From an optimization exercise on the open Yosys and OpenROAD flow, aimed at small area, a short achievable clock period and few clock cycles; shortcuts taken in it are not production practice.
RTL that was checked went through simulation tests only; none was proved equivalent to the original.
The series may have gaps, and a smaller design here may also do less where the tests do not look.
For runs 2 to 4, 7 and 8, only the layout was checked, not whether the RTL still works.

## flow/design.v

```verilog
module SNN(
	clk,
	rst_n,
	in_valid,
	img,
	ker,
	weight,
	out_valid,
	out_data
);
input clk;
input rst_n;
input in_valid;
input [7:0] img;
input [7:0] ker;
input [7:0] weight;
output reg out_valid;
output reg [9:0] out_data;
parameter IDLE = 4'b0000;
parameter IN_DATA = 4'b0001;
parameter CONV = 4'b0010;
parameter QUAN = 4'b0011;
parameter MAX_P = 4'b0100;
parameter F_C = 4'b0101;
parameter L1_D = 4'b0110;
parameter ACTIVE = 4'b0111;
parameter OUT = 4'b1000;
integer i;
reg [3:0] current_state,next_state;
wire conv_done,quan_done,mp_done,fc_done,l1_done,ac_done;
reg conv_start,quan_start,mp_start,fc_start,l1_start,ac_start;
reg [7:0] in_cnt;
reg [1:0] matrix_cnt;
reg [7:0] m_in[0:71]; 
reg [7:0] kernel [0:8];
reg [7:0] w[0:3];
reg [7:0] nn1,nn2,nn3,nn4,nn5,nn6,nn7,nn8; 
reg [7:0] c1,c2,c3,c4,c5,c6,c7,c8,c9,c10,c11,c12,c13,c14,c15,c16,c17,c18,c19,c20,c21,c22,c23,c24,c25,c26,c27,c28,c29,c30,c31,c32,c33,c34,c35,c36;
wire [19:0] q1,q2,q3,q4,q5,q6,q7,q8,q9,q10,q11,q12,q13,q14,q15,q16;
wire [7:0] mp1,mp2,mp3,mp4,mp5,mp6,mp7,mp8,mp9,mp10,mp11,mp12,mp13,mp14,mp15,mp16;
wire [7:0] fc1,fc2,fc3,fc4;
wire [7:0] snn1,snn2,snn3,snn4;
wire [9:0] fo,l1o;
reg sleep_in,sleep_conv,sleep_quan,sleep_mp,sleep_fc,sleep_l1,sleep_ac,sleep_out;
always @(posedge clk or negedge rst_n) begin
	if(!rst_n) conv_start<=0;
	else if(next_state==CONV) conv_start<=1;
	else  conv_start<=0;
end
always @(posedge clk or negedge rst_n) begin
	if(!rst_n) quan_start<=0;
	else if(next_state==QUAN) quan_start<=1;
	else quan_start<=0;
end
always @(posedge clk or negedge rst_n) begin
	if(!rst_n) mp_start<=0;
	else if(next_state==MAX_P) mp_start<=1;
	else mp_start<=0;
end
always @(posedge clk or negedge rst_n) begin
	if(!rst_n) fc_start<=0;
	else if(next_state==F_C) fc_start<=1;
	else fc_start<=0;
end
always @(posedge clk or negedge rst_n) begin
	if(!rst_n) l1_start<=0;
	else if(next_state==L1_D) l1_start<=1;
	else l1_start<=0;
end
always @(posedge clk or negedge rst_n) begin
	if(!rst_n) ac_start<=0;
	else if(next_state==ACTIVE) ac_start<=1;
	else ac_start<=0;
end
always @(posedge clk or negedge rst_n) begin
	if(!rst_n) matrix_cnt<=0;
	else if(current_state==MAX_P&&(next_state==MAX_P)) matrix_cnt<=matrix_cnt+1;
	else if(current_state==L1_D) matrix_cnt<=0;
end
always @(posedge clk or negedge rst_n) begin
	if(!rst_n) in_cnt<=0;
	else if(in_cnt==71) in_cnt<=0;
	else if(in_valid) in_cnt<=in_cnt+1;
end
always @(posedge clk or negedge rst_n) begin
	if(!rst_n) begin
		for(i=0;i<72;i=i+1) begin
			m_in[i]<=0;
		end
	end
	else if(in_valid) m_in[in_cnt]<=img;
end
always @(posedge clk or negedge rst_n) begin
	if(!rst_n)begin
		for(i=0;i<9;i=i+1) kernel[i]<=0;
	end
	else if(in_valid&&(in_cnt<9)) kernel[in_cnt]<=ker;
end
always @(posedge clk or negedge rst_n) begin
	if(!rst_n) begin
		for(i=0;i<4;i=i+1) w[i]<=0;
	end
	else if(in_valid&&(in_cnt<4)) w[in_cnt]<=weight;
end
always @(posedge clk or negedge rst_n) begin
	if(!rst_n) current_state<=0;
	else current_state<=next_state;
end
always @(*) begin
	case(current_state)
	IDLE:begin 
		if(in_valid) next_state = IN_DATA;
		else next_state = IDLE;
	end
	IN_DATA:begin 
		if(in_cnt==71) next_state = CONV;
		else next_state = IN_DATA;
	end
	CONV:begin 
		if(conv_done) next_state = QUAN;
		else next_state = CONV;
	end
	QUAN:begin 
		if(quan_done) next_state = MAX_P;
		else next_state = QUAN;
	end
	MAX_P:begin 
		if(mp_done) next_state = F_C;
		else next_state = MAX_P;
	end
	F_C:begin 
		if(fc_done)begin
			if(matrix_cnt==2) next_state = L1_D;
			else next_state = CONV;
		end
		else next_state = F_C;
	end
	L1_D:begin 
		if(l1_done) next_state = ACTIVE;
		else next_state = L1_D;
	end
	ACTIVE:begin 
		next_state = OUT;
	end
	OUT:begin 
		next_state = IDLE;
	end
	default:next_state = IDLE;
	endcase
end
always @(posedge clk or negedge rst_n) begin
	if(!rst_n)begin
		c1<=0;
		c2<=0;
		c3<=0;
		c4<=0;
		c5<=0;
		c6<=0;
		c7<=0;
		c8<=0;
		c9<=0;
		c10<=0;
		c11<=0;
		c12<=0;
		c13<=0;
		c14<=0;
		c15<=0;
		c16<=0;
		c17<=0;
		c18<=0;
		c19<=0;
		c20<=0;
		c21<=0;
		c22<=0;
		c23<=0;
		c24<=0;
		c25<=0;
		c26<=0;
		c27<=0;
		c28<=0;
		c29<=0;
		c30<=0;
		c31<=0;
		c32<=0;
		c33<=0;
		c34<=0;
		c35<=0;
		c36<=0;
	end
	else  if(matrix_cnt==0&&next_state==CONV)begin
		c1 <= m_in[0];
		c2 <= m_in[1];
		c3 <= m_in[2];
		c4 <= m_in[3];
		c5 <= m_in[4];
		c6 <= m_in[5];
		c7 <= m_in[6];
		c8 <= m_in[7];
		c9 <= m_in[8];
		c10 <= m_in[9];
		c11 <= m_in[10];
		c12 <= m_in[11];
		c13 <= m_in[12];
		c14 <= m_in[13];
		c15 <= m_in[14];
		c16 <= m_in[15];
		c17 <= m_in[16];
		c18 <= m_in[17];
		c19 <= m_in[18];
		c20 <= m_in[19];
		c21 <= m_in[20];
		c22 <= m_in[21];
		c23 <= m_in[22];
		c24 <= m_in[23];
		c25 <= m_in[24];
		c26 <= m_in[25];
		c27 <= m_in[26];
		c28 <= m_in[27];
		c29 <= m_in[28];
		c30 <= m_in[29];
		c31 <= m_in[30];
		c32 <= m_in[31];
		c33 <= m_in[32];
		c34 <= m_in[33];
		c35 <= m_in[34];
		c36 <= m_in[35];
	end
	else if(matrix_cnt==1&&next_state==CONV) begin
		c1 <= m_in[36];
		c2 <= m_in[37];
		c3 <= m_in[38];
		c4 <= m_in[39];
		c5 <= m_in[40];
		c6 <= m_in[41];
		c7 <= m_in[42];
		c8 <= m_in[43];
		c9 <= m_in[44];
		c10 <= m_in[45];
		c11 <= m_in[46];
		c12 <= m_in[47];
		c13 <= m_in[48];
		c14 <= m_in[49];
		c15 <= m_in[50];
		c16 <= m_in[51];
		c17 <= m_in[52];
		c18 <= m_in[53];
		c19 <= m_in[54];
		c20 <= m_in[55];
		c21 <= m_in[56];
		c22 <= m_in[57];
		c23 <= m_in[58];
		c24 <= m_in[59];
		c25 <= m_in[60];
		c26 <= m_in[61];
		c27 <= m_in[62];
		c28 <= m_in[63];
		c29 <= m_in[64];
		c30 <= m_in[65];
		c31 <= m_in[66];
		c32 <= m_in[67];
		c33 <= m_in[68];
		c34 <= m_in[69];
		c35 <= m_in[70];
		c36 <= m_in[71];
	end
end
always @(posedge clk or negedge rst_n) begin
	if(!rst_n) nn1<=0;
	else if(fc_done&&(matrix_cnt==1)) nn1<=snn1;
end
always @(posedge clk or negedge rst_n) begin
	if(!rst_n) nn2<=0;
	else if(fc_done&&(matrix_cnt==1)) nn2<=snn2;
end
always @(posedge clk or negedge rst_n) begin
	if(!rst_n) nn3<=0;
	else if(fc_done&&(matrix_cnt==1)) nn3<=snn3;
end
always @(posedge clk or negedge rst_n) begin
	if(!rst_n) nn4<=0;
	else if(fc_done&&(matrix_cnt==1)) nn4<=snn4;
end
always @(posedge clk or negedge rst_n) begin
	if(!rst_n) nn5<=0;
	else if(fc_done&&(matrix_cnt==2))nn5<=snn1;
end
always @(posedge clk or negedge rst_n) begin
	if(!rst_n) nn6<=0;
	else if(fc_done&&(matrix_cnt==2)) nn6<=snn2;
end
always @(posedge clk or negedge rst_n) begin
	if(!rst_n) nn7<=0;
	else if(fc_done&&(matrix_cnt==2))nn7<=snn3;
end
always @(posedge clk or negedge rst_n) begin
	if(!rst_n) nn8<=0;
	else if(fc_done&&(matrix_cnt==2)) nn8<=snn4;
end
CONVOLUTION C1(.clk(clk),.rst_n(rst_n),.start(conv_start),.in1(c1),.in2(c2),.in3(c3),.in4(c4),.in5(c5),.in6(c6),.in7(c7),.in8(c8),.in9(c9),.in10(c10),.in11(c11),
.in12(c12),.in13(c13),.in14(c14),.in15(c15),.in16(c16),.in17(c17),.in18(c18),.in19(c19),.in20(c20),.in21(c21),.in22(c22),.in23(c23),.in24(c24),.in25(c25),.in26(c26),.in27(c27),
.in28(c28),.in29(c29),.in30(c30),.in31(c31),.in32(c32),.in33(c33),.in34(c34),.in35(c35),.in36(c36),
.k1(kernel[0]),.k2(kernel[1]),.k3(kernel[2]),.k4(kernel[3]),.k5(kernel[4]),.k6(kernel[5]),.k7(kernel[6]),.k8(kernel[7]),.k9(kernel[8]),
.out1(q1),.out2(q2),.out3(q3),.out4(q4),.out5(q5),.out6(q6),.out7(q7),.out8(q8),.out9(q9),.out10(q10),.out11(q11),.out12(q12),.out13(q13),.out14(q14),.out15(q15),.out16(q16),
.done(conv_done));
QUANTIZATION Q1(.clk(clk),.rst_n(rst_n),.start(quan_start),.in1(q1),.in2(q2),.in3(q3),.in4(q4),.in5(q5),.in6(q6),.in7(q7),.in8(q8),.in9(q9),.in10(q10),.in11(q11),.in12(q12),.in13(q13),.in14(q14),.in15(q15),.in16(q16),
.out1(mp1),.out2(mp2),.out3(mp3),.out4(mp4),.out5(mp5),.out6(mp6),.out7(mp7),.out8(mp8),.out9(mp9),.out10(mp10),.out11(mp11),.out12(mp12),.out13(mp13),.out14(mp14),.out15(mp15),.out16(mp16),.done(quan_done));
MAX_POOLING MP1(.clk(clk),.rst_n(rst_n),.start(mp_start),.in1(mp1),.in2(mp2),.in3(mp3),.in4(mp4),.in5(mp5),.in6(mp6),.in7(mp7),.in8(mp8),.in9(mp9),.in10(mp10),.in11(mp11),.in12(mp12),.in13(mp13),.in14(mp14),.in15(mp15),.in16(mp16),
.out1(fc1),.out2(fc2),.out3(fc3),.out4(fc4),.done(mp_done));
FULLLY_CONNECT FC1(.clk(clk),.rst_n(rst_n),.start(fc_start),.in1(fc1),.in2(fc2),.in3(fc3),.in4(fc4),.w1(w[0]),.w2(w[1]),.w3(w[2]),.w4(w[3]),.out1(snn1),.out2(snn2),.out3(snn3),.out4(snn4),.done(fc_done));
L1_DISTANCE LD1(.clk(clk),.rst_n(rst_n),.start(l1_start),.in11(nn1),.in12(nn2),.in13(nn3),.in14(nn4),.in21(nn5),.in22(nn6),.in23(nn7),.in24(nn8),.out(l1o),.done(l1_done));
ACTIVATION AC1(.clk(clk),.rst_n(rst_n),.start(ac_start),.in(l1o),.out(fo),.done(ac_done));
always @(posedge clk or negedge rst_n) begin
	if(!rst_n) out_data<=0;
	else if(current_state==OUT) out_data<=fo;
	else out_data<=0;
end
always @(posedge clk or negedge rst_n) begin
	if(!rst_n) out_valid<=0;
	else if(current_state==OUT) out_valid<=1;
	else out_valid<=0;
end
endmodule
module CONVOLUTION (clk,rst_n,start,
in1,in2,in3,in4,in5,in6,in7,in8,in9,in10,in11,in12,in13,in14,in15,in16,in17,in18,in19,in20,in21,in22,in23,in24,in25,in26,in27,in28,in29,in30,in31,in32,in33,in34,in35,in36,
k1,k2,k3,k4,k5,k6,k7,k8,k9,
out1,out2,out3,out4,out5,out6,out7,out8,out9,out10,out11,out12,out13,out14,out15,out16,
done
);	
input clk,rst_n,start;
input [7:0] in1,in2,in3,in4,in5,in6,in7,in8,in9,in10,in11,in12,in13,in14,in15,in16,in17,in18,in19,in20,in21,in22,in23,in24,in25,in26,in27,in28,in29,in30,in31,in32,in33,in34,in35,in36;
input [7:0] k1,k2,k3,k4,k5,k6,k7,k8,k9;
output reg done;
output reg [19:0] out1,out2,out3,out4,out5,out6,out7,out8,out9,out10,out11,out12,out13,out14,out15,out16;
reg [7:0] now_cal1,now_cal2,now_cal3,now_cal4,now_cal5,now_cal6,now_cal7,now_cal8,now_cal9;
wire [19:0] out;
reg [5:0] conv_cnt;
always @(posedge clk or negedge rst_n) begin
	if(!rst_n) conv_cnt<=0;
	else if(conv_cnt==17) conv_cnt<=0;
	else if(start) conv_cnt<=conv_cnt+1;
end
always @(posedge clk or negedge rst_n) begin
	if(!rst_n) done<=0;
	else if(conv_cnt>15) done<=1;
	else done<=0;
end
always @(*) begin
	case(conv_cnt)
	0:begin
		now_cal1 = in1;
		now_cal2 = in2;
		now_cal3 = in3;
		now_cal4 = in7;
		now_cal5 = in8;
		now_cal6 = in9;
		now_cal7 =in13;
		now_cal8 =in14;
		now_cal9 =in15;
	end
	1:begin
		now_cal1 = in2;
		now_cal2 = in3;
		now_cal3 = in4;
		now_cal4 = in8;
		now_cal5 = in9;
		now_cal6 = in10;
		now_cal7 = in14;
		now_cal8 = in15;
		now_cal9 = in16;
	end
	2:begin
		now_cal1 = in3;
		now_cal2 = in4;
		now_cal3 = in5;
		now_cal4 = in9;
		now_cal5 =in10;
		now_cal6 =in11;
		now_cal7 =in15;
		now_cal8 =in16;
		now_cal9 =in17;
	end
	3:begin
		now_cal1 = in4;
		now_cal2 =in5;
		now_cal3 =in6;
		now_cal4 =in10;
		now_cal5 =in11;
		now_cal6 =in12;
		now_cal7 =in16;
		now_cal8 =in17;
		now_cal9 =in18;
	end
	4:begin
		now_cal1 = in7;
		now_cal2 =in8;
		now_cal3 =in9;
		now_cal4 =in13;
		now_cal5 =in14;
		now_cal6 =in15;
		now_cal7 =in19;
		now_cal8 =in20;
		now_cal9 =in21;
	end
	5:begin
		now_cal1 = in8;
		now_cal2 =in9;
		now_cal3 =in10;
		now_cal4 =in14;
		now_cal5 =in15;
		now_cal6 =in16;
		now_cal7 =in20;
		now_cal8 =in21;
		now_cal9 =in22;
	end
	6:begin
		now_cal1 = in9;
		now_cal2 =in10;
		now_cal3 =in11;
		now_cal4 =in15;
		now_cal5 =in16;
		now_cal6 =in17;
		now_cal7 =in21;
		now_cal8 =in22;
		now_cal9 =in23;
	end
	7:begin
		now_cal1 = in10;
		now_cal2 =in11;
		now_cal3 =in12;
		now_cal4 =in16;
		now_cal5 =in17;
		now_cal6 =in18;
		now_cal7 =in22;
		now_cal8 =in23;
		now_cal9 =in24;
	end
	8:begin
		now_cal1 = in13;
		now_cal2 =in14;
		now_cal3 =in15;
		now_cal4 =in19;
		now_cal5 =in20;
		now_cal6 =in21;
		now_cal7 =in25;
		now_cal8 =in26;
		now_cal9 =in27;
	end
	9:begin
		now_cal1 = in14;
		now_cal2 =in15;
		now_cal3 =in16;
		now_cal4 =in20;
		now_cal5 =in21;
		now_cal6 =in22;
		now_cal7 =in26;
		now_cal8 =in27;
		now_cal9 =in28;
	end
	10:begin
		now_cal1 = in15;
		now_cal2 =in16;
		now_cal3 =in17;
		now_cal4 =in21;
		now_cal5 =in22;
		now_cal6 =in23;
		now_cal7 =in27;
		now_cal8 =in28;
		now_cal9 =in29;
	end
	11:begin
		now_cal1 = in16;
		now_cal2 =in17;
		now_cal3 =in18;
		now_cal4 =in22;
		now_cal5 =in23;
		now_cal6 =in24;
		now_cal7 =in28;
		now_cal8 =in29;
		now_cal9 =in30;
	end
	12:begin
		now_cal1 = in19;
		now_cal2 =in20;
		now_cal3 =in21;
		now_cal4 =in25;
		now_cal5 =in26;
		now_cal6 =in27;
		now_cal7 =in31;
		now_cal8 =in32;
		now_cal9 =in33;
	end
	13:begin
		now_cal1 = in20;
		now_cal2 =in21;
		now_cal3 =in22;
		now_cal4 =in26;
		now_cal5 =in27;
		now_cal6 =in28;
		now_cal7 =in32;
		now_cal8 =in33;
		now_cal9 =in34;
	end
	14:begin
		now_cal1 = in21;
		now_cal2 =in22;
		now_cal3 =in23;
		now_cal4 =in27;
		now_cal5 =in28;
		now_cal6 =in29;
		now_cal7 =in33;
		now_cal8 =in34;
		now_cal9 =in35;
	end
	15:begin
		now_cal1 = in22;
		now_cal2 =in23;
		now_cal3 =in24;
		now_cal4 =in28;
		now_cal5 =in29;
		now_cal6 =in30;
		now_cal7 =in34;
		now_cal8 =in35;
		now_cal9 =in36;
	end
	default:begin
		now_cal1 = 0;
		now_cal2 =0;
		now_cal3 =0;
		now_cal4 =0;
		now_cal5 =0;
		now_cal6 =0;
		now_cal7 =0;
		now_cal8 =0;
		now_cal9 =0;
	end
	endcase
end
CONV_CELL CC1(.in1(now_cal1),.in2(now_cal2),.in3(now_cal3),.in4(now_cal4),.in5(now_cal5),.in6(now_cal6),.in7(now_cal7),.in8(now_cal8),.in9(now_cal9),
.k1(k1),.k2(k2),.k3(k3),.k4(k4),.k5(k5),.k6(k6),.k7(k7),.k8(k8),.k9(k9),.out(out));
always @(posedge clk or negedge rst_n) begin
	if(!rst_n)begin
		out1<=0;
		out2<=0;
		out3<=0;
		out4<=0;
		out5<=0;
		out6<=0;
		out7<=0;
		out8<=0;
		out9<=0;
		out10<=0;
		out11<=0;
		out12<=0;
		out13<=0;
		out14<=0;
		out15<=0;
		out16<=0;
	end
	else begin
		case(conv_cnt)
		0:out1<=out;
		1:out2<=out;
		2:out3<=out;
		3:out4<=out;
		4:out5<=out;
		5:out6<=out;
		6:out7<=out;
		7:out8<=out;
		8:out9<=out;
		9:out10<=out;
		10:out11<=out;
		11:out12<=out;
		12:out13<=out;
		13:out14<=out;
		14:out15<=out;
		15:out16<=out;
		endcase
	end
end
endmodule
module CONV_CELL (
	in1,in2,in3,in4,in5,in6,in7,in8,in9,
	k1,k2,k3,k4,k5,k6,k7,k8,k9,
	out
);
input [7:0] in1,in2,in3,in4,in5,in6,in7,in8,in9;
input [7:0] k1,k2,k3,k4,k5,k6,k7,k8,k9;
output reg [19:0] out;
always @(*) begin
	out =in1*k1+in2*k2+in3*k3+in4*k4+in5*k5+in6*k6+in7*k7+in8*k8+in9*k9;	
end
endmodule
module QUANTIZATION (
	clk,rst_n,start,
	in1,in2,in3,in4,in5,in6,in7,in8,in9,in10,in11,in12,in13,in14,in15,in16,
    out1,out2,out3,out4,out5,out6,out7,out8,out9,out10,out11,out12,out13,out14,out15,out16,
	done
);
	input clk,rst_n,start;
	input [19:0] in1,in2,in3,in4,in5,in6,in7,in8,in9,in10,in11,in12,in13,in14,in15,in16;
	output reg [7:0]  out1,out2,out3,out4,out5,out6,out7,out8,out9,out10,out11,out12,out13,out14,out15,out16;
	output reg done;
reg [4:0] qua_cnt;
parameter down = 2295;
always @(posedge clk or negedge rst_n) begin
	if(!rst_n) qua_cnt<=0;
	else if(qua_cnt==17) qua_cnt<=0;
	else if(start) qua_cnt<=qua_cnt+1;
end
always @(posedge clk or negedge rst_n) begin
	if(!rst_n)done<=0;
	else if(qua_cnt>15) done<=1;
	else done<=0;
end
always @(posedge clk or negedge rst_n) begin
	if(!rst_n)begin
		out1<=0;
		out2<=0;
		out3<=0;
		out4<=0;
		out5<=0;
		out6<=0;
		out7<=0;
		out8<=0;
		out9<=0;
		out10<=0;
		out11<=0;
		out12<=0;
		out13<=0;
		out14<=0;
		out15<=0;
		out16<=0;
	end
	else begin
		case(qua_cnt)
		0:out1<=in1/down;
		1:out2<=in2/down;
		2:out3<=in3/down;
		3:out4<=in4/down;
		4:out5<=in5/down;
		5:out6<=in6/down;
		6:out7<=in7/down;
		7:out8<=in8/down;
		8:out9<=in9/down;
		9:out10<=in10/down;
		10:out11<=in11/down;
		11:out12<=in12/down;
		12:out13<=in13/down;
		13:out14<=in14/down;
		14:out15<=in15/down;
		15:out16<=in16/down;
		endcase
	end
end
endmodule
module MAX_POOLING (
	clk,rst_n,start,
	in1,in2,in3,in4,in5,in6,in7,in8,in9,in10,in11,in12,in13,in14,in15,in16,
	out1,out2,out3,out4,
	done
);
	input clk,rst_n,start;
	input [7:0]in1,in2,in3,in4,in5,in6,in7,in8,in9,in10,in11,in12,in13,in14,in15,in16;
	output reg [7:0] out1,out2,out3,out4;
	output reg done;
	wire [7:0] b1,b2,b3,b4;
	FBB f1(.in1(in1),.in2(in2),.in3(in5),.in4(in6),.out(b1));
	FBB f2(.in1(in3),.in2(in4),.in3(in7),.in4(in8),.out(b2));
	FBB f3(.in1(in9),.in2(in10),.in3(in13),.in4(in14),.out(b3));
	FBB f4(.in1(in11),.in2(in12),.in3(in15),.in4(in16),.out(b4));
	always @(*) begin
		out1 = b1;
		out2 = b2;
		out3 = b3;
		out4 = b4;
	end
	always @(posedge clk or negedge rst_n) begin
		if(!rst_n) done<=0;
		else if(start) done<=1;
		else done<=0;
	end
endmodule
module FBB (
	in1,in2,in3,in4,
	out
);
input [7:0] in1,in2,in3,in4;
output reg [7:0] out;
	always @(*) begin
		if((in1>=in2)&&(in1>=in3)&&(in1>=in4)) out = in1;
		else if((in2>in1)&&(in2>=in3)&&(in2>=in4)) out = in2;
		else if((in3>in1)&&(in3>in2)&&(in3>=in4)) out = in3;
		else out = in4;
	end
endmodule
module FULLLY_CONNECT (
	clk,rst_n,start,
	in1,in2,in3,in4,
	w1,w2,w3,w4,
	out1,out2,out3,out4,
	done
);
	input clk,rst_n,start;
	input [7:0] in1,in2,in3,in4;
	input [7:0] w1,w2,w3,w4;
	output reg [7:0] out1,out2,out3,out4;
	output reg done;
	reg [2:0] fc_cnt;
	reg [19:0] o1,o2,o3,o4;
	parameter down = 510;
	always @(posedge clk or negedge rst_n) begin
		if(!rst_n) fc_cnt<=0;
		else if(fc_cnt==4)fc_cnt<=0;
		else if(start&&(!done)) fc_cnt<=fc_cnt+1;
	end
	always @(posedge clk or negedge rst_n) begin
		if(!rst_n) done<=0;
		else if(fc_cnt==4) done<=1;
		else done<=0;
	end
	always @(posedge clk or negedge rst_n) begin
		if(!rst_n)begin
			o1<=0;
			o2<=0;
			o3<=0;
			o4<=0;
		end
		else begin
			case(fc_cnt)
			0: o1<=in1*w1+in2*w3;
			1: o2<=in1*w2+in2*w4;
			2: o3<=in3*w1+in4*w3;
			3: o4<=in3*w2+in4*w4;
			endcase
		end
	end
	always @(posedge clk or negedge rst_n) begin
		if(!rst_n)begin
			out1<=0;
			out2<=0;
			out3<=0;
			out4<=0;
		end
		else begin
			case(fc_cnt)
			1:out1<=o1/down;
			2:out2<=o2/down;
			3:out3<=o3/down;
			4:out4<=o4/down;
			endcase
		end
	end
endmodule
module L1_DISTANCE (
	clk,rst_n,start,
	in11,in12,in13,in14,
	in21,in22,in23,in24,
	out,
	done
);	
	input clk,rst_n,start;
	input [7:0] in11,in12,in13,in14;
	input [7:0] in21,in22,in23,in24;
	output reg [9:0] out;
	output reg done;
	wire [7:0] big1,big2,big3,big4;
	wire [7:0] small1,small2,small3,small4;
	reg [2:0] l1_cnt;
	reg [7:0] o1,o2,o3,o4;
	always @(posedge clk or negedge rst_n) begin
		if(!rst_n) l1_cnt<=0;
		else if(start) l1_cnt<=l1_cnt+1;
		else l1_cnt<=0;
	end
	always @(posedge clk or negedge rst_n) begin
		if(!rst_n) done<=0;
		else if(l1_cnt==4) done<=1;
		else done<=0;
	end
		assign big1 = (in11>in21)?in11:in21;
		assign big2 = (in12>in22)?in12:in22;
		assign big3 = (in13>in23)?in13:in23;
		assign big4 = (in14>in24)?in14:in24;
		assign small1 = (in11<in21)?in11:in21;
		assign small2 = (in12<in22)?in12:in22;
		assign small3 = (in13<in23)?in13:in23;
		assign small4 = (in14<in24)?in14:in24;
	always @(posedge clk or negedge rst_n) begin
		if(!rst_n)begin
			o1<=0;
			o2<=0;
			o3<=0;
			o4<=0;
		end
		else begin
			case(l1_cnt)
			0:o1<=big1-small1;
			1:o2<=big2-small2;
			2:o3<=big3-small3;
			3:o4<=big4-small4;
			endcase
		end
	end
	always @(posedge clk or negedge rst_n) begin
		if(!rst_n) out<=0;
		else begin
			case(l1_cnt)
			4:out<=o1+o2+o3+o4;
			endcase
		end
	end
endmodule
module ACTIVATION (
	clk,rst_n,start,
	in,
	out,
	done
);
	input clk,rst_n,start;
	input [9:0] in;
	output reg [9:0] out;
	output reg done;
	always @(posedge clk or negedge rst_n) begin
		if(!rst_n) done<=0;
		else if(start) done<=1;
		else done<=0;
	end
	always @(posedge clk or negedge rst_n) begin
		if(!rst_n) out<=0;
		else if(start) out<=(in>=16)?in:0;
	end
endmodule
```

## flow/run.sh

```bash
#!/bin/bash
# synth_recipe.tcl (not shown) runs the flow's synth.tcl, then flattens the netlist and writes it again
# the make line also repeats each setting of config.mk as NAME=value (left out here)
make -C /OpenROAD-flow-scripts/flow DESIGN_CONFIG=/design/flow/config.mk WORK_HOME=/design/flow/orfs CLKGATE_MAP_FILE= SYNTH_SCRIPT=/design/flow/synth_recipe.tcl finish
```

## flow/config.mk

```make
export PLATFORM = sky130hd
export DESIGN_NAME = SNN
export DESIGN_NICKNAME = SNN
export VERILOG_FILES = /design/flow/design.v
export SDC_FILE = /design/flow/constraint.sdc
export NUM_CORES = 4
export LEC_CHECK = 0
export CAP_MARGIN = 20
export CORE_MARGIN = 2
export CORE_UTILIZATION = 40
export SLEW_MARGIN = 20
```

## flow/constraint.sdc

```tcl
create_clock -name core_clock -period 15.0 [get_ports {clk}]
set_input_delay 3.0000 -clock core_clock [delete_from_list [all_inputs] [get_ports {clk}]]
set_output_delay 3.0000 -clock core_clock [all_outputs]
set_load 0.01 [all_outputs]
```

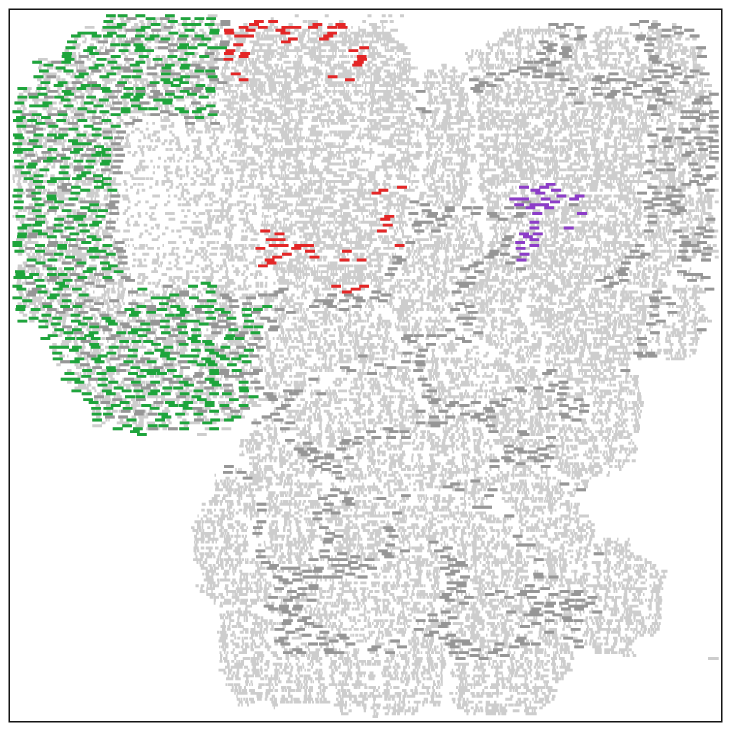
*Sequential cells grouped by signal name, run 1*
[`m_in`] green | flops: 576
[`w`] purple | flops: 32 | where: top right
[`kernel`] red | flops: 72
not coloured: 1001

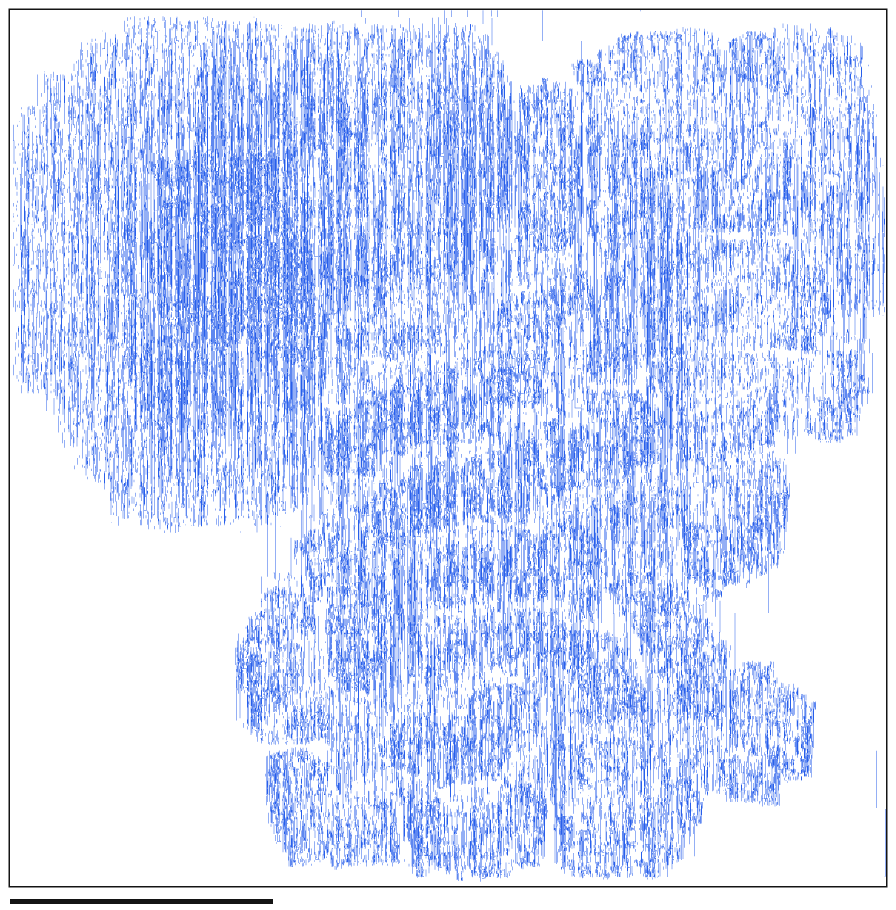
*Metal 2, run 1*
Bar = 200 um.
wire length on this layer: 263 mm
longest straight run: 155 um

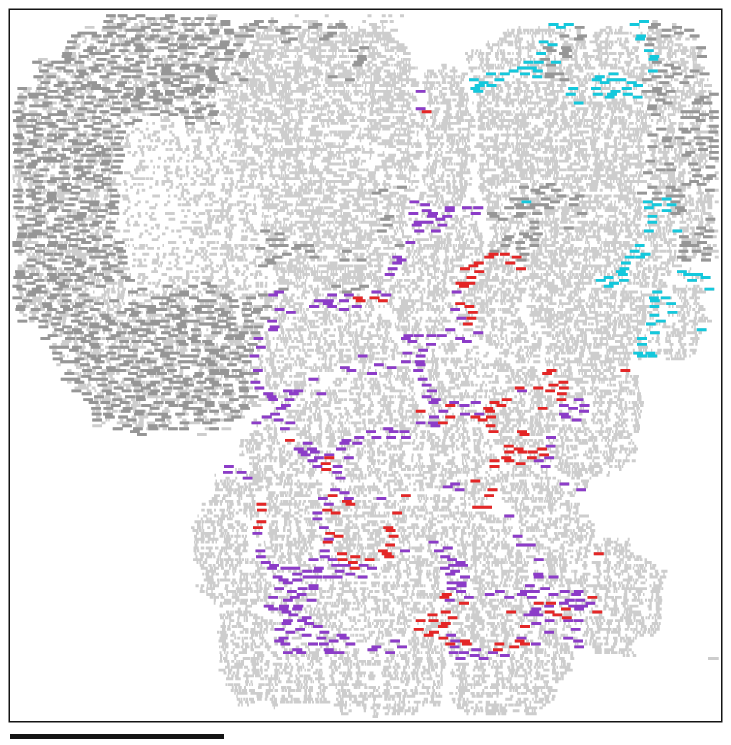
*Sequential cells coloured by instance or generate block, run 1*
Bar = 200 um.
[`Q1`] red | flops: 134
[`FC1`] cyan | flops: 100 | where: top right
[`C1`] purple | flops: 327
not coloured: 1120

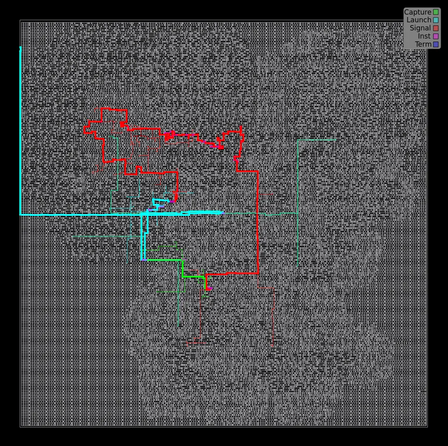
*Critical path on the layout, run 1*
non-filler cells, final: 25700
Final Util: 0.429

==> impl_metrics.ini, run 1 <==
[synth]
synthAdderAreaFrac = 0.168
ys_seq_elements = 1681
synth_compound_area_frac = 0.216
synth_warnings = 15
synth_seq_area_share = 0.241
synth-async-reset-ratio = 1.00
synth.cell_area_um2 = 175000
syn_inst = 20500
netlist-cell-type-count = 158
synth_top_family_by_area = compound AO/OA/AOI/OAI gates
muxShareOfSynthArea = 0.0858

[sta]
hold_viol = 0
max_freq_ghz = 0.0731
holdWs_ns = 0.355
setup_viol = 0
drv_slew = 0
slew_headroom = 0.223
setup_ws_ns = 1.33
period_share = 0.912

[floorplanning]
n_tap_cell = 5734
initial_core_util = 0.402
fp.dieArea_um2 = 442000
core-area_um2 = 435000
die_w_um = 665
io_pins = 38

[cells_and_area]
final_nets = 21600
top_area_cell_class = multi-input combinational cells
largest_reg_flops = 576
buffers = 219
buffer_area_frac = 0.00968
seq_cells = 1681
sh_seq_area = 0.225
multi_input_area_share = 0.659
clkCellAreaFrac = 0.0356
drive_gt1_frac = 0.0977
layout_common_cells = nand2_1 (2339), dfrtp_1 (1681), inv_1 (1563)
multi_input_comb_cells = 16200

[placed_design]
gp_congestion = 0.968

[grt]
grt_usage = 0.255
globalRoute.totalOverflow = 0
grt_pass1_wl_um = 895000

[detailed_routing]
num_vias = 154000
drc_errors = 0
dr.pass1.iters = 6
vias_per_cell = 5.98

[setup_path]
reg2reg_slack_ns = 1.33
timing.rr.end = C1.out5[19]
start_kind = flip-flop
arrival_ns = 14.41
worstPathRequired_ns = 15.73
max_stage_delay_ns = 0.79
cp_num_cells = 45
path_class = reg -> reg
path_buf_inv = 9

[clocking]
cts_tree = built
clockBufferDepth = 4
insertion_delay_ns = 1.01
clkTransAtPathRegs_ns = 0.06
holdBufCountCts = 0
h-tree-depth = 4
cts_made_buffers = 196
cts_resized = 0

[hold_path]
worstHoldStart = mp_start
min_to = MP1.done
hold_depth = 0

[outcome]
status = timing/DRC/antenna clean
Testbench counts for the RTL of run 1, summed over its fixed seeds: cycles 53,768.
-- run 1: cell usage after synthesis (all sizes together), types with 208 or more instances --
| library cell | instances | area (um^2) |
|---|---|---|
| a21o | 208 | 1560 |
| a21oi | 882 | 4490 |
| a221oi | 250 | 2210 |
| a22o | 241 | 2110 |
| a31oi | 271 | 1790 |
| and2 | 666 | 4170 |
| and3 | 270 | 1690 |
| buf | 266 | 1200 |
| clkbuf | 778 | 2930 |
| dfrtp | 1681 | 42100 |
| fa | 836 | 16700 |
| ha | 928 | 11600 |
| inv | 1563 | 5870 |
| mux2 | 887 | 9990 |
| mux2i | 499 | 5010 |
| nand2 | 2354 | 8850 |
| nand2b | 251 | 1570 |
| nand3 | 509 | 2570 |
| nor2 | 1005 | 3790 |
| nor2b | 275 | 1720 |
| nor3 | 387 | 2070 |
| o21ai | 1470 | 7430 |
| xnor2 | 633 | 5570 |
| xor2 | 248 | 2170 |
-- run 1: routing by layer --
layer,share of wire,vias to the layer above,track usage
met5,0.00016,-,0
met4,0.047,14,0.104
met3,0.061,1131,0.0333
met2,0.45,4889,0.411
met1,0.44,75800,0.345
li1,-,72100,-
## Run 2: files that changed since run 1, shown whole
==> flow/design.v <==
module SNN(
	clk,
	rst_n,
	in_valid,
	img,
	ker,
	weight,
	out_valid,
	out_data
);
input clk;
input rst_n;
input in_valid;
input [7:0] img;
input [7:0] ker;
input [7:0] weight;
output reg out_valid;
output reg [9:0] out_data;
integer i;
reg [2:0] col, row;
reg       im;
always @(posedge clk or negedge rst_n) begin
	if(!rst_n) begin
		col <= 0; row <= 0; im <= 0;
	end
	else if(in_valid) begin
		if(col == 5) begin
			col <= 0;
			if(row == 5) begin
				row <= 0;
				im  <= ~im;
			end
			else row <= row + 1;
		end
		else col <= col + 1;
	end
end
wire [3:0] kpos = row[0] ? col + 6 : {1'b0, col};
wire kload = in_valid && !im && row[2:1] == 0;
reg [7:0] k [0:8];
reg [7:0] w [0:3];
always @(posedge clk) begin
	for(i = 0; i < 9; i = i + 1)
		if(kload && kpos == i) k[i] <= ker;
end
always @(posedge clk) begin
	for(i = 0; i < 4; i = i + 1)
		if(kload && kpos == i) w[i] <= weight;
end
reg [7:0] px;
reg       v1;
reg [2:0] col1, row1;
reg       im1;
always @(posedge clk) begin
	px <= img;
	col1 <= col;
	row1 <= row;
	im1 <= im;
end
always @(posedge clk or negedge rst_n) begin
	if(!rst_n) v1 <= 0;
	else v1 <= in_valid;
end
reg [7:0] lb [0:11];
always @(posedge clk) begin
	lb[0] <= px;
	for(i = 1; i < 12; i = i + 1) lb[i] <= lb[i-1];
end
wire [7:0] pt = lb[11];
wire [7:0] pm = lb[5];
wire [7:0] pb = px;
reg [17:0] s1;
reg [18:0] s2;
reg [19:0] cv;
reg        v2;
reg [1:0]  c2;
reg [1:0]  r2;
reg        im2;
always @(posedge clk) begin
	s1 <= pt*k[0] + pm*k[3] + pb*k[6];
	s2 <= s1 + pt*k[1] + pm*k[4] + pb*k[7];
	cv <= s2 + pt*k[2] + pm*k[5] + pb*k[8];
	c2 <= col1 - 2;
	r2 <= row1 - 2;
	im2 <= im1;
end
always @(posedge clk or negedge rst_n) begin
	if(!rst_n) v2 <= 0;
	else v2 <= v1 && row1 >= 2 && col1 >= 2;
end
reg [19:0] mx [0:1];
reg        v3;
reg [1:0]  q3;     
reg        im3;
always @(posedge clk) begin
	if(v2) begin
		if(!r2[0] && !c2[0]) mx[c2[1]] <= cv;
		else if(cv > mx[c2[1]]) mx[c2[1]] <= cv;
	end
	q3 <= {r2[1], c2[1]};
	im3 <= im2;
end
always @(posedge clk or negedge rst_n) begin
	if(!rst_n) v3 <= 0;
	else v3 <= v2 && r2[0] && c2[0];
end
wire [19:0] pooled = mx[q3[0]];
reg [7:0] qv;
reg       v4;
reg [1:0] q4;
reg       im4;
always @(posedge clk) begin
	qv <= (pooled * 38'd233931) >> 29;
	q4 <= q3;
	im4 <= im3;
end
always @(posedge clk or negedge rst_n) begin
	if(!rst_n) v4 <= 0;
	else v4 <= v3;
end
reg [7:0] qa, qb, qc;
always @(posedge clk) begin
	if(v4 && q4 == 0) qa <= qv;
	if(v4 && q4 == 2) qc <= qv;
end
wire [7:0] fu = q4[1] ? qc : qa;
reg [16:0] fa, fb;
reg        v5, h5, im5;
always @(posedge clk) begin
	fa <= fu*w[0] + qv*w[2];
	fb <= fu*w[1] + qv*w[3];
	h5 <= q4[1];
	im5 <= im4;
end
always @(posedge clk or negedge rst_n) begin
	if(!rst_n) v5 <= 0;
	else v5 <= v4 && q4[0];
end
reg [7:0] na, nb;
reg       v6, h6, im6;
always @(posedge clk) begin
	na <= (fa * 35'd131587) >> 26;
	nb <= (fb * 35'd131587) >> 26;
	h6 <= h5;
	im6 <= im5;
end
always @(posedge clk or negedge rst_n) begin
	if(!rst_n) v6 <= 0;
	else v6 <= v5;
end
reg [7:0] n1 [0:3];
reg [8:0] dh;
always @(posedge clk) begin
	if(v6 && !im6) begin
		n1[{h6,1'b0}] <= na;
		n1[{h6,1'b1}] <= nb;
	end
end
wire [7:0] da = (na > n1[{h6,1'b0}]) ? na - n1[{h6,1'b0}] : n1[{h6,1'b0}] - na;
wire [7:0] db = (nb > n1[{h6,1'b1}]) ? nb - n1[{h6,1'b1}] : n1[{h6,1'b1}] - nb;
wire [9:0] l1d = dh + da + db;
always @(posedge clk) begin
	if(v6 && im6 && !h6) dh <= da + db;
end
wire fin = v6 && im6 && h6;
always @(posedge clk or negedge rst_n) begin
	if(!rst_n) begin
		out_valid <= 0;
		out_data <= 0;
	end
	else begin
		out_valid <= fin;
		out_data <= (fin && l1d >= 16) ? l1d : 10'd0;
	end
end
endmodule
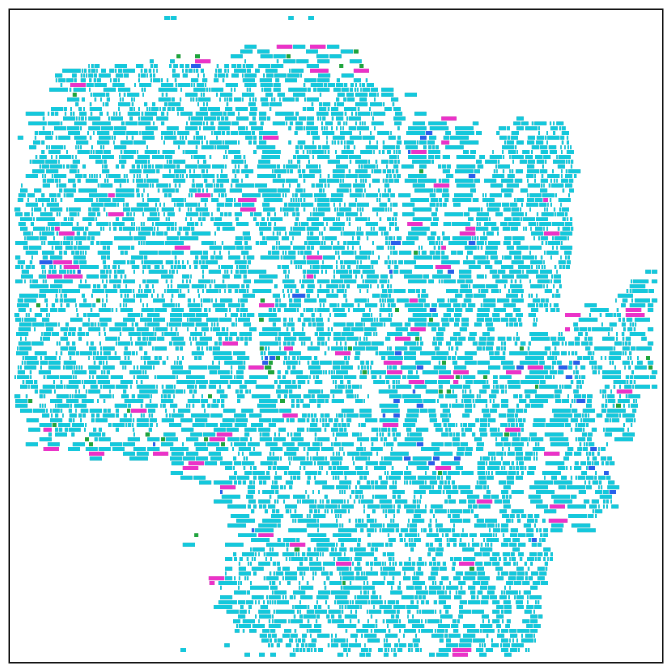
*Cell sizes after repair, run 2*
[_3 and _4 cells] green | cells: 50 | most used: buf_4
[_0 and _1 cells] cyan | cells: 5085 | most used: inv_1
[_6 and larger] magenta | cells: 79 | most used: clkbuf_16
[_2 cells] blue | cells: 41 | most used: mux2_2

==> run 2 against run 1 <==
  * Global-route usage shrank 7.0 points
  * Final cell count shrank 73%
  * Synthesized cell count shrank 75%
  * Routed wire length shrank 79%
  * Maximum frequency grew 89%
  * Die area shrank 69%
  * Utilization grew 0.78 points
  * Highest routed layer unchanged
  * Register-to-register slack gained 6.4 ns
  * Critical endpoint is now s1[17]
  * Clock-buffer cell count shrank 198
  * Still clean on timing, DRC and antenna
  * Sequential share of layout area shrank 2.9 points
==> impl_metrics.ini, run 2 <==
[outcome]
status = timing/DRC/antenna clean

[synth]
synth_top_area_share = 0.313
synthTopCellsByCount = inv_1 (1329), fa_1 (840), ha_1 (835), and2_1 (551), nand2_1 (341)
synth_area_leaders = fa_1 (31%), ha_1 (19%), edfxtp_1 (11%)
synth.cell_area_um2 = 53700
syn_inst = 5156
netlist-cell-type-count = 67
synth_top_area_cell = fa_1
synth-async-reset-ratio = 0.0515
synth_edf_count = 201
ys.flop_type = dfxtp_1
synth_warnings = 4
synth_nets = 6858
ys_seq_elements = 466
syn_avg_cell_area_um2 = 10.4
synth_seq_area_share = 0.213
yosysMostFrequentCell = inv_1

[cells_and_area]
buffers = 71
regArea_um2 = 11500
multi_input_comb_cells = 3281
buffer_area_frac = 0.0109
regMostFlops = lb
multi_input_area_um2 = 37000
layout_commonest_cell = inv_1
largest_reg_flops = 96
clkCellAreaFrac = 0.0344
fillers = 12700
multi_input_area_share = 0.634
top_area_cell_class = multi-input combinational cells
layout_common_cells = inv_1 (1329), fa_1 (840), ha_1 (835)
sh_seq_area = 0.197
drive_gt1_frac = 0.0324
seq_cells = 466
final_nets = 6909
instances_no_fill = 7023
final_util = 0.437

[setup_path]
max_stage_delay_ns = 1.06
path_class = reg -> reg
start_kind = flip-flop
worstRegToRegCells = 22
path_buf_inv = 4
path_common_cell = fa_1
r2r_start = lb[11][4]
cp_num_cells = 22
worstPathRequired_ns = 15.60
reg2reg_slack_ns = 7.78
arrival_ns = 7.83
timing.rr.end = s1[17]
endpoint = s1[17]

[sta]
drv_slew = 0
setup_viol = 0
hold_viol = 0
finalSetupTns_ns = 0
setup_ws_ns = 7.78
period_share = 0.482
holdWs_ns = 0.298
slew_headroom = 0.241
max_freq_ghz = 0.138

[floorplanning]
io_pins = 38
core-area_um2 = 133000
die_w_um = 370
n_tap_cell = 1768
initial_core_util = 0.403
fp.dieArea_um2 = 137000

[grt]
grt_busiest_layer = met2
globalRoute.totalOverflow = 0
grt_use_met1 = 0.235
grt_use_met2 = 0.330
antenna_found_initial = 9
grt_usage = 0.185
grt_pass1_wl_um = 197000
met3_usage = 0.0204

[detailed_routing]
wl_met2_um = 60000
drt_iter0_drc = 1411
num_vias = 33600
highest_layer = met5
dr.pass1.iters = 5
drc_errors = 0
met1Wirelength_um = 52100
wl_met3_um = 4710
vias_per_cell = 4.78

[clocking]
cts_tree = built
cts_made_buffers = 58
holdBufCountCts = 0
h-tree-depth = 2
postCtsSetupRepairBufs = 0
clkTransAtPathRegs_ns = 0.06
cts_resized = 0
root_buffer = clkbuf_16
insertion_delay_ns = 0.67
clockBufferDepth = 3

[hold_path]
hold_depth = 0
min_to = im4
min_path_type = reg -> reg
worstHoldStart = im3

[placed_design]
gp_congestion = 0.854
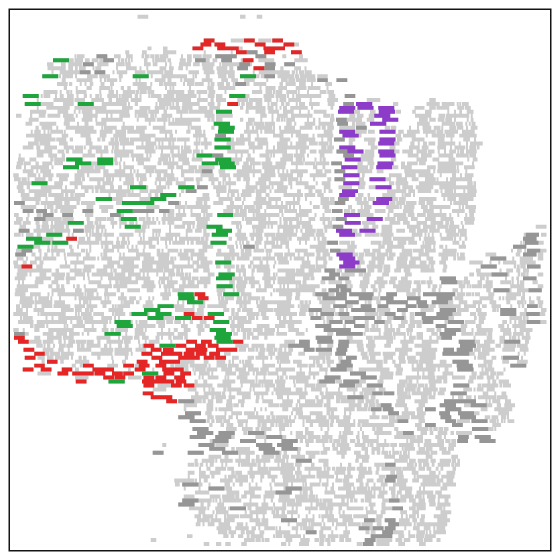
*Sequential cells grouped by signal name, run 2*
[`k`] green | flops: 72
[`mx`] purple | flops: 40
[`lb`] red | flops: 96
not coloured: 258

-- run 2: cell types whose count changed after synthesis, moves of 247 or more --
cell / change
clkbuf_1: -700
o21ai_0: -1347
a31oi_1: -247
nor2b_1: -260
nor2_1: -918
and3_1: -265
xnor2_1: -541
mux2i_1: -434
dfrtp_1: -1657
mux2_2: -869
nand2_1: -2008
nand3_1: -476
nor3_1: -332
a21oi_1: -775
-- run 2: cells by family after synthesis --
kind of cell,after synthesis,synth area share
buf+inv,1409,0.0987
flops,466,0.213
simple gates,1105,0.108
mux,78,0.0149
compound gates,301,0.0373
xor+xnor,122,0.0199
fa+ha+maj,1675,0.508
-- run 2: worst reg2reg max path: stages, from the launching register on --
cell and delay (ns):
dfxtp_1 1.06, and2_1 0.27, fa_1 0.42, inv_1 0.09
fa_1 0.41, fa_1 0.55, inv_1 0.05, fa_1 0.49
fa_1 0.55, inv_1 0.05, fa_1 0.48, inv_1 0.05
fa_1 0.44, ha_1 0.33, nor2b_1 0.14, o21ai_1 0.16
a21boi_1 0.14, nor4_1 0.33, o31ai_1 0.20, or4_1 0.46
a31o_1 0.22, a21oi_1 0.16, xnor2_1 0.13
### Zoomed window, run 2

Bar = 10 um. Window x 170 to 200, y 244 to 274 um. Cells in grey, sequential cells in the stronger grey; small squares are vias.
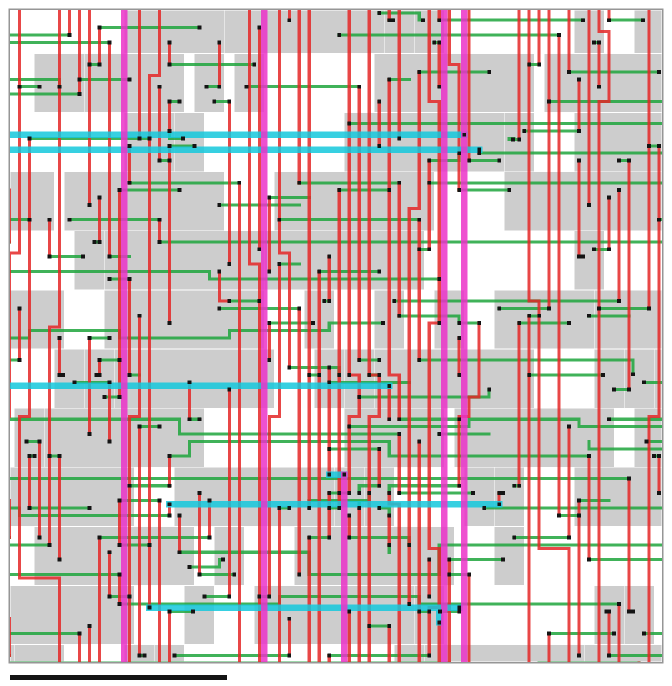

==> run 3: too many edits to list; what changed since run 2 <==
flow/design.v: 176 -> 1600 lines; modules unchanged: 0
  SNN: edited, 176 -> 1600 lines
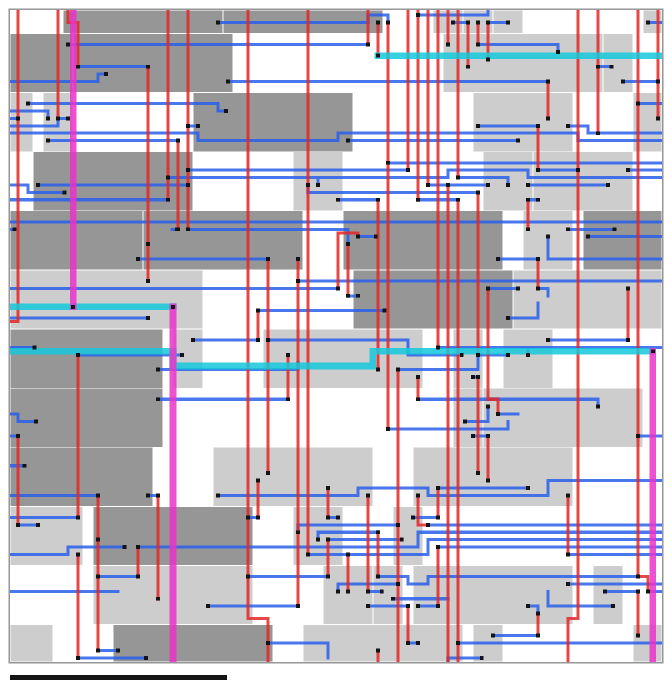
*Zoomed window, run 3*
Bar = 10 um. Window x 142 to 172, y 205 to 235 um. Cells in grey, sequential cells in the stronger grey; small squares are vias.
[metal 1] blue
[metal 4] magenta
[metal 3] cyan
[metal 2] red
sequential cells in the window: 12
most frequent: dfxtp_1 (12), fa_1 (9), inv_1 (8)
cells with their middle in the window: 39
netlist names of flops here include: `tm1a` (4), `tm1b` (4), `tm0a` (2)

==> run 3 against run 2 <==
  * Register-to-register slack improved by 1.6 ns
  * Worst hold slack better by 0.020 ns
  * Largest cell class unchanged
  * Die area decreased by 28%
  * Still clean
  * Routed wire length is 28% lower
  * Final cell count decreased by 31%
  * Critical path type unchanged
==> impl_metrics.ini, run 3 <==
[cells_and_area]
top_area_cell_class = multi-input combinational cells
largest_reg_flops = 88
buffer_area_frac = 0.0131
multi_input_area_um2 = 22800
multi_input_area_share = 0.534
final_nets = 4386
instances_no_fill = 4856
layout_common_cells = inv_1 (730), fa_1 (592), and2_1 (406)
sh_seq_area = 0.305
clkCellAreaFrac = 0.0465
layout_commonest_cell = inv_1
drive_gt1_frac = 0.0520
final_util = 0.443
fillers = 9029

[floorplanning]
io_pins = 38
core-area_um2 = 96300
fp.dieArea_um2 = 99200

[sta]
setup_viol = 0
finalSetupTns_ns = 0
max_freq_ghz = 0.177
period_share = 0.376
slew_headroom = 0.279
drv_slew = 0
holdWs_ns = 0.318
hold_viol = 0
setup_ws_ns = 9.35

[synth]
synth.cell_area_um2 = 38700
synth_area_leaders = fa_1 (31%), dfxtp_1 (16%), edfxtp_1 (16%)
syn_avg_cell_area_um2 = 11.2
synth_edf_count = 202
synth_warnings = 5
synth_nets = 4307
synthTopCellsByCount = inv_1 (730), fa_1 (592), and2_1 (406), dfxtp_1 (311), ha_1 (237)
syn_inst = 3451
synth_top_area_share = 0.306
ys.flop_type = dfxtp_1
netlist-cell-type-count = 80
ys_seq_elements = 541
synth_top_area_cell = fa_1

[grt]
grt_pass1_wl_um = 139000
globalRoute.totalOverflow = 0
grt_usage = 0.182
antenna_found_initial = 1

[clocking]
cts_resized = 0
clockBufferDepth = 3
cts_tree = built
insertion_delay_ns = 0.65
holdBufCountCts = 0
cts_made_buffers = 59
clkTransAtPathRegs_ns = 0.06
h-tree-depth = 2

[detailed_routing]
dr.pass1.iters = 5
num_vias = 23100

[setup_path]
timing.rr.end = out_data[0]
worstRegToRegCells = 23
r2r_start = na[0]
path_class = reg -> reg
worstPathRequired_ns = 15.48
start_kind = flip-flop

[hold_path]
min_to = cd5
min_path_type = reg -> reg
hold_depth = 0

[outcome]
status = timing/DRC/antenna clean
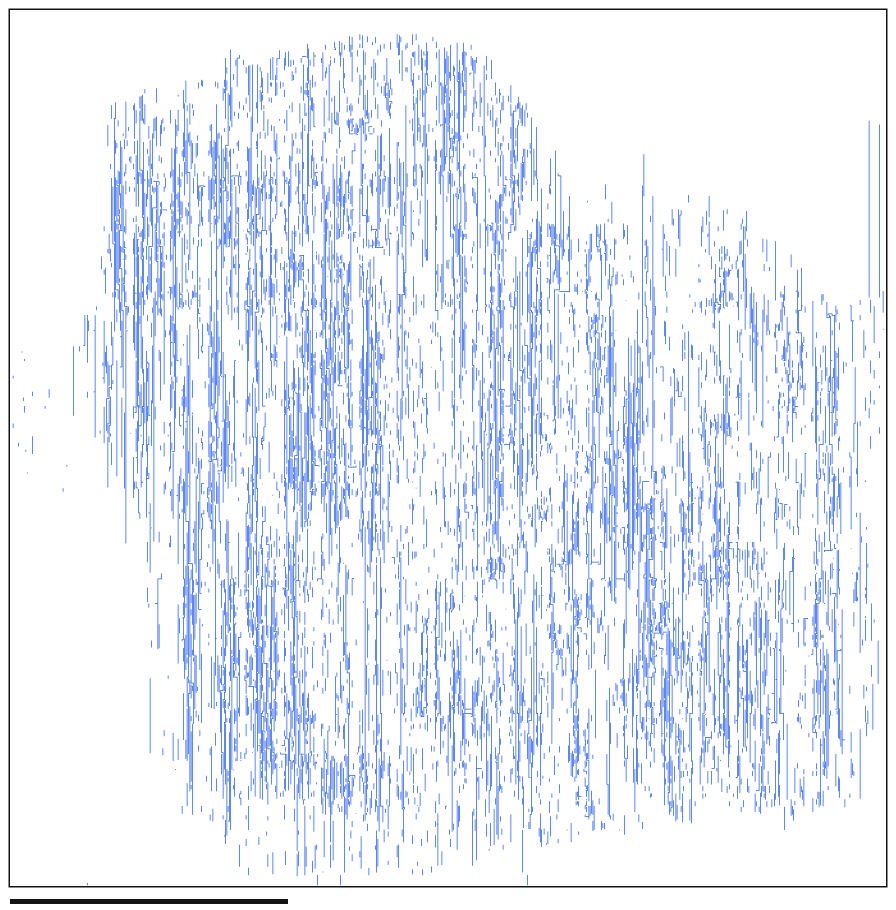
*Metal 2, run 3*
Bar = 100 um.
wire length on this layer: 38.5 mm
share of all routed wire: 45%

[run 3: cell families after synthesis]
family          Yosys count  synth area share
simple gates            889             0.121
buf+inv                 775            0.0764
compound gates          259            0.0447
xor+xnor                 95            0.0215
flops                   541             0.336
fa+ha+maj               829             0.383
mux                      63            0.0169
[run 3: critical path, cell delays in order, from the launching register on]
cell and delay, ns:
dfxtp_1 0.30, inv_1 0.05, ha_1 0.16, inv_1 0.05
fa_1 0.40, nand2_1 0.08, nand2_1 0.05, a21oi_1 0.21
o21ai_0 0.10, a21oi_1 0.30, o21ai_0 0.13, a21oi_1 0.79
xnor2_1 0.22, fa_1 0.57, inv_1 0.04, ha_1 0.32
nor2b_1 0.14, o21ai_0 0.14, nand2b_1 0.10, a311oi_1 0.38
xor2_1 0.28, nand3_1 0.13, nor4_2 0.46, nor3b_1 0.11
[run 3: per-layer routing]
metal  track usage  vias up  part of all wire
met5             0        -                 0
met4        0.0537        0             0.028
met3        0.0340      127             0.055
met2         0.286      478              0.45
met1         0.255    11700              0.47
li1              -    10800                 -
### Sequential cells grouped by signal name, run 3

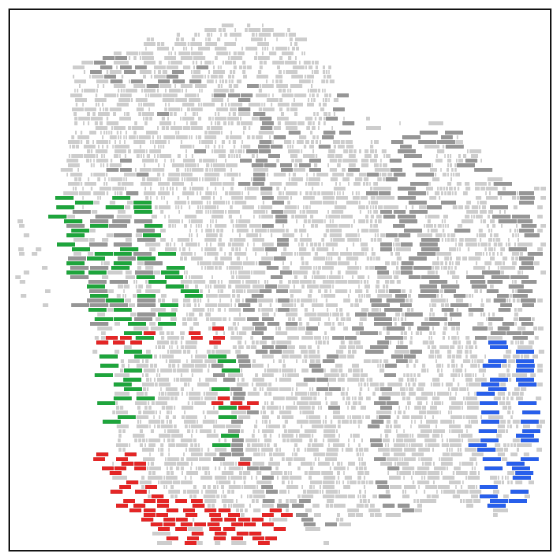

==> run 4, diff against run 3 <==
--- a/flow/design.v
+++ b/flow/design.v
@@ -36,14 +36,4 @@
 	end
 end
-wire [3:0] kpos = row[0] ? col + 6 : {1'b0, col};
-wire kload = in_valid && !im && row[2:1] == 0;
-reg [7:0] k [0:8];
-reg [7:0] w [0:3];
-always @(posedge clk) begin
-	for(i = 0; i < 9; i = i + 1)
-		if(kload && kpos == i) k[i] <= ker;
-	for(i = 0; i < 4; i = i + 1)
-		if(kload && kpos == i) w[i] <= weight;
-end
 reg [7:0] px;
 reg       v1;
@@ -60,4 +50,19 @@
 	else v1 <= in_valid;
 end
+reg [7:0] ker1, wt1;
+always @(posedge clk) begin
+	ker1 <= ker;
+	wt1 <= weight;
+end
+wire [3:0] kpos = row1[0] ? col1 + 6 : {1'b0, col1};
+wire kload = v1 && !im1 && row1[2:1] == 0;
+reg [7:0] k [0:8];
+reg [7:0] w [0:3];
+always @(posedge clk) begin
+	for(i = 0; i < 9; i = i + 1)
+		if(kload && kpos == i) k[i] <= ker1;
+	for(i = 0; i < 4; i = i + 1)
+		if(kload && kpos == i) w[i] <= wt1;
+end
 reg [7:0] lb [0:11];
 always @(posedge clk) begin
@@ -75,8 +80,5 @@
 wire [7:0] nt = lb[10];
 wire [7:0] nm = lb[4];
-wire [7:0] ua = fa_a ? mx[0] : nt;
-wire [7:0] um = fa_a ? 8'd0 : nm;
-wire [7:0] kw0 = fa_a ? w[0] : k0;
-wire [7:0] kw1 = fa_a ? w[1] : k1;
+reg  [7:0] ua, um, kw0, kw1;
 reg  [7:0] pbm, kw6, kw7;
 reg  [16:0] tm0a, tm0b, tm1a, tm1b, tm2a, tm2b;
@@ -1459,16 +1461,16 @@
 wire [22:0] qa_190 = {qa_186, qa_184, qa_182, qa_180, qa_178, qa_176, qa_174, qa_172, qa_170, qa_168, qa_166, qa_164, qa_162, qa_160, qa_158, qa_156, qa_154, qa_152, qa_150, qa_148, qa_146, qa_144, qa_143};
 assign qp = qa_189 + qa_190;
-reg [19:0] mr [0:1];
+reg [19:0] mr;
 wire first2 = !r2[0] && !c2[0];
-wire gt2 = first2 || cv > mr[c2[1]];
+wire gt2 = cv > mr;
 always @(posedge clk) begin
-	if(v2 && gt2) mr[c2[1]] <= cv;
+	if(v2 && c2[1] && (first2 || gt2)) mr <= cv;
 end
-reg       v3, gt3;
-reg [1:0] c3;
+reg       v3;
+reg [1:0] c3, r3;
 always @(posedge clk) begin
 	q3 <= qp[22:15];
-	gt3 <= gt2;
 	c3 <= c2;
+	r3 <= r2;
 end
 always @(posedge clk or negedge rst_n) begin
@@ -1476,17 +1478,24 @@
 	else v3 <= v2;
 end
-wire [7:0] pool = gt3 ? q3 : mx[c3[1]];
+wire first3 = !r3[0] && !c3[0];
+wire [7:0] mxs = mx[c3[1]];
+wire [7:0] pool = (first3 || q3 > mxs) ? q3 : mxs;
 always @(posedge clk) begin
 	if(v3) mx[c3[1]] <= pool;
 end
-wire [7:0] m3 = gt3 ? q3 : mx[1];
-wire [7:0] vb = !fa_cd ? mx[1] : gt2 ? qp[22:15] : m3;
+wire a_cd = v1 && row1 == 5 && col1 == 5;
+wire a_ab = v1 && row1 == 4 && col1 == 3;
+wire       bq = fa_a && fa_cd && gt2;
+wire [7:0] vr = !fa_a ? img : !fa_cd ? mx[1] : pool;
+wire a_next = a_cd || a_ab;
 always @(posedge clk) begin
-	pbm <= fa_a ? vb : img;
+	pbm <= ({8{bq}} & qp[22:15]) | ({8{!bq}} & vr);
+	ua <= a_next ? (a_cd ? pool : mx[0]) : lb[9];
+	um <= a_next ? 8'd0 : lb[3];
+	kw0 <= a_next ? w[0] : k0;
+	kw1 <= a_next ? w[1] : k1;
 	kw6 <= fa_a ? w[2] : k6;
 	kw7 <= fa_a ? w[3] : k7;
 end
-wire a_cd = v1 && row1 == 5 && col1 == 5;
-wire a_ab = v1 && row1 == 4 && col1 == 3;
 reg  v5;
 always @(posedge clk or negedge rst_n) begin
@@ -1502,58 +1511,96 @@
 	end
 end
-wire [17:0] npa, npb;
-wire dva_1 = s1[0] ^ s1[8];
-wire dva_2 = s1[0] & s1[8];
-wire dva_3 = s1[16] ^ dva_1;
-wire dva_4 = s1[16] & dva_1;
-wire dva_5, dva_6;
-assign {dva_6, dva_5} = {1'b0, s1[1]} + {1'b0, s1[9]} + {1'b0, dva_2};
-wire dva_7 = s1[2] ^ s1[10];
-wire dva_8 = s1[2] & s1[10];
-wire dva_9 = s1[3] ^ s1[11];
-wire dva_10 = s1[3] & s1[11];
-wire dva_11 = s1[4] ^ s1[12];
-wire dva_12 = s1[4] & s1[12];
-wire dva_13 = s1[5] ^ s1[13];
-wire dva_14 = s1[5] & s1[13];
-wire dva_15 = s1[6] ^ s1[14];
-wire dva_16 = s1[6] & s1[14];
-wire dva_17 = s1[7] ^ s1[15];
-wire dva_18 = s1[7] & s1[15];
-wire dva_19 = s1[8] ^ s1[16];
-wire dva_20 = s1[8] & s1[16];
-wire [17:0] dva_21 = {1'b0, s1[16], s1[15], s1[14], s1[13], s1[12], s1[11], s1[10], s1[9], dva_19, dva_17, dva_15, dva_13, dva_11, dva_9, dva_7, dva_5, 1'b1};
-wire [17:0] dva_22 = {1'b0, 1'b0, 1'b0, 1'b0, 1'b0, 1'b0, 1'b0, 1'b0, dva_20, dva_18, dva_16, dva_14, dva_12, dva_10, dva_8, dva_6, dva_4, dva_3};
-assign npa = dva_21 + dva_22;
-wire dvb_1 = s2[0] ^ s2[8];
-wire dvb_2 = s2[0] & s2[8];
-wire dvb_3 = s2[16] ^ dvb_1;
-wire dvb_4 = s2[16] & dvb_1;
-wire dvb_5, dvb_6;
-assign {dvb_6, dvb_5} = {1'b0, s2[1]} + {1'b0, s2[9]} + {1'b0, dvb_2};
-wire dvb_7 = s2[2] ^ s2[10];
-wire dvb_8 = s2[2] & s2[10];
-wire dvb_9 = s2[3] ^ s2[11];
-wire dvb_10 = s2[3] & s2[11];
-wire dvb_11 = s2[4] ^ s2[12];
-wire dvb_12 = s2[4] & s2[12];
-wire dvb_13 = s2[5] ^ s2[13];
-wire dvb_14 = s2[5] & s2[13];
-wire dvb_15 = s2[6] ^ s2[14];
-wire dvb_16 = s2[6] & s2[14];
-wire dvb_17 = s2[7] ^ s2[15];
-wire dvb_18 = s2[7] & s2[15];
-wire dvb_19 = s2[8] ^ s2[16];
-wire dvb_20 = s2[8] & s2[16];
-wire [17:0] dvb_21 = {1'b0, s2[16], s2[15], s2[14], s2[13], s2[12], s2[11], s2[10], s2[9], dvb_19, dvb_17, dvb_15, dvb_13, dvb_11, dvb_9, dvb_7, dvb_5, 1'b1};
-wire [17:0] dvb_22 = {1'b0, 1'b0, 1'b0, 1'b0, 1'b0, 1'b0, 1'b0, 1'b0, dvb_20, dvb_18, dvb_16, dvb_14, dvb_12, dvb_10, dvb_8, dvb_6, dvb_4, dvb_3};
-assign npb = dvb_21 + dvb_22;
-reg  [7:0] na, nb;
-reg        v6, cd6;
+reg [7:0] n1 [0:3];
 reg        pim;      
+wire [7:0] n0m = pim ? n1[0] : 8'd0;
+wire [7:0] n1m = pim ? n1[1] : 8'd0;
+wire [18:0] nqa, nqb;
+wire dqa_1 = s1[0] ^ s1[8];
+wire dqa_2 = s1[0] & s1[8];
+wire dqa_3 = s1[16] ^ dqa_1;
+wire dqa_4 = s1[16] & dqa_1;
+wire dqa_5, dqa_6;
+assign {dqa_6, dqa_5} = {1'b0, s1[1]} + {1'b0, s1[9]} + {1'b0, dqa_2};
+wire dqa_7 = s1[2] ^ s1[10];
+wire dqa_8 = s1[2] & s1[10];
+wire dqa_9 = s1[3] ^ s1[11];
+wire dqa_10 = s1[3] & s1[11];
+wire dqa_11 = s1[4] ^ s1[12];
+wire dqa_12 = s1[4] & s1[12];
+wire dqa_13 = s1[5] ^ s1[13];
+wire dqa_14 = s1[5] & s1[13];
+wire dqa_15 = s1[6] ^ s1[14];
+wire dqa_16 = s1[6] & s1[14];
+wire dqa_17 = s1[7] ^ s1[15];
+wire dqa_18 = s1[7] & s1[15];
+wire dqa_19 = s1[8] ^ s1[16];
+wire dqa_20 = s1[8] & s1[16];
+wire dqa_21, dqa_22;
+assign {dqa_22, dqa_21} = {1'b0, s1[9]} + {1'b0, ~n0m[0]} + {1'b0, 1'b1};
+wire dqa_23 = s1[10] ^ ~n0m[1];
+wire dqa_24 = s1[10] & ~n0m[1];
+wire dqa_25 = s1[11] ^ ~n0m[2];
+wire dqa_26 = s1[11] & ~n0m[2];
+wire dqa_27 = s1[12] ^ ~n0m[3];
+wire dqa_28 = s1[12] & ~n0m[3];
+wire dqa_29 = s1[13] ^ ~n0m[4];
+wire dqa_30 = s1[13] & ~n0m[4];
+wire dqa_31 = s1[14] ^ ~n0m[5];
+wire dqa_32 = s1[14] & ~n0m[5];
+wire dqa_33 = s1[15] ^ ~n0m[6];
+wire dqa_34 = s1[15] & ~n0m[6];
+wire dqa_35 = s1[16] ^ ~n0m[7];
+wire dqa_36 = s1[16] & ~n0m[7];
+wire [18:0] dqa_37 = {1'b1, 1'b1, dqa_35, dqa_33, dqa_31, dqa_29, dqa_27, dqa_25, dqa_23, dqa_21, dqa_19, dqa_17, dqa_15, dqa_13, dqa_11, dqa_9, dqa_7, dqa_5, 1'b1};
+wire [18:0] dqa_38 = {1'b0, dqa_36, dqa_34, dqa_32, dqa_30, dqa_28, dqa_26, dqa_24, dqa_22, dqa_20, dqa_18, dqa_16, dqa_14, dqa_12, dqa_10, dqa_8, dqa_6, dqa_4, dqa_3};
+assign nqa = dqa_37 + dqa_38;
+wire dqb_1 = s2[0] ^ s2[8];
+wire dqb_2 = s2[0] & s2[8];
+wire dqb_3 = s2[16] ^ dqb_1;
+wire dqb_4 = s2[16] & dqb_1;
+wire dqb_5, dqb_6;
+assign {dqb_6, dqb_5} = {1'b0, s2[1]} + {1'b0, s2[9]} + {1'b0, dqb_2};
+wire dqb_7 = s2[2] ^ s2[10];
+wire dqb_8 = s2[2] & s2[10];
+wire dqb_9 = s2[3] ^ s2[11];
+wire dqb_10 = s2[3] & s2[11];
+wire dqb_11 = s2[4] ^ s2[12];
+wire dqb_12 = s2[4] & s2[12];
+wire dqb_13 = s2[5] ^ s2[13];
+wire dqb_14 = s2[5] & s2[13];
+wire dqb_15 = s2[6] ^ s2[14];
+wire dqb_16 = s2[6] & s2[14];
+wire dqb_17 = s2[7] ^ s2[15];
+wire dqb_18 = s2[7] & s2[15];
+wire dqb_19 = s2[8] ^ s2[16];
+wire dqb_20 = s2[8] & s2[16];
+wire dqb_21, dqb_22;
+assign {dqb_22, dqb_21} = {1'b0, s2[9]} + {1'b0, ~n1m[0]} + {1'b0, 1'b1};
+wire dqb_23 = s2[10] ^ ~n1m[1];
+wire dqb_24 = s2[10] & ~n1m[1];
+wire dqb_25 = s2[11] ^ ~n1m[2];
+wire dqb_26 = s2[11] & ~n1m[2];
+wire dqb_27 = s2[12] ^ ~n1m[3];
+wire dqb_28 = s2[12] & ~n1m[3];
+wire dqb_29 = s2[13] ^ ~n1m[4];
+wire dqb_30 = s2[13] & ~n1m[4];
+wire dqb_31 = s2[14] ^ ~n1m[5];
+wire dqb_32 = s2[14] & ~n1m[5];
+wire dqb_33 = s2[15] ^ ~n1m[6];
+wire dqb_34 = s2[15] & ~n1m[6];
+wire dqb_35 = s2[16] ^ ~n1m[7];
+wire dqb_36 = s2[16] & ~n1m[7];
+wire [18:0] dqb_37 = {1'b1, 1'b1, dqb_35, dqb_33, dqb_31, dqb_29, dqb_27, dqb_25, dqb_23, dqb_21, dqb_19, dqb_17, dqb_15, dqb_13, dqb_11, dqb_9, dqb_7, dqb_5, 1'b1};
+wire [18:0] dqb_38 = {1'b0, dqb_36, dqb_34, dqb_32, dqb_30, dqb_28, dqb_26, dqb_24, dqb_22, dqb_20, dqb_18, dqb_16, dqb_14, dqb_12, dqb_10, dqb_8, dqb_6, dqb_4, dqb_3};
+assign nqb = dqb_37 + dqb_38;
+reg  [7:0] xa, xb;
+reg        sa, sb;
+reg        v6, cd6;
 reg        cd5;
 always @(posedge clk) begin
-	na <= npa[16:9];
-	nb <= npb[16:9];
+	xa <= nqa[16:9] ^ {8{nqa[18]}};
+	xb <= nqb[16:9] ^ {8{nqb[18]}};
+	sa <= nqa[18];
+	sb <= nqb[18];
 	cd5 <= fb_cd;
 	cd6 <= cd5;
@@ -1570,18 +1617,13 @@
 	end
 end
-reg [7:0] n1 [0:3];
-wire [8:0] da = {1'b0, na} - {1'b0, n1[0]};
-wire [8:0] db = {1'b0, nb} - {1'b0, n1[1]};
-wire [7:0] xa = da[7:0] ^ {8{da[8]}};
-wire [7:0] xb = db[7:0] ^ {8{db[8]}};
 reg  [9:0] dacc;
 wire [9:0] dbase = cd6 ? dacc : 10'd0;
-wire [9:0] l1d = dbase + xa + xb + da[8] + db[8];
+wire [9:0] l1d = dbase + xa + xb + sa + sb;
 always @(posedge clk) begin
 	if(v6) begin
 		n1[0] <= n1[2];
 		n1[1] <= n1[3];
-		n1[2] <= na;
-		n1[3] <= nb;
+		n1[2] <= xa;
+		n1[3] <= xb;
 		dacc <= l1d;
 	end
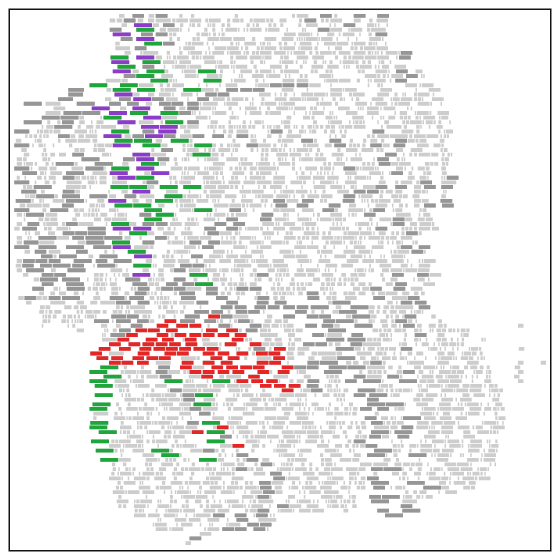
*Sequential cells grouped by signal name, run 4*
[`k`] green | flops: 72 | where: a column on the left
[`w`] purple | flops: 32 | where: top left
[`lb`] red | flops: 88
not coloured: 380

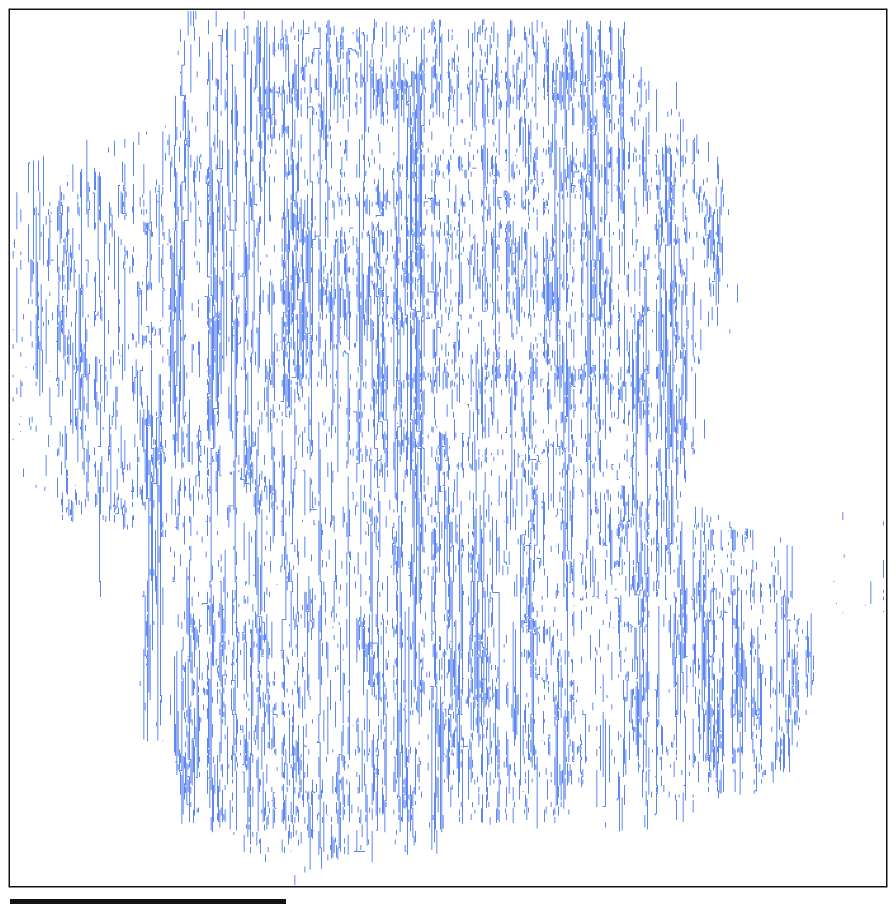
*Metal 2, run 4*
Bar = 100 um.
share of all routed wire: 45%
longest straight run: 112 um

==> run 4 against run 3 <==
  * Synthesized area up 1.7%
  * Utilization up 0.16 points
  * Flip-flop and latch count up 31
  * Non-clock buffer count down 9
  * Critical path depth down 7
  * Worst setup slack better by 0.18 ns
  * Critical path type unchanged
==> impl_metrics.ini, run 4 <==
[setup_path]
r2r_start = pbm[0]
slowest_stage = dfxtp_1
crit_family = adder cells
timing.rr.end = s2[17]
start_kind = flip-flop
path_cells = and2_1 -> fa_1 -> inv_1 -> fa_1 -> fa_1 -> fa_1 -> fa_1 -> inv_1 -> ha_1 -> or4_1 -> o21bai_1 -> and4b_1 -> o21a_1 -> o31ai_1 -> mux2i_1 -> nand2_1

[synth]
synth_compound_area_frac = 0.0411
ys.flop_type = dfxtp_1
ys_seq_elements = 572
synth_warnings = 5
synth_top_area_cell = fa_1
synth_top_family_by_area = adder cells
muxShareOfSynthArea = 0.0165
synth_edf_count = 182
syn_inst = 3463

[clocking]
clockBufferDepth = 3
cts_made_buffers = 61
insertion_delay_ns = 0.68
cts_resized = 0
cts_tree = built
h-tree-depth = 2
holdBufCountCts = 0

[grt]
grt_usage = 0.189
grt_use_met1 = 0.270
met3_usage = 0.0371
antenna_found_initial = 5

[floorplanning]
fp.dieArea_um2 = 101000

[sta]
hold_viol = 0
max_freq_ghz = 0.183
slew_headroom = 0.287
drv_slew = 0
period_share = 0.364
finalSetupTns_ns = 0

[cells_and_area]
instances_no_fill = 4875
drive_gt1_frac = 0.0530
layout_common_cells = inv_1 (732), fa_1 (593), and2_1 (485)
final_nets = 4410
multi_input_area_um2 = 23000
largest_reg_flops = 88
layout_commonest_cell = inv_1
clkCellAreaFrac = 0.0522

[hold_path]
min_path_type = reg -> reg
hold_depth = 0
min_to = lb[7][6]

[detailed_routing]
highest_layer = met5
wl_met3_um = 5390
wl_met2_um = 41500

[outcome]
status = timing/DRC/antenna clean
## run 4: cell count changes after synthesis, sizes merged, moves of 7 or more
| cell | delta |
|---|---|
| or2 | -9 |
| nor2 | -131 |
| mux2i | -21 |
| nand2 | +41 |
| dfxtp | +51 |
| ha | +20 |
| nor2b | +19 |
| and2 | +78 |
| edfxtp | -20 |
| mux2 | +18 |
| o21ai | -26 |
| and3 | -7 |
| a21o | +8 |
## run 4: through the flow
stage / instance area, um^2 / worst slack [ns] / util
finish: 43600 / 9.53 / 0.445
global route: 43600 / 9.23 / 0.445
CTS: 43600 / 9.54 / 0.445
detailed placement: 41300 / 9.55 / 0.421
global placement: 41300 / 9.63 / 0.421
floorplan: 39300 / 9.97 / -
### Zoomed window, run 4

Bar = 10 um. Window x 144 to 174, y 207 to 237 um. Cells in grey, sequential cells in the stronger grey; small squares are vias.
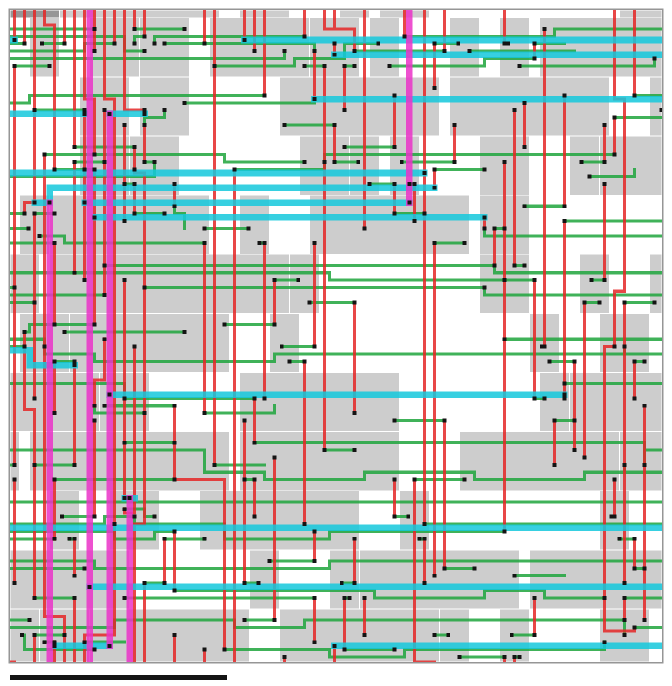

==> run 5, diff against run 4 <==
--- a/flow/design.v
+++ b/flow/design.v
@@ -18,22 +18,4 @@
 output reg [9:0] out_data;
 integer i;
-reg [2:0] col, row;
-reg       im;
-always @(posedge clk or negedge rst_n) begin
-	if(!rst_n) begin
-		col <= 0; row <= 0; im <= 0;
-	end
-	else if(in_valid) begin
-		if(col == 5) begin
-			col <= 0;
-			if(row == 5) begin
-				row <= 0;
-				im  <= ~im;
-			end
-			else row <= row + 1;
-		end
-		else col <= col + 1;
-	end
-end
 reg [7:0] px;
 reg       v1;
@@ -42,7 +24,4 @@
 always @(posedge clk) begin
 	px <= img;
-	col1 <= col;
-	row1 <= row;
-	im1 <= im;
 end
 always @(posedge clk or negedge rst_n) begin
@@ -50,4 +29,20 @@
 	else v1 <= in_valid;
 end
+always @(posedge clk or negedge rst_n) begin
+	if(!rst_n) begin
+		col1 <= 0; row1 <= 0; im1 <= 0;
+	end
+	else if(v1) begin
+		if(col1 == 5) begin
+			col1 <= 0;
+			if(row1 == 5) begin
+				row1 <= 0;
+				im1  <= ~im1;
+			end
+			else row1 <= row1 + 1;
+		end
+		else col1 <= col1 + 1;
+	end
+end
 reg [7:0] ker1, wt1;
 always @(posedge clk) begin
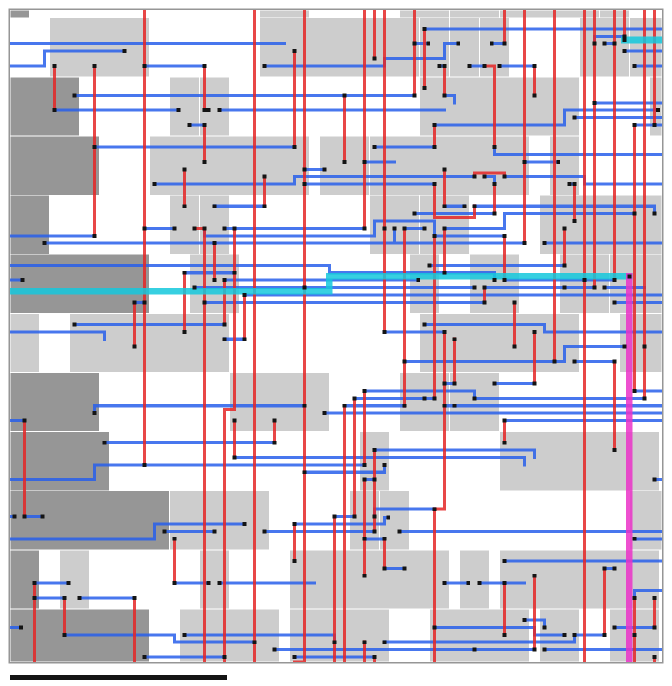
*Zoomed window, run 5*
Bar = 10 um. Window x 144 to 174, y 207 to 237 um. Cells in grey, sequential cells in the stronger grey; small squares are vias.
[metal 3] cyan
[metal 1] blue
[metal 2] red
[metal 4] magenta
cells with their middle in the window: 49
most frequent: inv_1 (11), and2_1 (10), fa_1 (10)
netlist names of flops here include: `tm0b` (4), `tm0a` (2)
sequential cells in the window: 6

==> run 5 against run 4 <==
  * Still clean
  * Worst hold slack better by 0.0017 ns
  * Maximum frequency is 2.5% higher
  * Via count is 0.40% lower
  * Final cell count is 0.41% higher
  * Die area hardly changed
  * Global-route usage is 0.46 points lower
  * Sequential share of layout area is 0.37 points lower
  * Routed wire length is 2.7% lower
  * Flip-flop and latch count is 7 lower
==> impl_metrics.ini, run 5 <==
[synth]
synth_top_area_cell = fa_1
synth_warnings = 5
synth_top_family_by_area = adder cells
ys.flop_type = dfxtp_1
synth_top_area_share = 0.302
syn_avg_cell_area_um2 = 11.3
synth_edf_count = 182
netlist-cell-type-count = 73
syn_inst = 3481
ys_seq_elements = 565
synthAdderAreaFrac = 0.384
synth_compound_area_frac = 0.0462
synth-async-reset-ratio = 0.0496
muxShareOfSynthArea = 0.0150

[sta]
setup_viol = 0
rsz0062_at_grt = no
holdWs_ns = 0.320
max_freq_ghz = 0.188
drv_slew = 0
hold_viol = 0
period_share = 0.355
slew_headroom = 0.363
setup_ws_ns = 9.67
finalSetupTns_ns = 0
worst_pin_slew_ns = 0.955

[detailed_routing]
routedWlPerCell_um = 18.4
wl_um = 89900
vias_per_cell = 4.74
num_vias = 23200

[cells_and_area]
layout_common_cells = inv_1 (735), fa_1 (594), and2_1 (519)
buffers = 50
instances_no_fill = 4895
final_nets = 4433
multi_input_area_um2 = 23100
sh_seq_area = 0.304
seq_cells = 565
inv_count = 739
drive_gt1_frac = 0.0482
buffer_area_frac = 0.0106
multi_input_area_share = 0.530
layout_commonest_cell = inv_1
clock_buffers = 82
fin_area_um2 = 43600
largest_reg_flops = 88
clkCellAreaFrac = 0.0542
final_util = 0.445
area_growth_pct = 10.9

[setup_path]
path_class = reg -> reg
timing.rr.end = s2[17]
r2r_start = pbm[0]
end_kind = flip-flop
start_kind = flip-flop
crit_start = pbm[0]
worstRegToRegCells = 17

[clocking]
cts_resized = 0
clockBufferDepth = 3
h-tree-depth = 3
holdBufCountCts = 0
clkTransAtPathRegs_ns = 0.06
cts_tree = built
insertion_delay_ns = 0.65
cts_made_buffers = 66

[grt]
grt_use_met1 = 0.273
met3_usage = 0.0297
grt_usage = 0.185
antenna_found_initial = 3
globalRoute.totalOverflow = 0
grt_busiest_layer = met2

[hold_path]
worstHoldStart = lb[5][1]
min_to = lb[6][1]
hold_depth = 0
min_path_type = reg -> reg

[floorplanning]
core-area_um2 = 98000
die_y_um = 318
fp.dieArea_um2 = 101000
initial_core_util = 0.401

[placed_design]
post_dp_cell_area_um2 = 41300
post-place-ws_ns = 9.70

[outcome]
status = timing/DRC/antenna clean
Testbench counts for the RTL of run 5, summed over its fixed seeds: cycles 24,648.
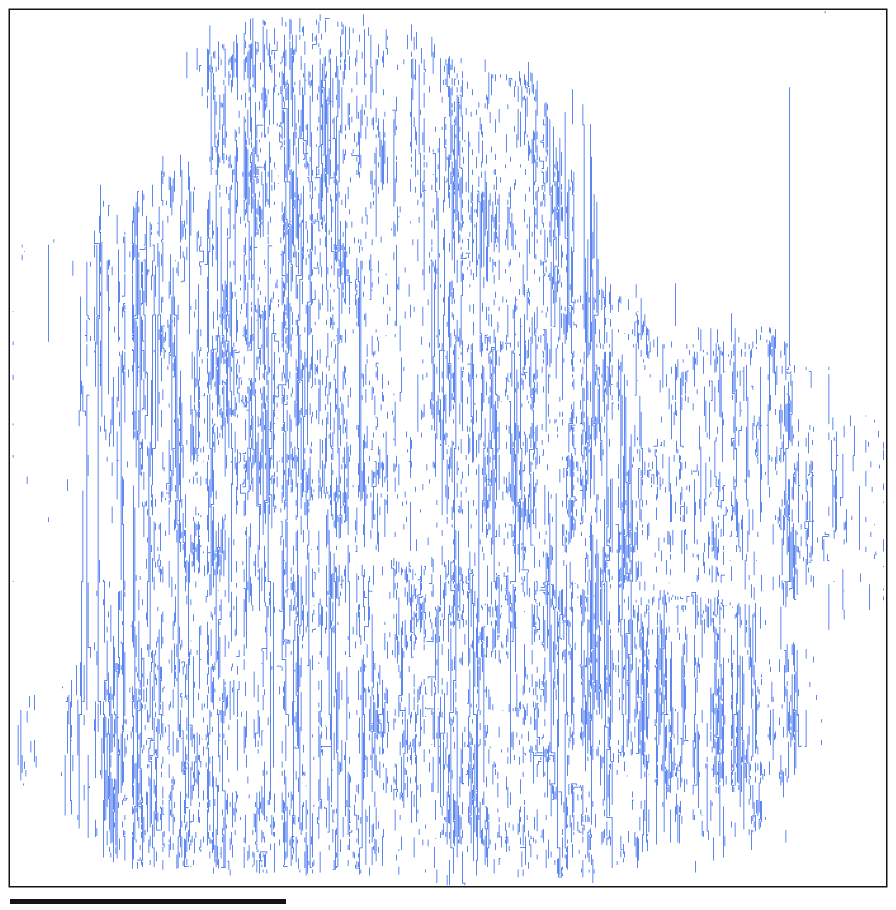
*Metal 2, run 5*
Bar = 100 um.
nets with wire on the layer: 3598
wire length on this layer: 39.8 mm
longest straight run: 139 um
share of all routed wire: 44%

run 5: worst max path at each step:
| stage | cells after the start | endpoint | slack (ns) |
|---|---|---|---|
| after floorplan | 18 | s2[17] | 10.08 |
| after global placement | 16 | pbm[6] | 9.79 |
| after detailed placement | 17 | s2[17] | 9.70 |
| after CTS | 17 | s2[17] | 9.60 |
| after global routing | 17 | pbm[6] | 9.34 |
| final | 17 | s2[17] | 9.67 |
run 5: worst max-delay path: stages, from the launching register on:
cell	delay [ns]
dfxtp_1	0.63
and2_1	0.22
fa_1	0.41
inv_1	0.09
fa_1	0.44
fa_1	0.56
fa_1	0.45
fa_1	0.49
inv_1	0.04
ha_1	0.34
a21o_1	0.19
a21oi_1	0.24
nand2_1	0.09
o21a_1	0.23
a211o_1	0.29
a31o_1	0.20
a21oi_1	0.17
xnor2_1	0.13
run 5: per-layer routing:
layer  up-vias  part of all wire
li1      10900                 -
met1     11800              0.50
met2       403              0.44
met3       103             0.043
met4         0             0.018
met5         -                 0
### Sequential cells grouped by signal name, run 5

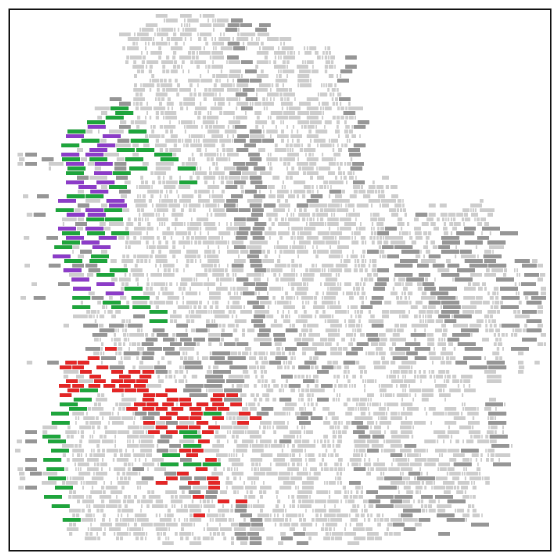

==> run 6, diff against run 5 <==
--- a/flow/config.mk
+++ b/flow/config.mk
@@ -8,4 +8,5 @@
 export CAP_MARGIN = 20
 export CORE_MARGIN = 2
-export CORE_UTILIZATION = 40
+export CORE_UTILIZATION = 65
+export CTS_BUF_LIST = sky130_fd_sc_hd__clkbuf_4 sky130_fd_sc_hd__clkbuf_8
 export SLEW_MARGIN = 20
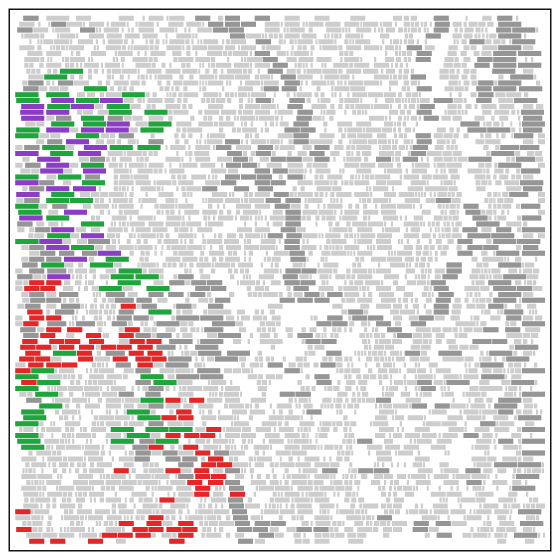
*Sequential cells grouped by signal name, run 6*
[`w`] purple | flops: 32
[`lb`] red | flops: 88
[`k`] green | flops: 72 | where: a column on the left
not coloured: 373

==> run 6 against run 5 <==
  * Critical path depth is the same
  * Clock skew shrank 0.015 ns
  * Worst hold slack lost 0.0012 ns
  * First-iteration DRC count grew 9.2%
  * Via count grew 3.5%
  * Critical path type unchanged
  * Die area shrank 38%
  * Final cell count shrank 9.3%
  * Maximum frequency shrank 1.8%
  * Still clean
  * Final area shrank 2.0%
  * Routed wire length grew 1.9%
  * Sequential share of layout area grew 0.61 points
==> impl_metrics.ini, run 6 <==
[outcome]
status = timing/DRC/antenna clean

[cells_and_area]
seq_cells = 565
multi_input_area_share = 0.541
multi_input_area_um2 = 23100
clock_buffers = 138
inv_count = 739
final_util = 0.711
area_growth_pct = 8.73
clkCellAreaFrac = 0.0510
instances_no_fill = 4440
regMostFlops = lb
final_nets = 4456
largest_reg_flops = 88
layout_common_cells = inv_1 (735), fa_1 (594), and2_1 (519)
drive_gt1_frac = 0.0629
buffer_area_frac = 0.00995
sh_seq_area = 0.310
buffers = 45
fin_area_um2 = 42800

[synth]
ys.flop_type = dfxtp_1
syn_inst = 3481
synth-async-reset-ratio = 0.0496
synth_warnings = 5
synth_top_area_share = 0.302
netlist-cell-type-count = 73
syn_avg_cell_area_um2 = 11.3
synth_top_area_cell = fa_1
synthTopCellsByCount = inv_1 (735), fa_1 (594), and2_1 (519), dfxtp_1 (355), ha_1 (258)
synth_seq_area_share = 0.337
ys_seq_elements = 565
synth_edf_count = 182

[sta]
drv_slew = 0
max_freq_ghz = 0.184
hold_viol = 0
holdWs_ns = 0.319
finalSetupTns_ns = 0
worst_pin_slew_ns = 1.17
setup_ws_ns = 9.57
period_share = 0.362
skew_ns = 0.0368
setup_viol = 0
slew_headroom = 0.217

[setup_path]
slowest_stage = dfxtp_1
worstRegToRegCells = 17
path_cells = and2_1 -> fa_1 -> inv_1 -> fa_1 -> fa_1 -> fa_1 -> fa_1 -> inv_1 -> ha_1 -> a21o_1 -> a21oi_1 -> nand2_1 -> o21a_1 -> a211o_1 -> a31o_1 -> a21oi_1 -> xnor2_1
timing.rr.end = s2[17]
path_common_cell = fa_1
cp_num_cells = 17
path_class = reg -> reg
crit_start = pbm[0]
endpoint = s2[17]
r2r_start = pbm[0]
path_buf_inv = 2
reg2reg_slack_ns = 9.57
max_stage_delay_ns = 0.70
end_kind = flip-flop
start_kind = flip-flop

[grt]
met3_usage = 0.0601
grt_busiest_layer = met2
antenna_found_initial = 3
grt_use_met1 = 0.448
grt_usage = 0.307
globalRoute.totalOverflow = 0

[detailed_routing]
routedWlPerCell_um = 20.6
wl_um = 91600
ant_nets = 0
wl_met3_um = 6370
num_vias = 24000
vias_per_cell = 5.40
wl_met2_um = 41300
met1Wirelength_um = 42000
highest_layer = met4

[clocking]
cts_resized = 0
cts_tree = built
insertion_delay_ns = 0.72
clkTransAtPathRegs_ns = 0.06
holdBufCountCts = 0
cts_made_buffers = 94
h-tree-depth = 3
clockBufferDepth = 3

[hold_path]
hold_depth = 0
worstHoldStart = lb[6][7]
min_path_type = reg -> reg

[floorplanning]
core-area_um2 = 60100
initial_core_util = 0.654
fp.dieArea_um2 = 62500
io_pins = 38
die_y_um = 250

[placed_design]
post_dp_cell_area_um2 = 40600
hpwl_um = 72100
post-place-ws_ns = 9.65
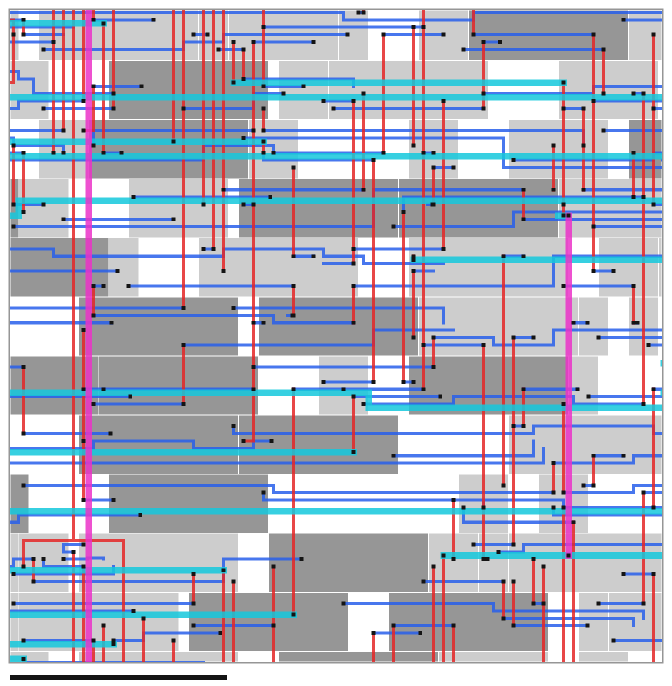
*Zoomed window, run 6*
Bar = 10 um. Window x 110 to 140, y 160 to 190 um. Cells in grey, sequential cells in the stronger grey; small squares are vias.
[metal 4] magenta
[metal 1] blue
[metal 2] red
[metal 3] cyan
most frequent: dfxtp_1 (17), and2_1 (11), fa_1 (9)
netlist names of flops here include: `tm1a` (5), `tm1b` (4), `kw7` (3)
sequential cells in the window: 17
cells with their middle in the window: 51

-- run 6: logic make-up (layout without fill, tap and decap cells) --
family / Yosys count / in the layout / share of synthesized area
AO/OA/AOI/OAI: 266 / 266 / 0.0462
adder cells (fa/ha/maj): 852 / 852 / 0.384
AND/OR/NAND/NOR: 876 / 876 / 0.123
XOR/XNOR: 84 / 84 / 0.0187
multiplexers: 54 / 54 / 0.0150
other: 0 / 1 / 0
buffers and inverters: 784 / 960 / 0.0751
flip-flops: 565 / 565 / 0.337
-- run 6: worst min-delay path by stage --
stage                    end  slack (ns)
global route        lb[6][6]        0.33
detailed placement  lb[7][2]        0.31
global placement    lb[6][1]        0.31
floorplan                cd6        0.31
finish              lb[7][7]        0.32
CTS                 lb[6][6]        0.32
### Metal 2, run 6

Bar = 100 um.
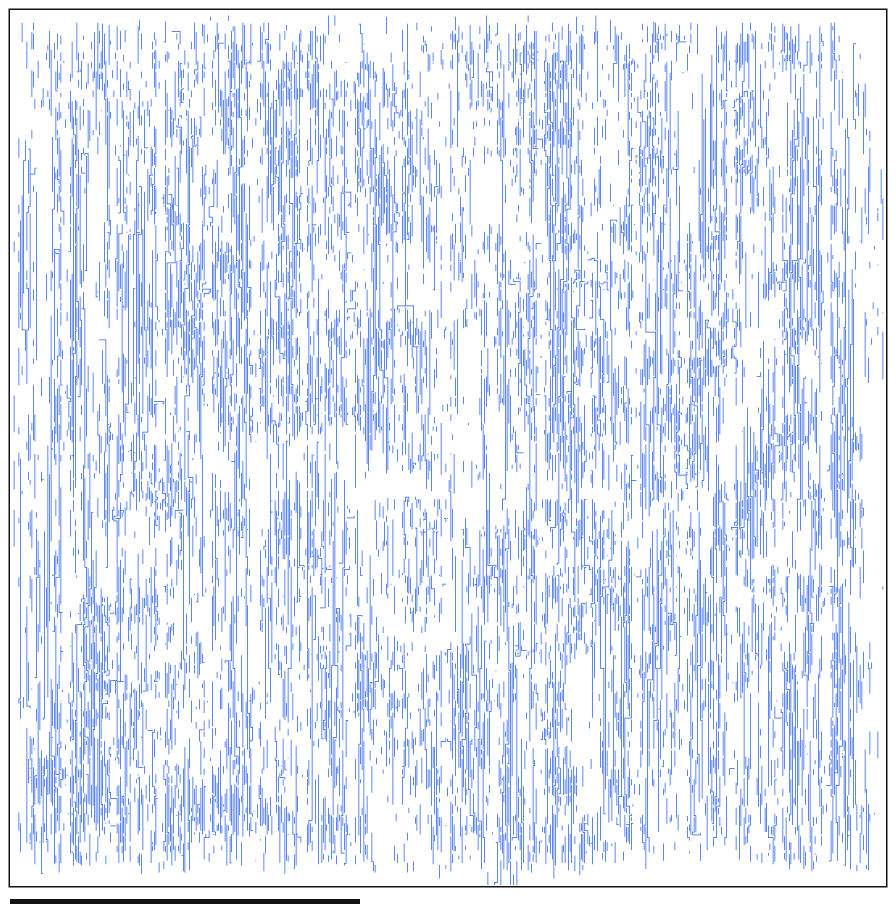

==> run 7: too many edits to list; what changed since run 6 <==
flow/design.v: 1637 -> 1636 lines; modules unchanged: 0
  SNN: edited, 1637 -> 1636 lines
--- a/flow/config.mk
+++ b/flow/config.mk
@@ -9,4 +9,5 @@
 export CORE_MARGIN = 2
 export CORE_UTILIZATION = 65
-export CTS_BUF_LIST = sky130_fd_sc_hd__clkbuf_4 sky130_fd_sc_hd__clkbuf_8
+export CTS_BUF_LIST = sky130_fd_sc_hd__clkbuf_4 sky130_fd_sc_hd__clkbuf_8 sky130_fd_sc_hd__clkbuf_16
+export CTS_CLUSTER_SIZE = 20
 export SLEW_MARGIN = 20
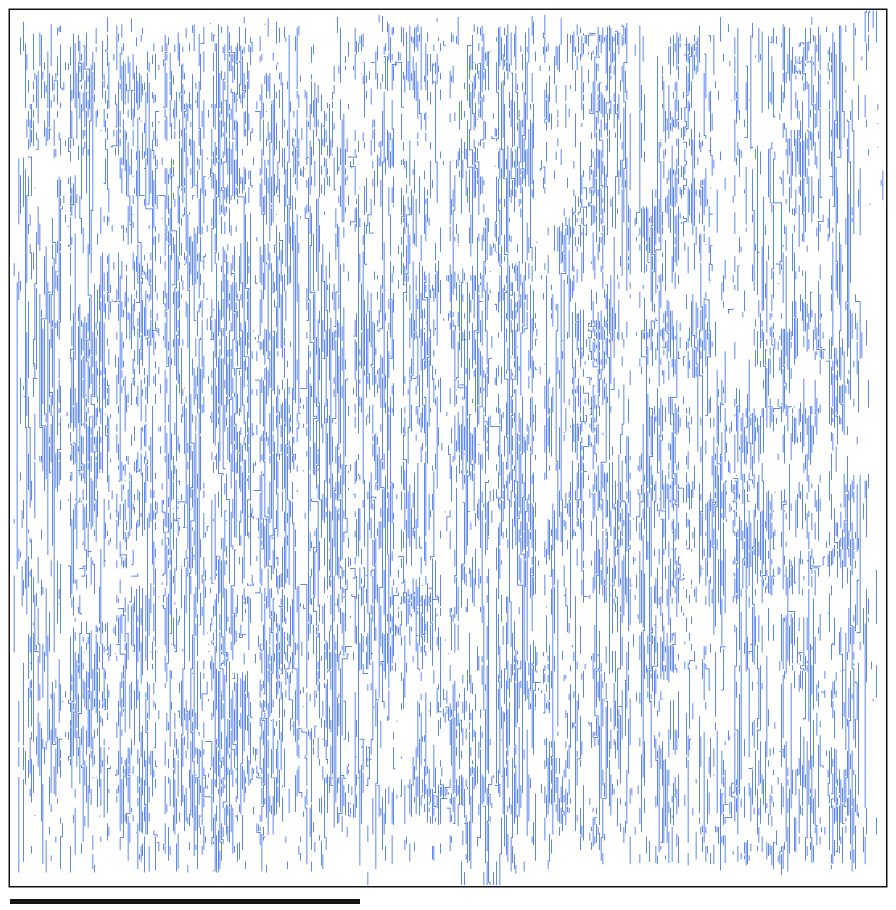
*Metal 2, run 7*
Bar = 100 um.
main direction: vertical
wire length on this layer: 45.1 mm
share of all routed wire: 48%
nets with wire on the layer: 3879
longest straight run: 113 um

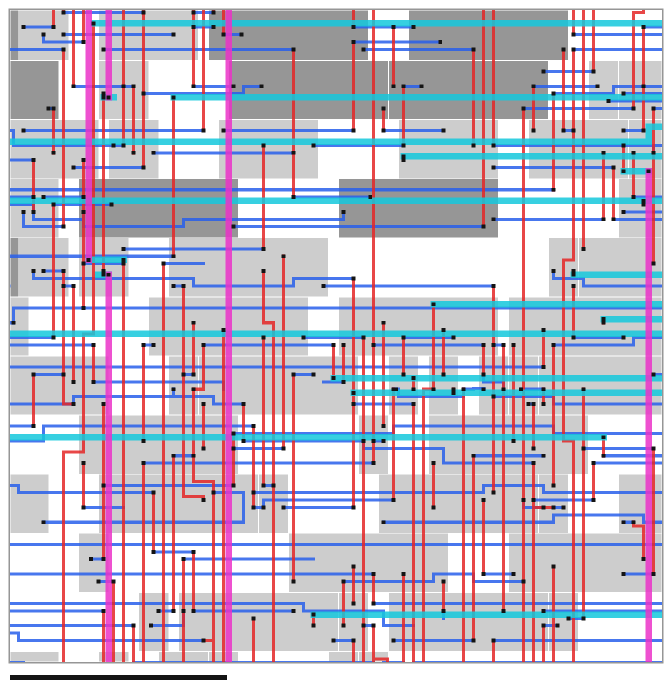
*Zoomed window, run 7*
Bar = 10 um. Window x 110 to 140, y 160 to 190 um. Cells in grey, sequential cells in the stronger grey; small squares are vias.
[metal 3] cyan
[metal 2] red
[metal 4] magenta
[metal 1] blue
sequential cells in the window: 6
most frequent: fa_1 (16), nand2_1 (9), and2_1 (8)
cells with their middle in the window: 50
netlist names of flops here include: `tm0b` (3), `tm0a` (2)

==> run 7 against run 6 <==
  * Routed wire length up 3.4%
  * First-iteration DRC count up 2.7%
  * Worst hold slack worse by 0.049 ns
==> impl_metrics.ini, run 7 <==
[synth]
syn_avg_cell_area_um2 = 11.0
ys.flop_type = dfxtp_1
synth_edf_count = 182
netlist-cell-type-count = 70
synth-async-reset-ratio = 0.0503
synth_top_area_share = 0.302
synth_top_area_cell = fa_1
ys_seq_elements = 557

[setup_path]
path_cells = inv_1 -> fa_1 -> fa_1 -> fa_1 -> inv_1 -> fa_1 -> ha_1 -> o21ai_0 -> o21ai_1 -> a211oi_1 -> o31ai_1 -> a211o_1 -> a311o_1 -> mux2_2
path_class = reg -> reg
endpoint = pbm[7]
timing.rr.end = pbm[7]
slowest_stage = a211oi_1
worstRegToRegCells = 14
r2r_start = cv[12]
max_stage_delay_ns = 0.66
path_common_cell = fa_1

[sta]
skew_ns = 0.0690
finalSetupTns_ns = 0
hold_viol = 0
setup_ws_ns = 9.39
period_share = 0.374
worst_pin_slew_ns = 1.05
max_freq_ghz = 0.178
setup_viol = 0
holdWs_ns = 0.270

[cells_and_area]
area_growth_pct = 8.38
final_nets = 4506
largest_reg_flops = 80
layout_common_cells = inv_1 (729), fa_1 (595), and2_1 (503)
drive_gt1_frac = 0.0448
final_util = 0.710
instances_no_fill = 4463
fin_area_um2 = 42800

[clocking]
h-tree-depth = 2
cts_made_buffers = 59
cts_tree = built
holdBufCountCts = 0
clockBufferDepth = 3
cts_resized = 0

[floorplanning]
fp.dieArea_um2 = 62700
initial_core_util = 0.655
core-area_um2 = 60200
die_y_um = 250
io_pins = 38

[grt]
globalRoute.totalOverflow = 0
antenna_found_initial = 2

[outcome]
status = timing/DRC/antenna clean

[placed_design]
hpwl_um = 73700
post_dp_cell_area_um2 = 40700

[detailed_routing]
wl_um = 94800
num_vias = 24800

[hold_path]
min_path_type = reg -> reg
min_to = lb[2][1]
worstHoldStart = lb[1][1]
-- run 7: kinds of logic after synthesis --
kind of cell	after synthesis	synth area share
flops	557	0.332
mux	36	0.00985
buf+inv	785	0.0747
simple gates	989	0.137
fa+ha+maj	850	0.382
xor+xnor	83	0.0184
compound gates	275	0.0460
-- run 7: critical path, delay by kind of cell (launching register included) --
kind / cells / cell delay (ns)
AOI/OAI and AO/OA: 6 / 2.01
buffers and inverters: 2 / 0.27
adders and majority gates: 5 / 2.39
muxes: 1 / 0.26
DFF: 1 / 0.57
-- run 7: final cells by class --
cell class              count  area (um^2)  area share
well taps                 782          978      0.0229
clock inverters            29          327     0.00763
inverters                 733         2750      0.0643
diodes                      1         2.50   0.0000585
clock buffers              83         1750      0.0408
flip-flops and latches    557        13100       0.306
repair buffers             45          425     0.00994
multi-input cells        2233        23500       0.548
-- run 7: metal layers --
| metal | GRT usage | vias to the layer above | routed length (um) |
|---|---|---|---|
| li1 | - | 11200 | - |
| met1 | 0.434 | 12600 | 40000 |
| met3 | 0.0488 | 193 | 6440 |
| met4 | 0.0987 | 0 | 3250 |
| met5 | 0 | - | 0 |
| met2 | 0.532 | 815 | 45100 |
### Critical path on the layout, run 7

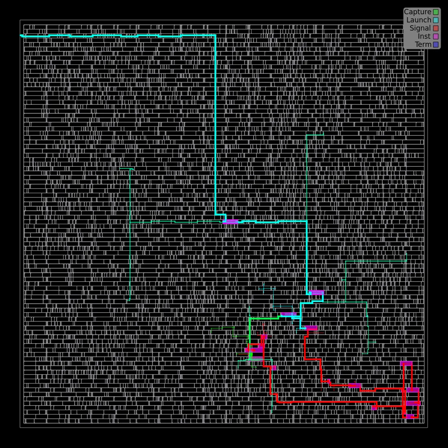

==> run 8, diff against run 7 <==
==> flow/config.mk (replaced) <==
export PLATFORM = sky130hd
export DESIGN_NAME = SNN
export DESIGN_NICKNAME = SNN
export VERILOG_FILES = /design/flow/design.v
export SDC_FILE = /design/flow/constraint.sdc
export NUM_CORES = 4
export LEC_CHECK = 0
export CAP_MARGIN = 20
export CORE_MARGIN = 2
export CORE_UTILIZATION = 40
export SLEW_MARGIN = 20
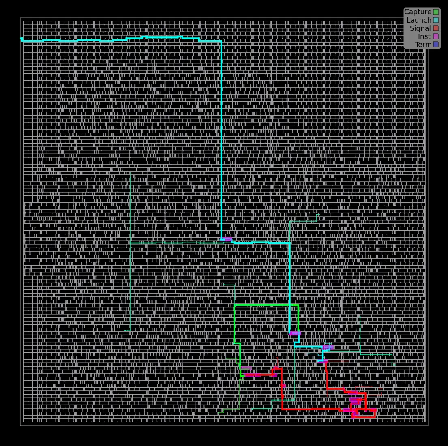
*Critical path on the layout, run 8*
final worst slack: 9.53 ns
Final Util: 0.443
minimum clock period: 5.47 ns

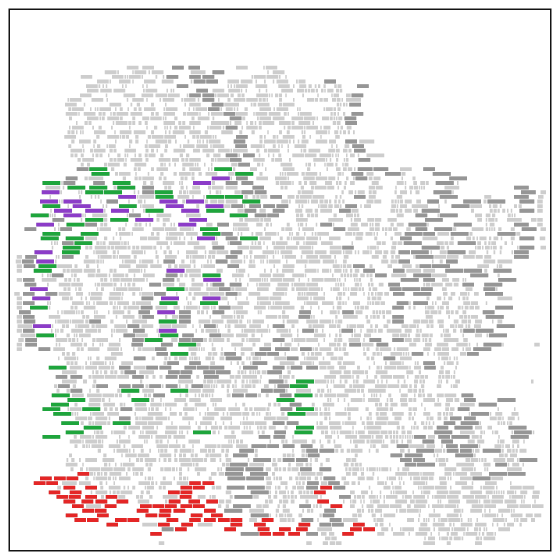
*Sequential cells grouped by signal name, run 8*
[`k`] green | flops: 72
[`lb`] red | flops: 80
[`w`] purple | flops: 32
not coloured: 373

==> run 8 against run 7 <==
  * Still clean on timing, DRC and antenna
  * Global-route usage fell by 12 points
  * Clock skew down 0.035 ns
  * Via count is 2.9% lower
  * First-iteration DRC count shrank 13%
  * Final area is 1.6% higher
  * Register-to-register slack improved by 0.15 ns
  * Synthesized cell count is the same
  * Sequential share of layout area shrank 0.47 points
  * Worst hold slack better by 0.051 ns
==> impl_metrics.ini, run 8 <==
[clocking]
cts_resized = 0
h-tree-depth = 2
clockBufferDepth = 3
cts_made_buffers = 59
holdBufCountCts = 0

[grt]
grt_use_met2 = 0.314
met3_usage = 0.0305
globalRoute.totalOverflow = 0
grt_busiest_layer = met2
antenna_found_initial = 2
grt_use_met1 = 0.272

[cells_and_area]
fin_area_um2 = 43500
layout_common_cells = inv_1 (729), fa_1 (595), and2_1 (503)
multi_input_area_share = 0.540
area_growth_pct = 10.1
instances_no_fill = 4974
buffers = 50
clkCellAreaFrac = 0.0474
regArea_um2 = 13100
multi_input_area_um2 = 23400
antenna_cells = 2
seq_cells = 557
top_area_cell_class = multi-input combinational cells
clock_buffers = 78
largest_reg_flops = 80
multi_input_comb_cells = 2233
final_nets = 4511
layout_commonest_cell = inv_1
inv_count = 733

[floorplanning]
io_pins = 38
initial_core_util = 0.402
die_y_um = 318
n_tap_cell = 1287
fp.dieArea_um2 = 101000
core-area_um2 = 98100

[sta]
finalSetupTns_ns = 0
setup_viol = 0
max_freq_ghz = 0.183
hold_viol = 0
holdWs_ns = 0.320
worst_pin_slew_ns = 0.933
period_share = 0.364
skew_ns = 0.0345

[synth]
synth.cell_area_um2 = 39500
netlist-cell-type-count = 70
synth-async-reset-ratio = 0.0503
syn_avg_cell_area_um2 = 11.0
synth_edf_count = 182
ys_seq_elements = 557
ys.flop_type = dfxtp_1

[detailed_routing]
highest_layer = met4
wl_met2_um = 43700
met1Wirelength_um = 44400
wl_met3_um = 4930
num_vias = 24100

[setup_path]
timing.rr.end = pbm[7]
path_class = reg -> reg
cp_num_cells = 16
max_stage_delay_ns = 0.64
slowest_stage = a211oi_1
crit_family = adder cells
r2r_start = cv[12]
worstRegToRegCells = 16
path_buf_inv = 4
endpoint = pbm[7]

[placed_design]
hpwl_um = 73800
post_dp_cell_area_um2 = 41400
io_buffers = 37

[hold_path]
min_to = lb[3][7]
min_path_type = reg -> reg
worstHoldStart = lb[2][7]

[outcome]
status = timing/DRC/antenna clean
==> run 8: cell counts after synthesis <==
No cell type changed its count.
==> run 8: cells by family (layout without fill, tap and decap cells) <==
family	count (synthesis)	count (layout)	synth area share
xor gates and xnor gates	83	83	0.0184
other	0	2	0
buffers and inverters	785	895	0.0747
DFF	557	557	0.332
and+or+nand+nor	989	989	0.137
muxes	36	36	0.00985
AOI/OAI and AO/OA	275	275	0.0460
adders and majority gates	850	850	0.382
### Cell sizes after repair, run 8

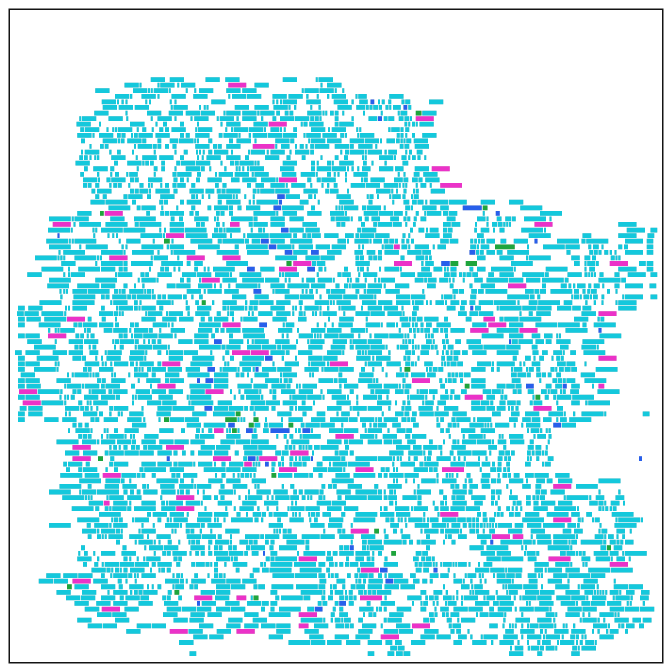

==> run 9, diff against run 8 <==
--- a/flow/design.v
+++ b/flow/design.v
@@ -75,5 +75,7 @@
 wire [7:0] nt2 = lb[9];
 wire [7:0] nm2 = lb[3];
-reg  [7:0] ua, um, kw0, kw1;
+reg  [7:0] ua, um;
+wire [7:0] kw0 = fa_a ? w[0] : k0;
+wire [7:0] kw1 = fa_a ? w[1] : k1;
 reg  [7:0] pbm, kw6, kw7;
 reg  [16:0] tm0a, tm0b, tm1a, tm1b, tm2a, tm2b;
@@ -1487,6 +1489,4 @@
 	ua <= a_next ? (a_cd ? pool : mx[0]) : lb[9];
 	um <= a_next ? 8'd0 : lb[3];
-	kw0 <= a_next ? w[0] : k0;
-	kw1 <= a_next ? w[1] : k1;
 	kw6 <= fa_a ? w[2] : k6;
 	kw7 <= fa_a ? w[3] : k7;
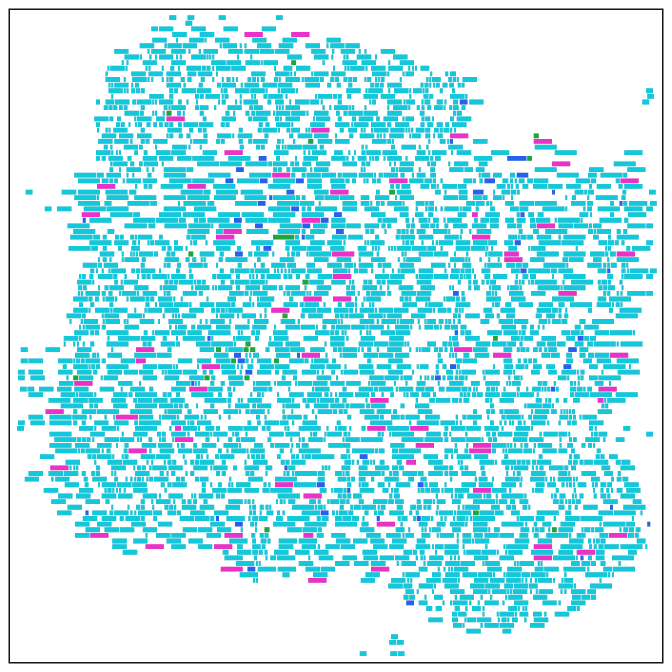
*Cell sizes after repair, run 9*
[_2 cells] blue | cells: 61 | most used: mux2_2
[_0 and _1 cells] cyan | cells: 3390 | most used: inv_1
[_3 and _4 cells] green | cells: 23 | most used: buf_4
[_6 and larger] magenta | cells: 70 | most used: clkbuf_16

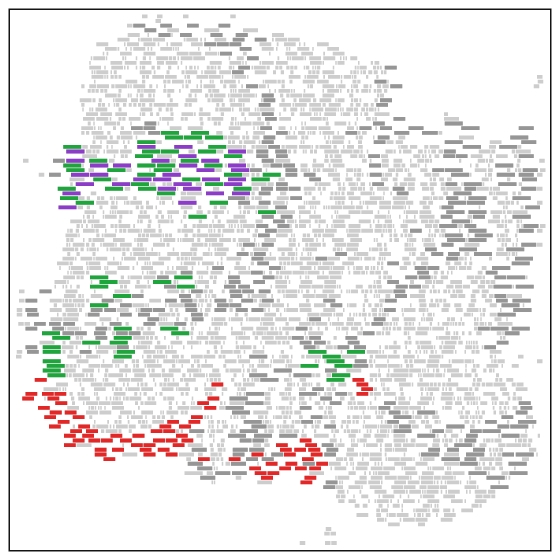
*Sequential cells grouped by signal name, run 9*
[`lb`] red | flops: 80
[`w`] purple | flops: 32
[`k`] green | flops: 72
not coloured: 357

==> run 9 against run 8 <==
  * Worst setup slack got worse by 0.097 ns
  * Sequential share of layout area decreased by 0.065 points
==> impl_metrics.ini, run 9 <==
[detailed_routing]
routedWlPerCell_um = 18.9
num_vias = 22900

[sta]
setup_viol = 0
setup_ws_ns = 9.44
max_freq_ghz = 0.180
period_share = 0.371
slew_headroom = 0.323
drv_slew = 0
fin_crit_ns = 5.56
skew_ns = 0.0331
holdWs_ns = 0.323
worst_pin_slew_ns = 0.988
hold_viol = 0
finalSetupTns_ns = 0

[placed_design]
post-place-ws_ns = 9.47
post_dp_cell_area_um2 = 40600
io_buffers = 37
hpwl_um = 71300
placed_cells = 4711

[synth]
synth_edf_count = 182
netlist-cell-type-count = 65
ys.flop_type = dfxtp_1
syn_avg_cell_area_um2 = 11.3
synth.cell_area_um2 = 38700
synth_seq_area_share = 0.330
synth-async-reset-ratio = 0.0518
synth_area_leaders = fa_1 (31%), dfxtp_1 (17%), edfxtp_1 (14%)
synth_top_area_share = 0.308
ys_seq_elements = 541
synthTopCellsByCount = inv_1 (732), fa_1 (595), and2_1 (382), dfxtp_1 (331), ha_1 (255)
synth_top_area_cell = fa_1

[floorplanning]
io_pins = 38
core-area_um2 = 96300
fp.dieArea_um2 = 99300
initial_core_util = 0.402
die_y_um = 315
std_cell_rows = 114

[clocking]
holdBufCountCts = 0
cts_made_buffers = 57
clockBufferDepth = 3
h-tree-depth = 2
cts_resized = 0
clock_sinks = 541
cts_tree = built

[grt]
antenna_found_initial = 9
grt_usage = 0.191
globalRoute.totalOverflow = 0

[setup_path]
end_kind = flip-flop
start_kind = flip-flop
worstPathMaxFanout = 16
r2r_start = pbm[1]
endpoint = s2[17]
worstRegToRegCells = 17
path_class = reg -> reg
timing.rr.end = s2[17]

[cells_and_area]
regArea_um2 = 12800
regMostFlops = lb
drive_gt1_frac = 0.0435
layout_common_cells = inv_1 (732), fa_1 (595), and2_1 (382)
layout_commonest_cell = inv_1
instances_no_fill = 4820
fin_area_um2 = 42500
largest_reg_flops = 80
final_util = 0.441
antenna_cells = 0
area_growth_pct = 9.77
multi_input_area_um2 = 23000
final_nets = 4372

[outcome]
status = timing/DRC/antenna clean

[hold_path]
min_path_type = reg -> reg
worstHoldStart = lb[6][2]
min_to = lb[7][2]
Testbench counts for the RTL of run 9, summed over its fixed seeds: cycles 24,648.
run 9: cell type report:
type | count | share of cell area
Clock buffer | 67 | 0.0362
Clock inverter | 41 | 0.00821
Inverter | 732 | 0.0646
Multi-Input combinational cell | 2112 | 0.541
Sequential cell | 541 | 0.301
Tap cell | 1276 | 0.0376
Timing Repair Buffer | 51 | 0.0110
run 9: worst max-delay path, cell delays in order, from the launching register on:
cell and delay [ns]:
dfxtp_1 0.66, and2_1 0.23, fa_1 0.45, fa_1 0.52, inv_1 0.05, fa_1 0.45
fa_1 0.48, fa_1 0.49, inv_1 0.04, ha_1 0.19, nor3_1 0.18, o21ai_0 0.15
and3_1 0.23, a41o_1 0.25, or4_1 0.53, a311o_1 0.29, a21oi_1 0.17, xnor2_1 0.12
run 9: routing by layer:
layer / share of wire / track usage
met5: 0.00036 / 0
met4: 0.026 / 0.0473
met3: 0.062 / 0.0370
met2: 0.45 / 0.299
met1: 0.46 / 0.272
run 9: cell families after synthesis:
kind of cell               synth area share
muxes                                0.0175
DFF                                   0.330
adders and majority gates             0.390
buffers and inverters                0.0758
and+or+nand+nor                       0.127
AOI/OAI and AO/OA                    0.0386
xor gates and xnor gates             0.0210
### Zoomed window, run 9

Bar = 10 um. Window x 143 to 173, y 206 to 236 um. Cells in grey, sequential cells in the stronger grey; small squares are vias.
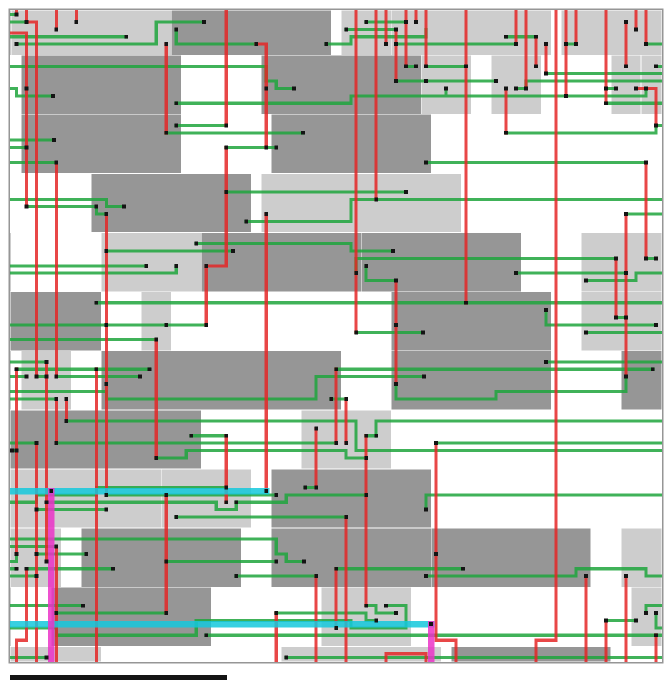

==> run 10, diff against run 9 <==
--- a/flow/config.mk
+++ b/flow/config.mk
@@ -6,6 +6,6 @@
 export NUM_CORES = 4
 export LEC_CHECK = 0
-export CAP_MARGIN = 20
+export CAP_MARGIN = 70
 export CORE_MARGIN = 2
 export CORE_UTILIZATION = 40
-export SLEW_MARGIN = 20
+export SLEW_MARGIN = 85
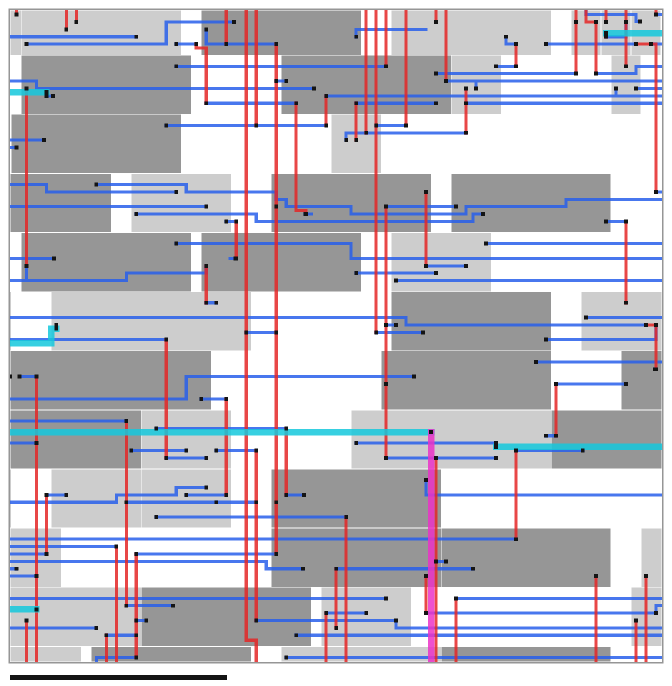
*Zoomed window, run 10*
Bar = 10 um. Window x 143 to 173, y 206 to 236 um. Cells in grey, sequential cells in the stronger grey; small squares are vias.
[metal 4] magenta
[metal 3] cyan
[metal 1] blue
[metal 2] red
sequential cells in the window: 18
most frequent: dfxtp_2 (10), dfxtp_1 (6), mux2_2 (4)
netlist names of flops here include: `kw6` (6), `kw7` (4), `tm0b` (4)
cells with their middle in the window: 38

==> run 10 against run 9 <==
  * Non-clock buffer count up 289
  * Flip-flop and latch count unchanged
  * Via count up 5.1%
  * First-iteration DRC count up 0.87%
  * Clock-buffer cell count up 25
  * Worst hold slack worse by 0.0018 ns
  * Sequential share of layout area down 1.9 points
  * Largest cell class unchanged
  * Highest routed layer is now met4
==> impl_metrics.ini, run 10 <==
[grt]
grt_busiest_layer = met2
grt_use_met2 = 0.310

[synth]
muxShareOfSynthArea = 0.0175
synth_top_area_cell = fa_1
synth_edf_count = 182
synthTopCellsByCount = inv_1 (732), fa_1 (595), and2_1 (382), dfxtp_1 (331), ha_1 (255)
synthAdderAreaFrac = 0.390
synth-async-reset-ratio = 0.0518
synth_seq_area_share = 0.330

[sta]
period_share = 0.947
hold_viol = 0
max_freq_ghz = 0.0704
slew_headroom = 0.854
skew_ns = 0.0330
finalSetupTns_ns = 0
drv_slew = 0

[clocking]
cts_made_buffers = 58
h-tree-depth = 2
cts_tree = built
clock_sinks = 541

[floorplanning]
std_cell_rows = 114
die_y_um = 315
core-area_um2 = 96300

[detailed_routing]
routedWlPerCell_um = 18.5
num_vias = 24000

[cells_and_area]
layout_commonest_cell = inv_1
seq_cells = 541
fin_area_um2 = 46600
clkCellAreaFrac = 0.0423
largest_reg_flops = 80
buffer_area_frac = 0.0543
multi_input_area_um2 = 24600

[setup_path]
max_stage_delay_ns = 0.55
end_kind = flip-flop
path_common_cell = clkdlybuf4s50_1
path_class = reg -> reg

[hold_path]
min_path_type = reg -> reg
worstHoldStart = lb[8][5]

[placed_design]
io_buffers = 37
hpwl_um = 77000
post-place-ws_ns = 6.62

[outcome]
status = timing/DRC/antenna clean
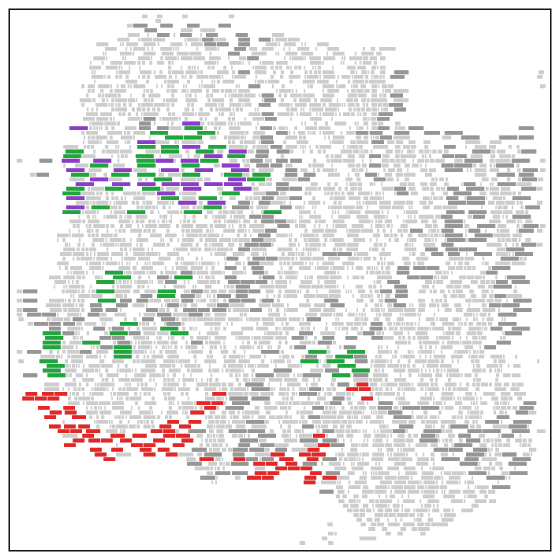
*Sequential cells grouped by signal name, run 10*
[`lb`] red | flops: 80
[`w`] purple | flops: 32
[`k`] green | flops: 72
not coloured: 357

==> run 10: cell counts after synthesis <==
No cell type changed its count.
==> run 10: per-layer routing <==
metal  share of wire  wire (um)
met2            0.46      43400
met1            0.46      43200
met3           0.058       5470
met4           0.026       2470
met5               0          0
==> run 10: worst max-delay path, delay by kind of cell (launching register included) <==
kind	cells	cell delay, ns
flops	1	0.39
simple gates	1	0.21
xor+xnor	1	0.15
buf+inv	27	9.93
compound gates	5	1.06
fa+ha+maj	5	2.34
==> run 10: logic make-up (layout without fill, tap and decap cells) <==
kind of cell / after synthesis / after routing
flip-flops: 541 / 541
adder cells (fa/ha/maj): 850 / 850
multiplexers: 65 / 65
XOR/XNOR: 92 / 92
AND/OR/NAND/NOR: 875 / 875
AO/OA/AOI/OAI: 230 / 230
buffers and inverters: 780 / 1182
==> run 10: path summary, 6_finish.rpt <==
kind,endpoint,cells past startpoint,slack (ns)
setup / recovery,pbm[2],39,0.79
hold / removal,lb[9][5],0,0.32
setup reg to reg,pbm[2],39,0.79
hold reg to reg,lb[9][5],0,0.32
max in group asynchronous,v6,2,12.51
min in group asynchronous,pim,1,2.15

[static timing again, ports no longer ideal]
The results above use ideal ports. As a check the final layouts listed here were re-extracted and re-timed, cells and wires unchanged.
Step 1 assumes that a clkbuf_16 drives the clock port and a buf_2 every other input.
Step 2 times the ports against the registers' clock, not the clock port: input delays grow and output delays shrink by t, the midpoint of the rising clock arrivals with the driver on.
Three values: ideal ports, drivers, drivers and shift; two values: the first two.
| run | t, ns | setup WS [ns] | worst setup path after step 2 | clock arrival spread, ns | cell pins on the clock port's net |
|---|---|---|---|---|---|
| run 1 | 1.045 | 1.327 / 1.327 / 1.327 | register to register | 0.150 / 0.150 | 1 |
| run 2 | 0.725 | 7.777 / 7.777 / 7.777 | register to register | 0.059 / 0.058 | 1 |
| run 3 | 0.693 | 9.353 / 9.353 / 9.337 | input to register | 0.044 / 0.045 | 1 |
| run 4 | 0.716 | 9.535 / 9.535 / 9.535 | register to register | 0.061 / 0.061 | 1 |
| run 5 | 0.695 | 9.669 / 9.669 / 9.669 | register to register | 0.056 / 0.056 | 1 |
| run 6 | 0.764 | 9.572 / 9.572 / 9.572 | register to register | 0.046 / 0.046 | 1 |
| run 7 | 0.702 | 9.385 / 9.385 / 9.385 | register to register | 0.070 / 0.070 | 1 |
| run 8 | 0.710 | 9.534 / 9.534 / 9.534 | register to register | 0.036 / 0.036 | 1 |
| run 9 | 0.704 | 9.438 / 9.438 / 9.438 | register to register | 0.040 / 0.039 | 1 |
| run 10 | 0.705 | 0.793 / 0.793 / 0.793 | register to register | 0.036 / 0.036 | 1 |
After both steps setup and hold are still met in every run listed. For run 3, which loses most, drivers alone change the setup slack by 0.000 ns; drivers and shift together by -0.016 ns.
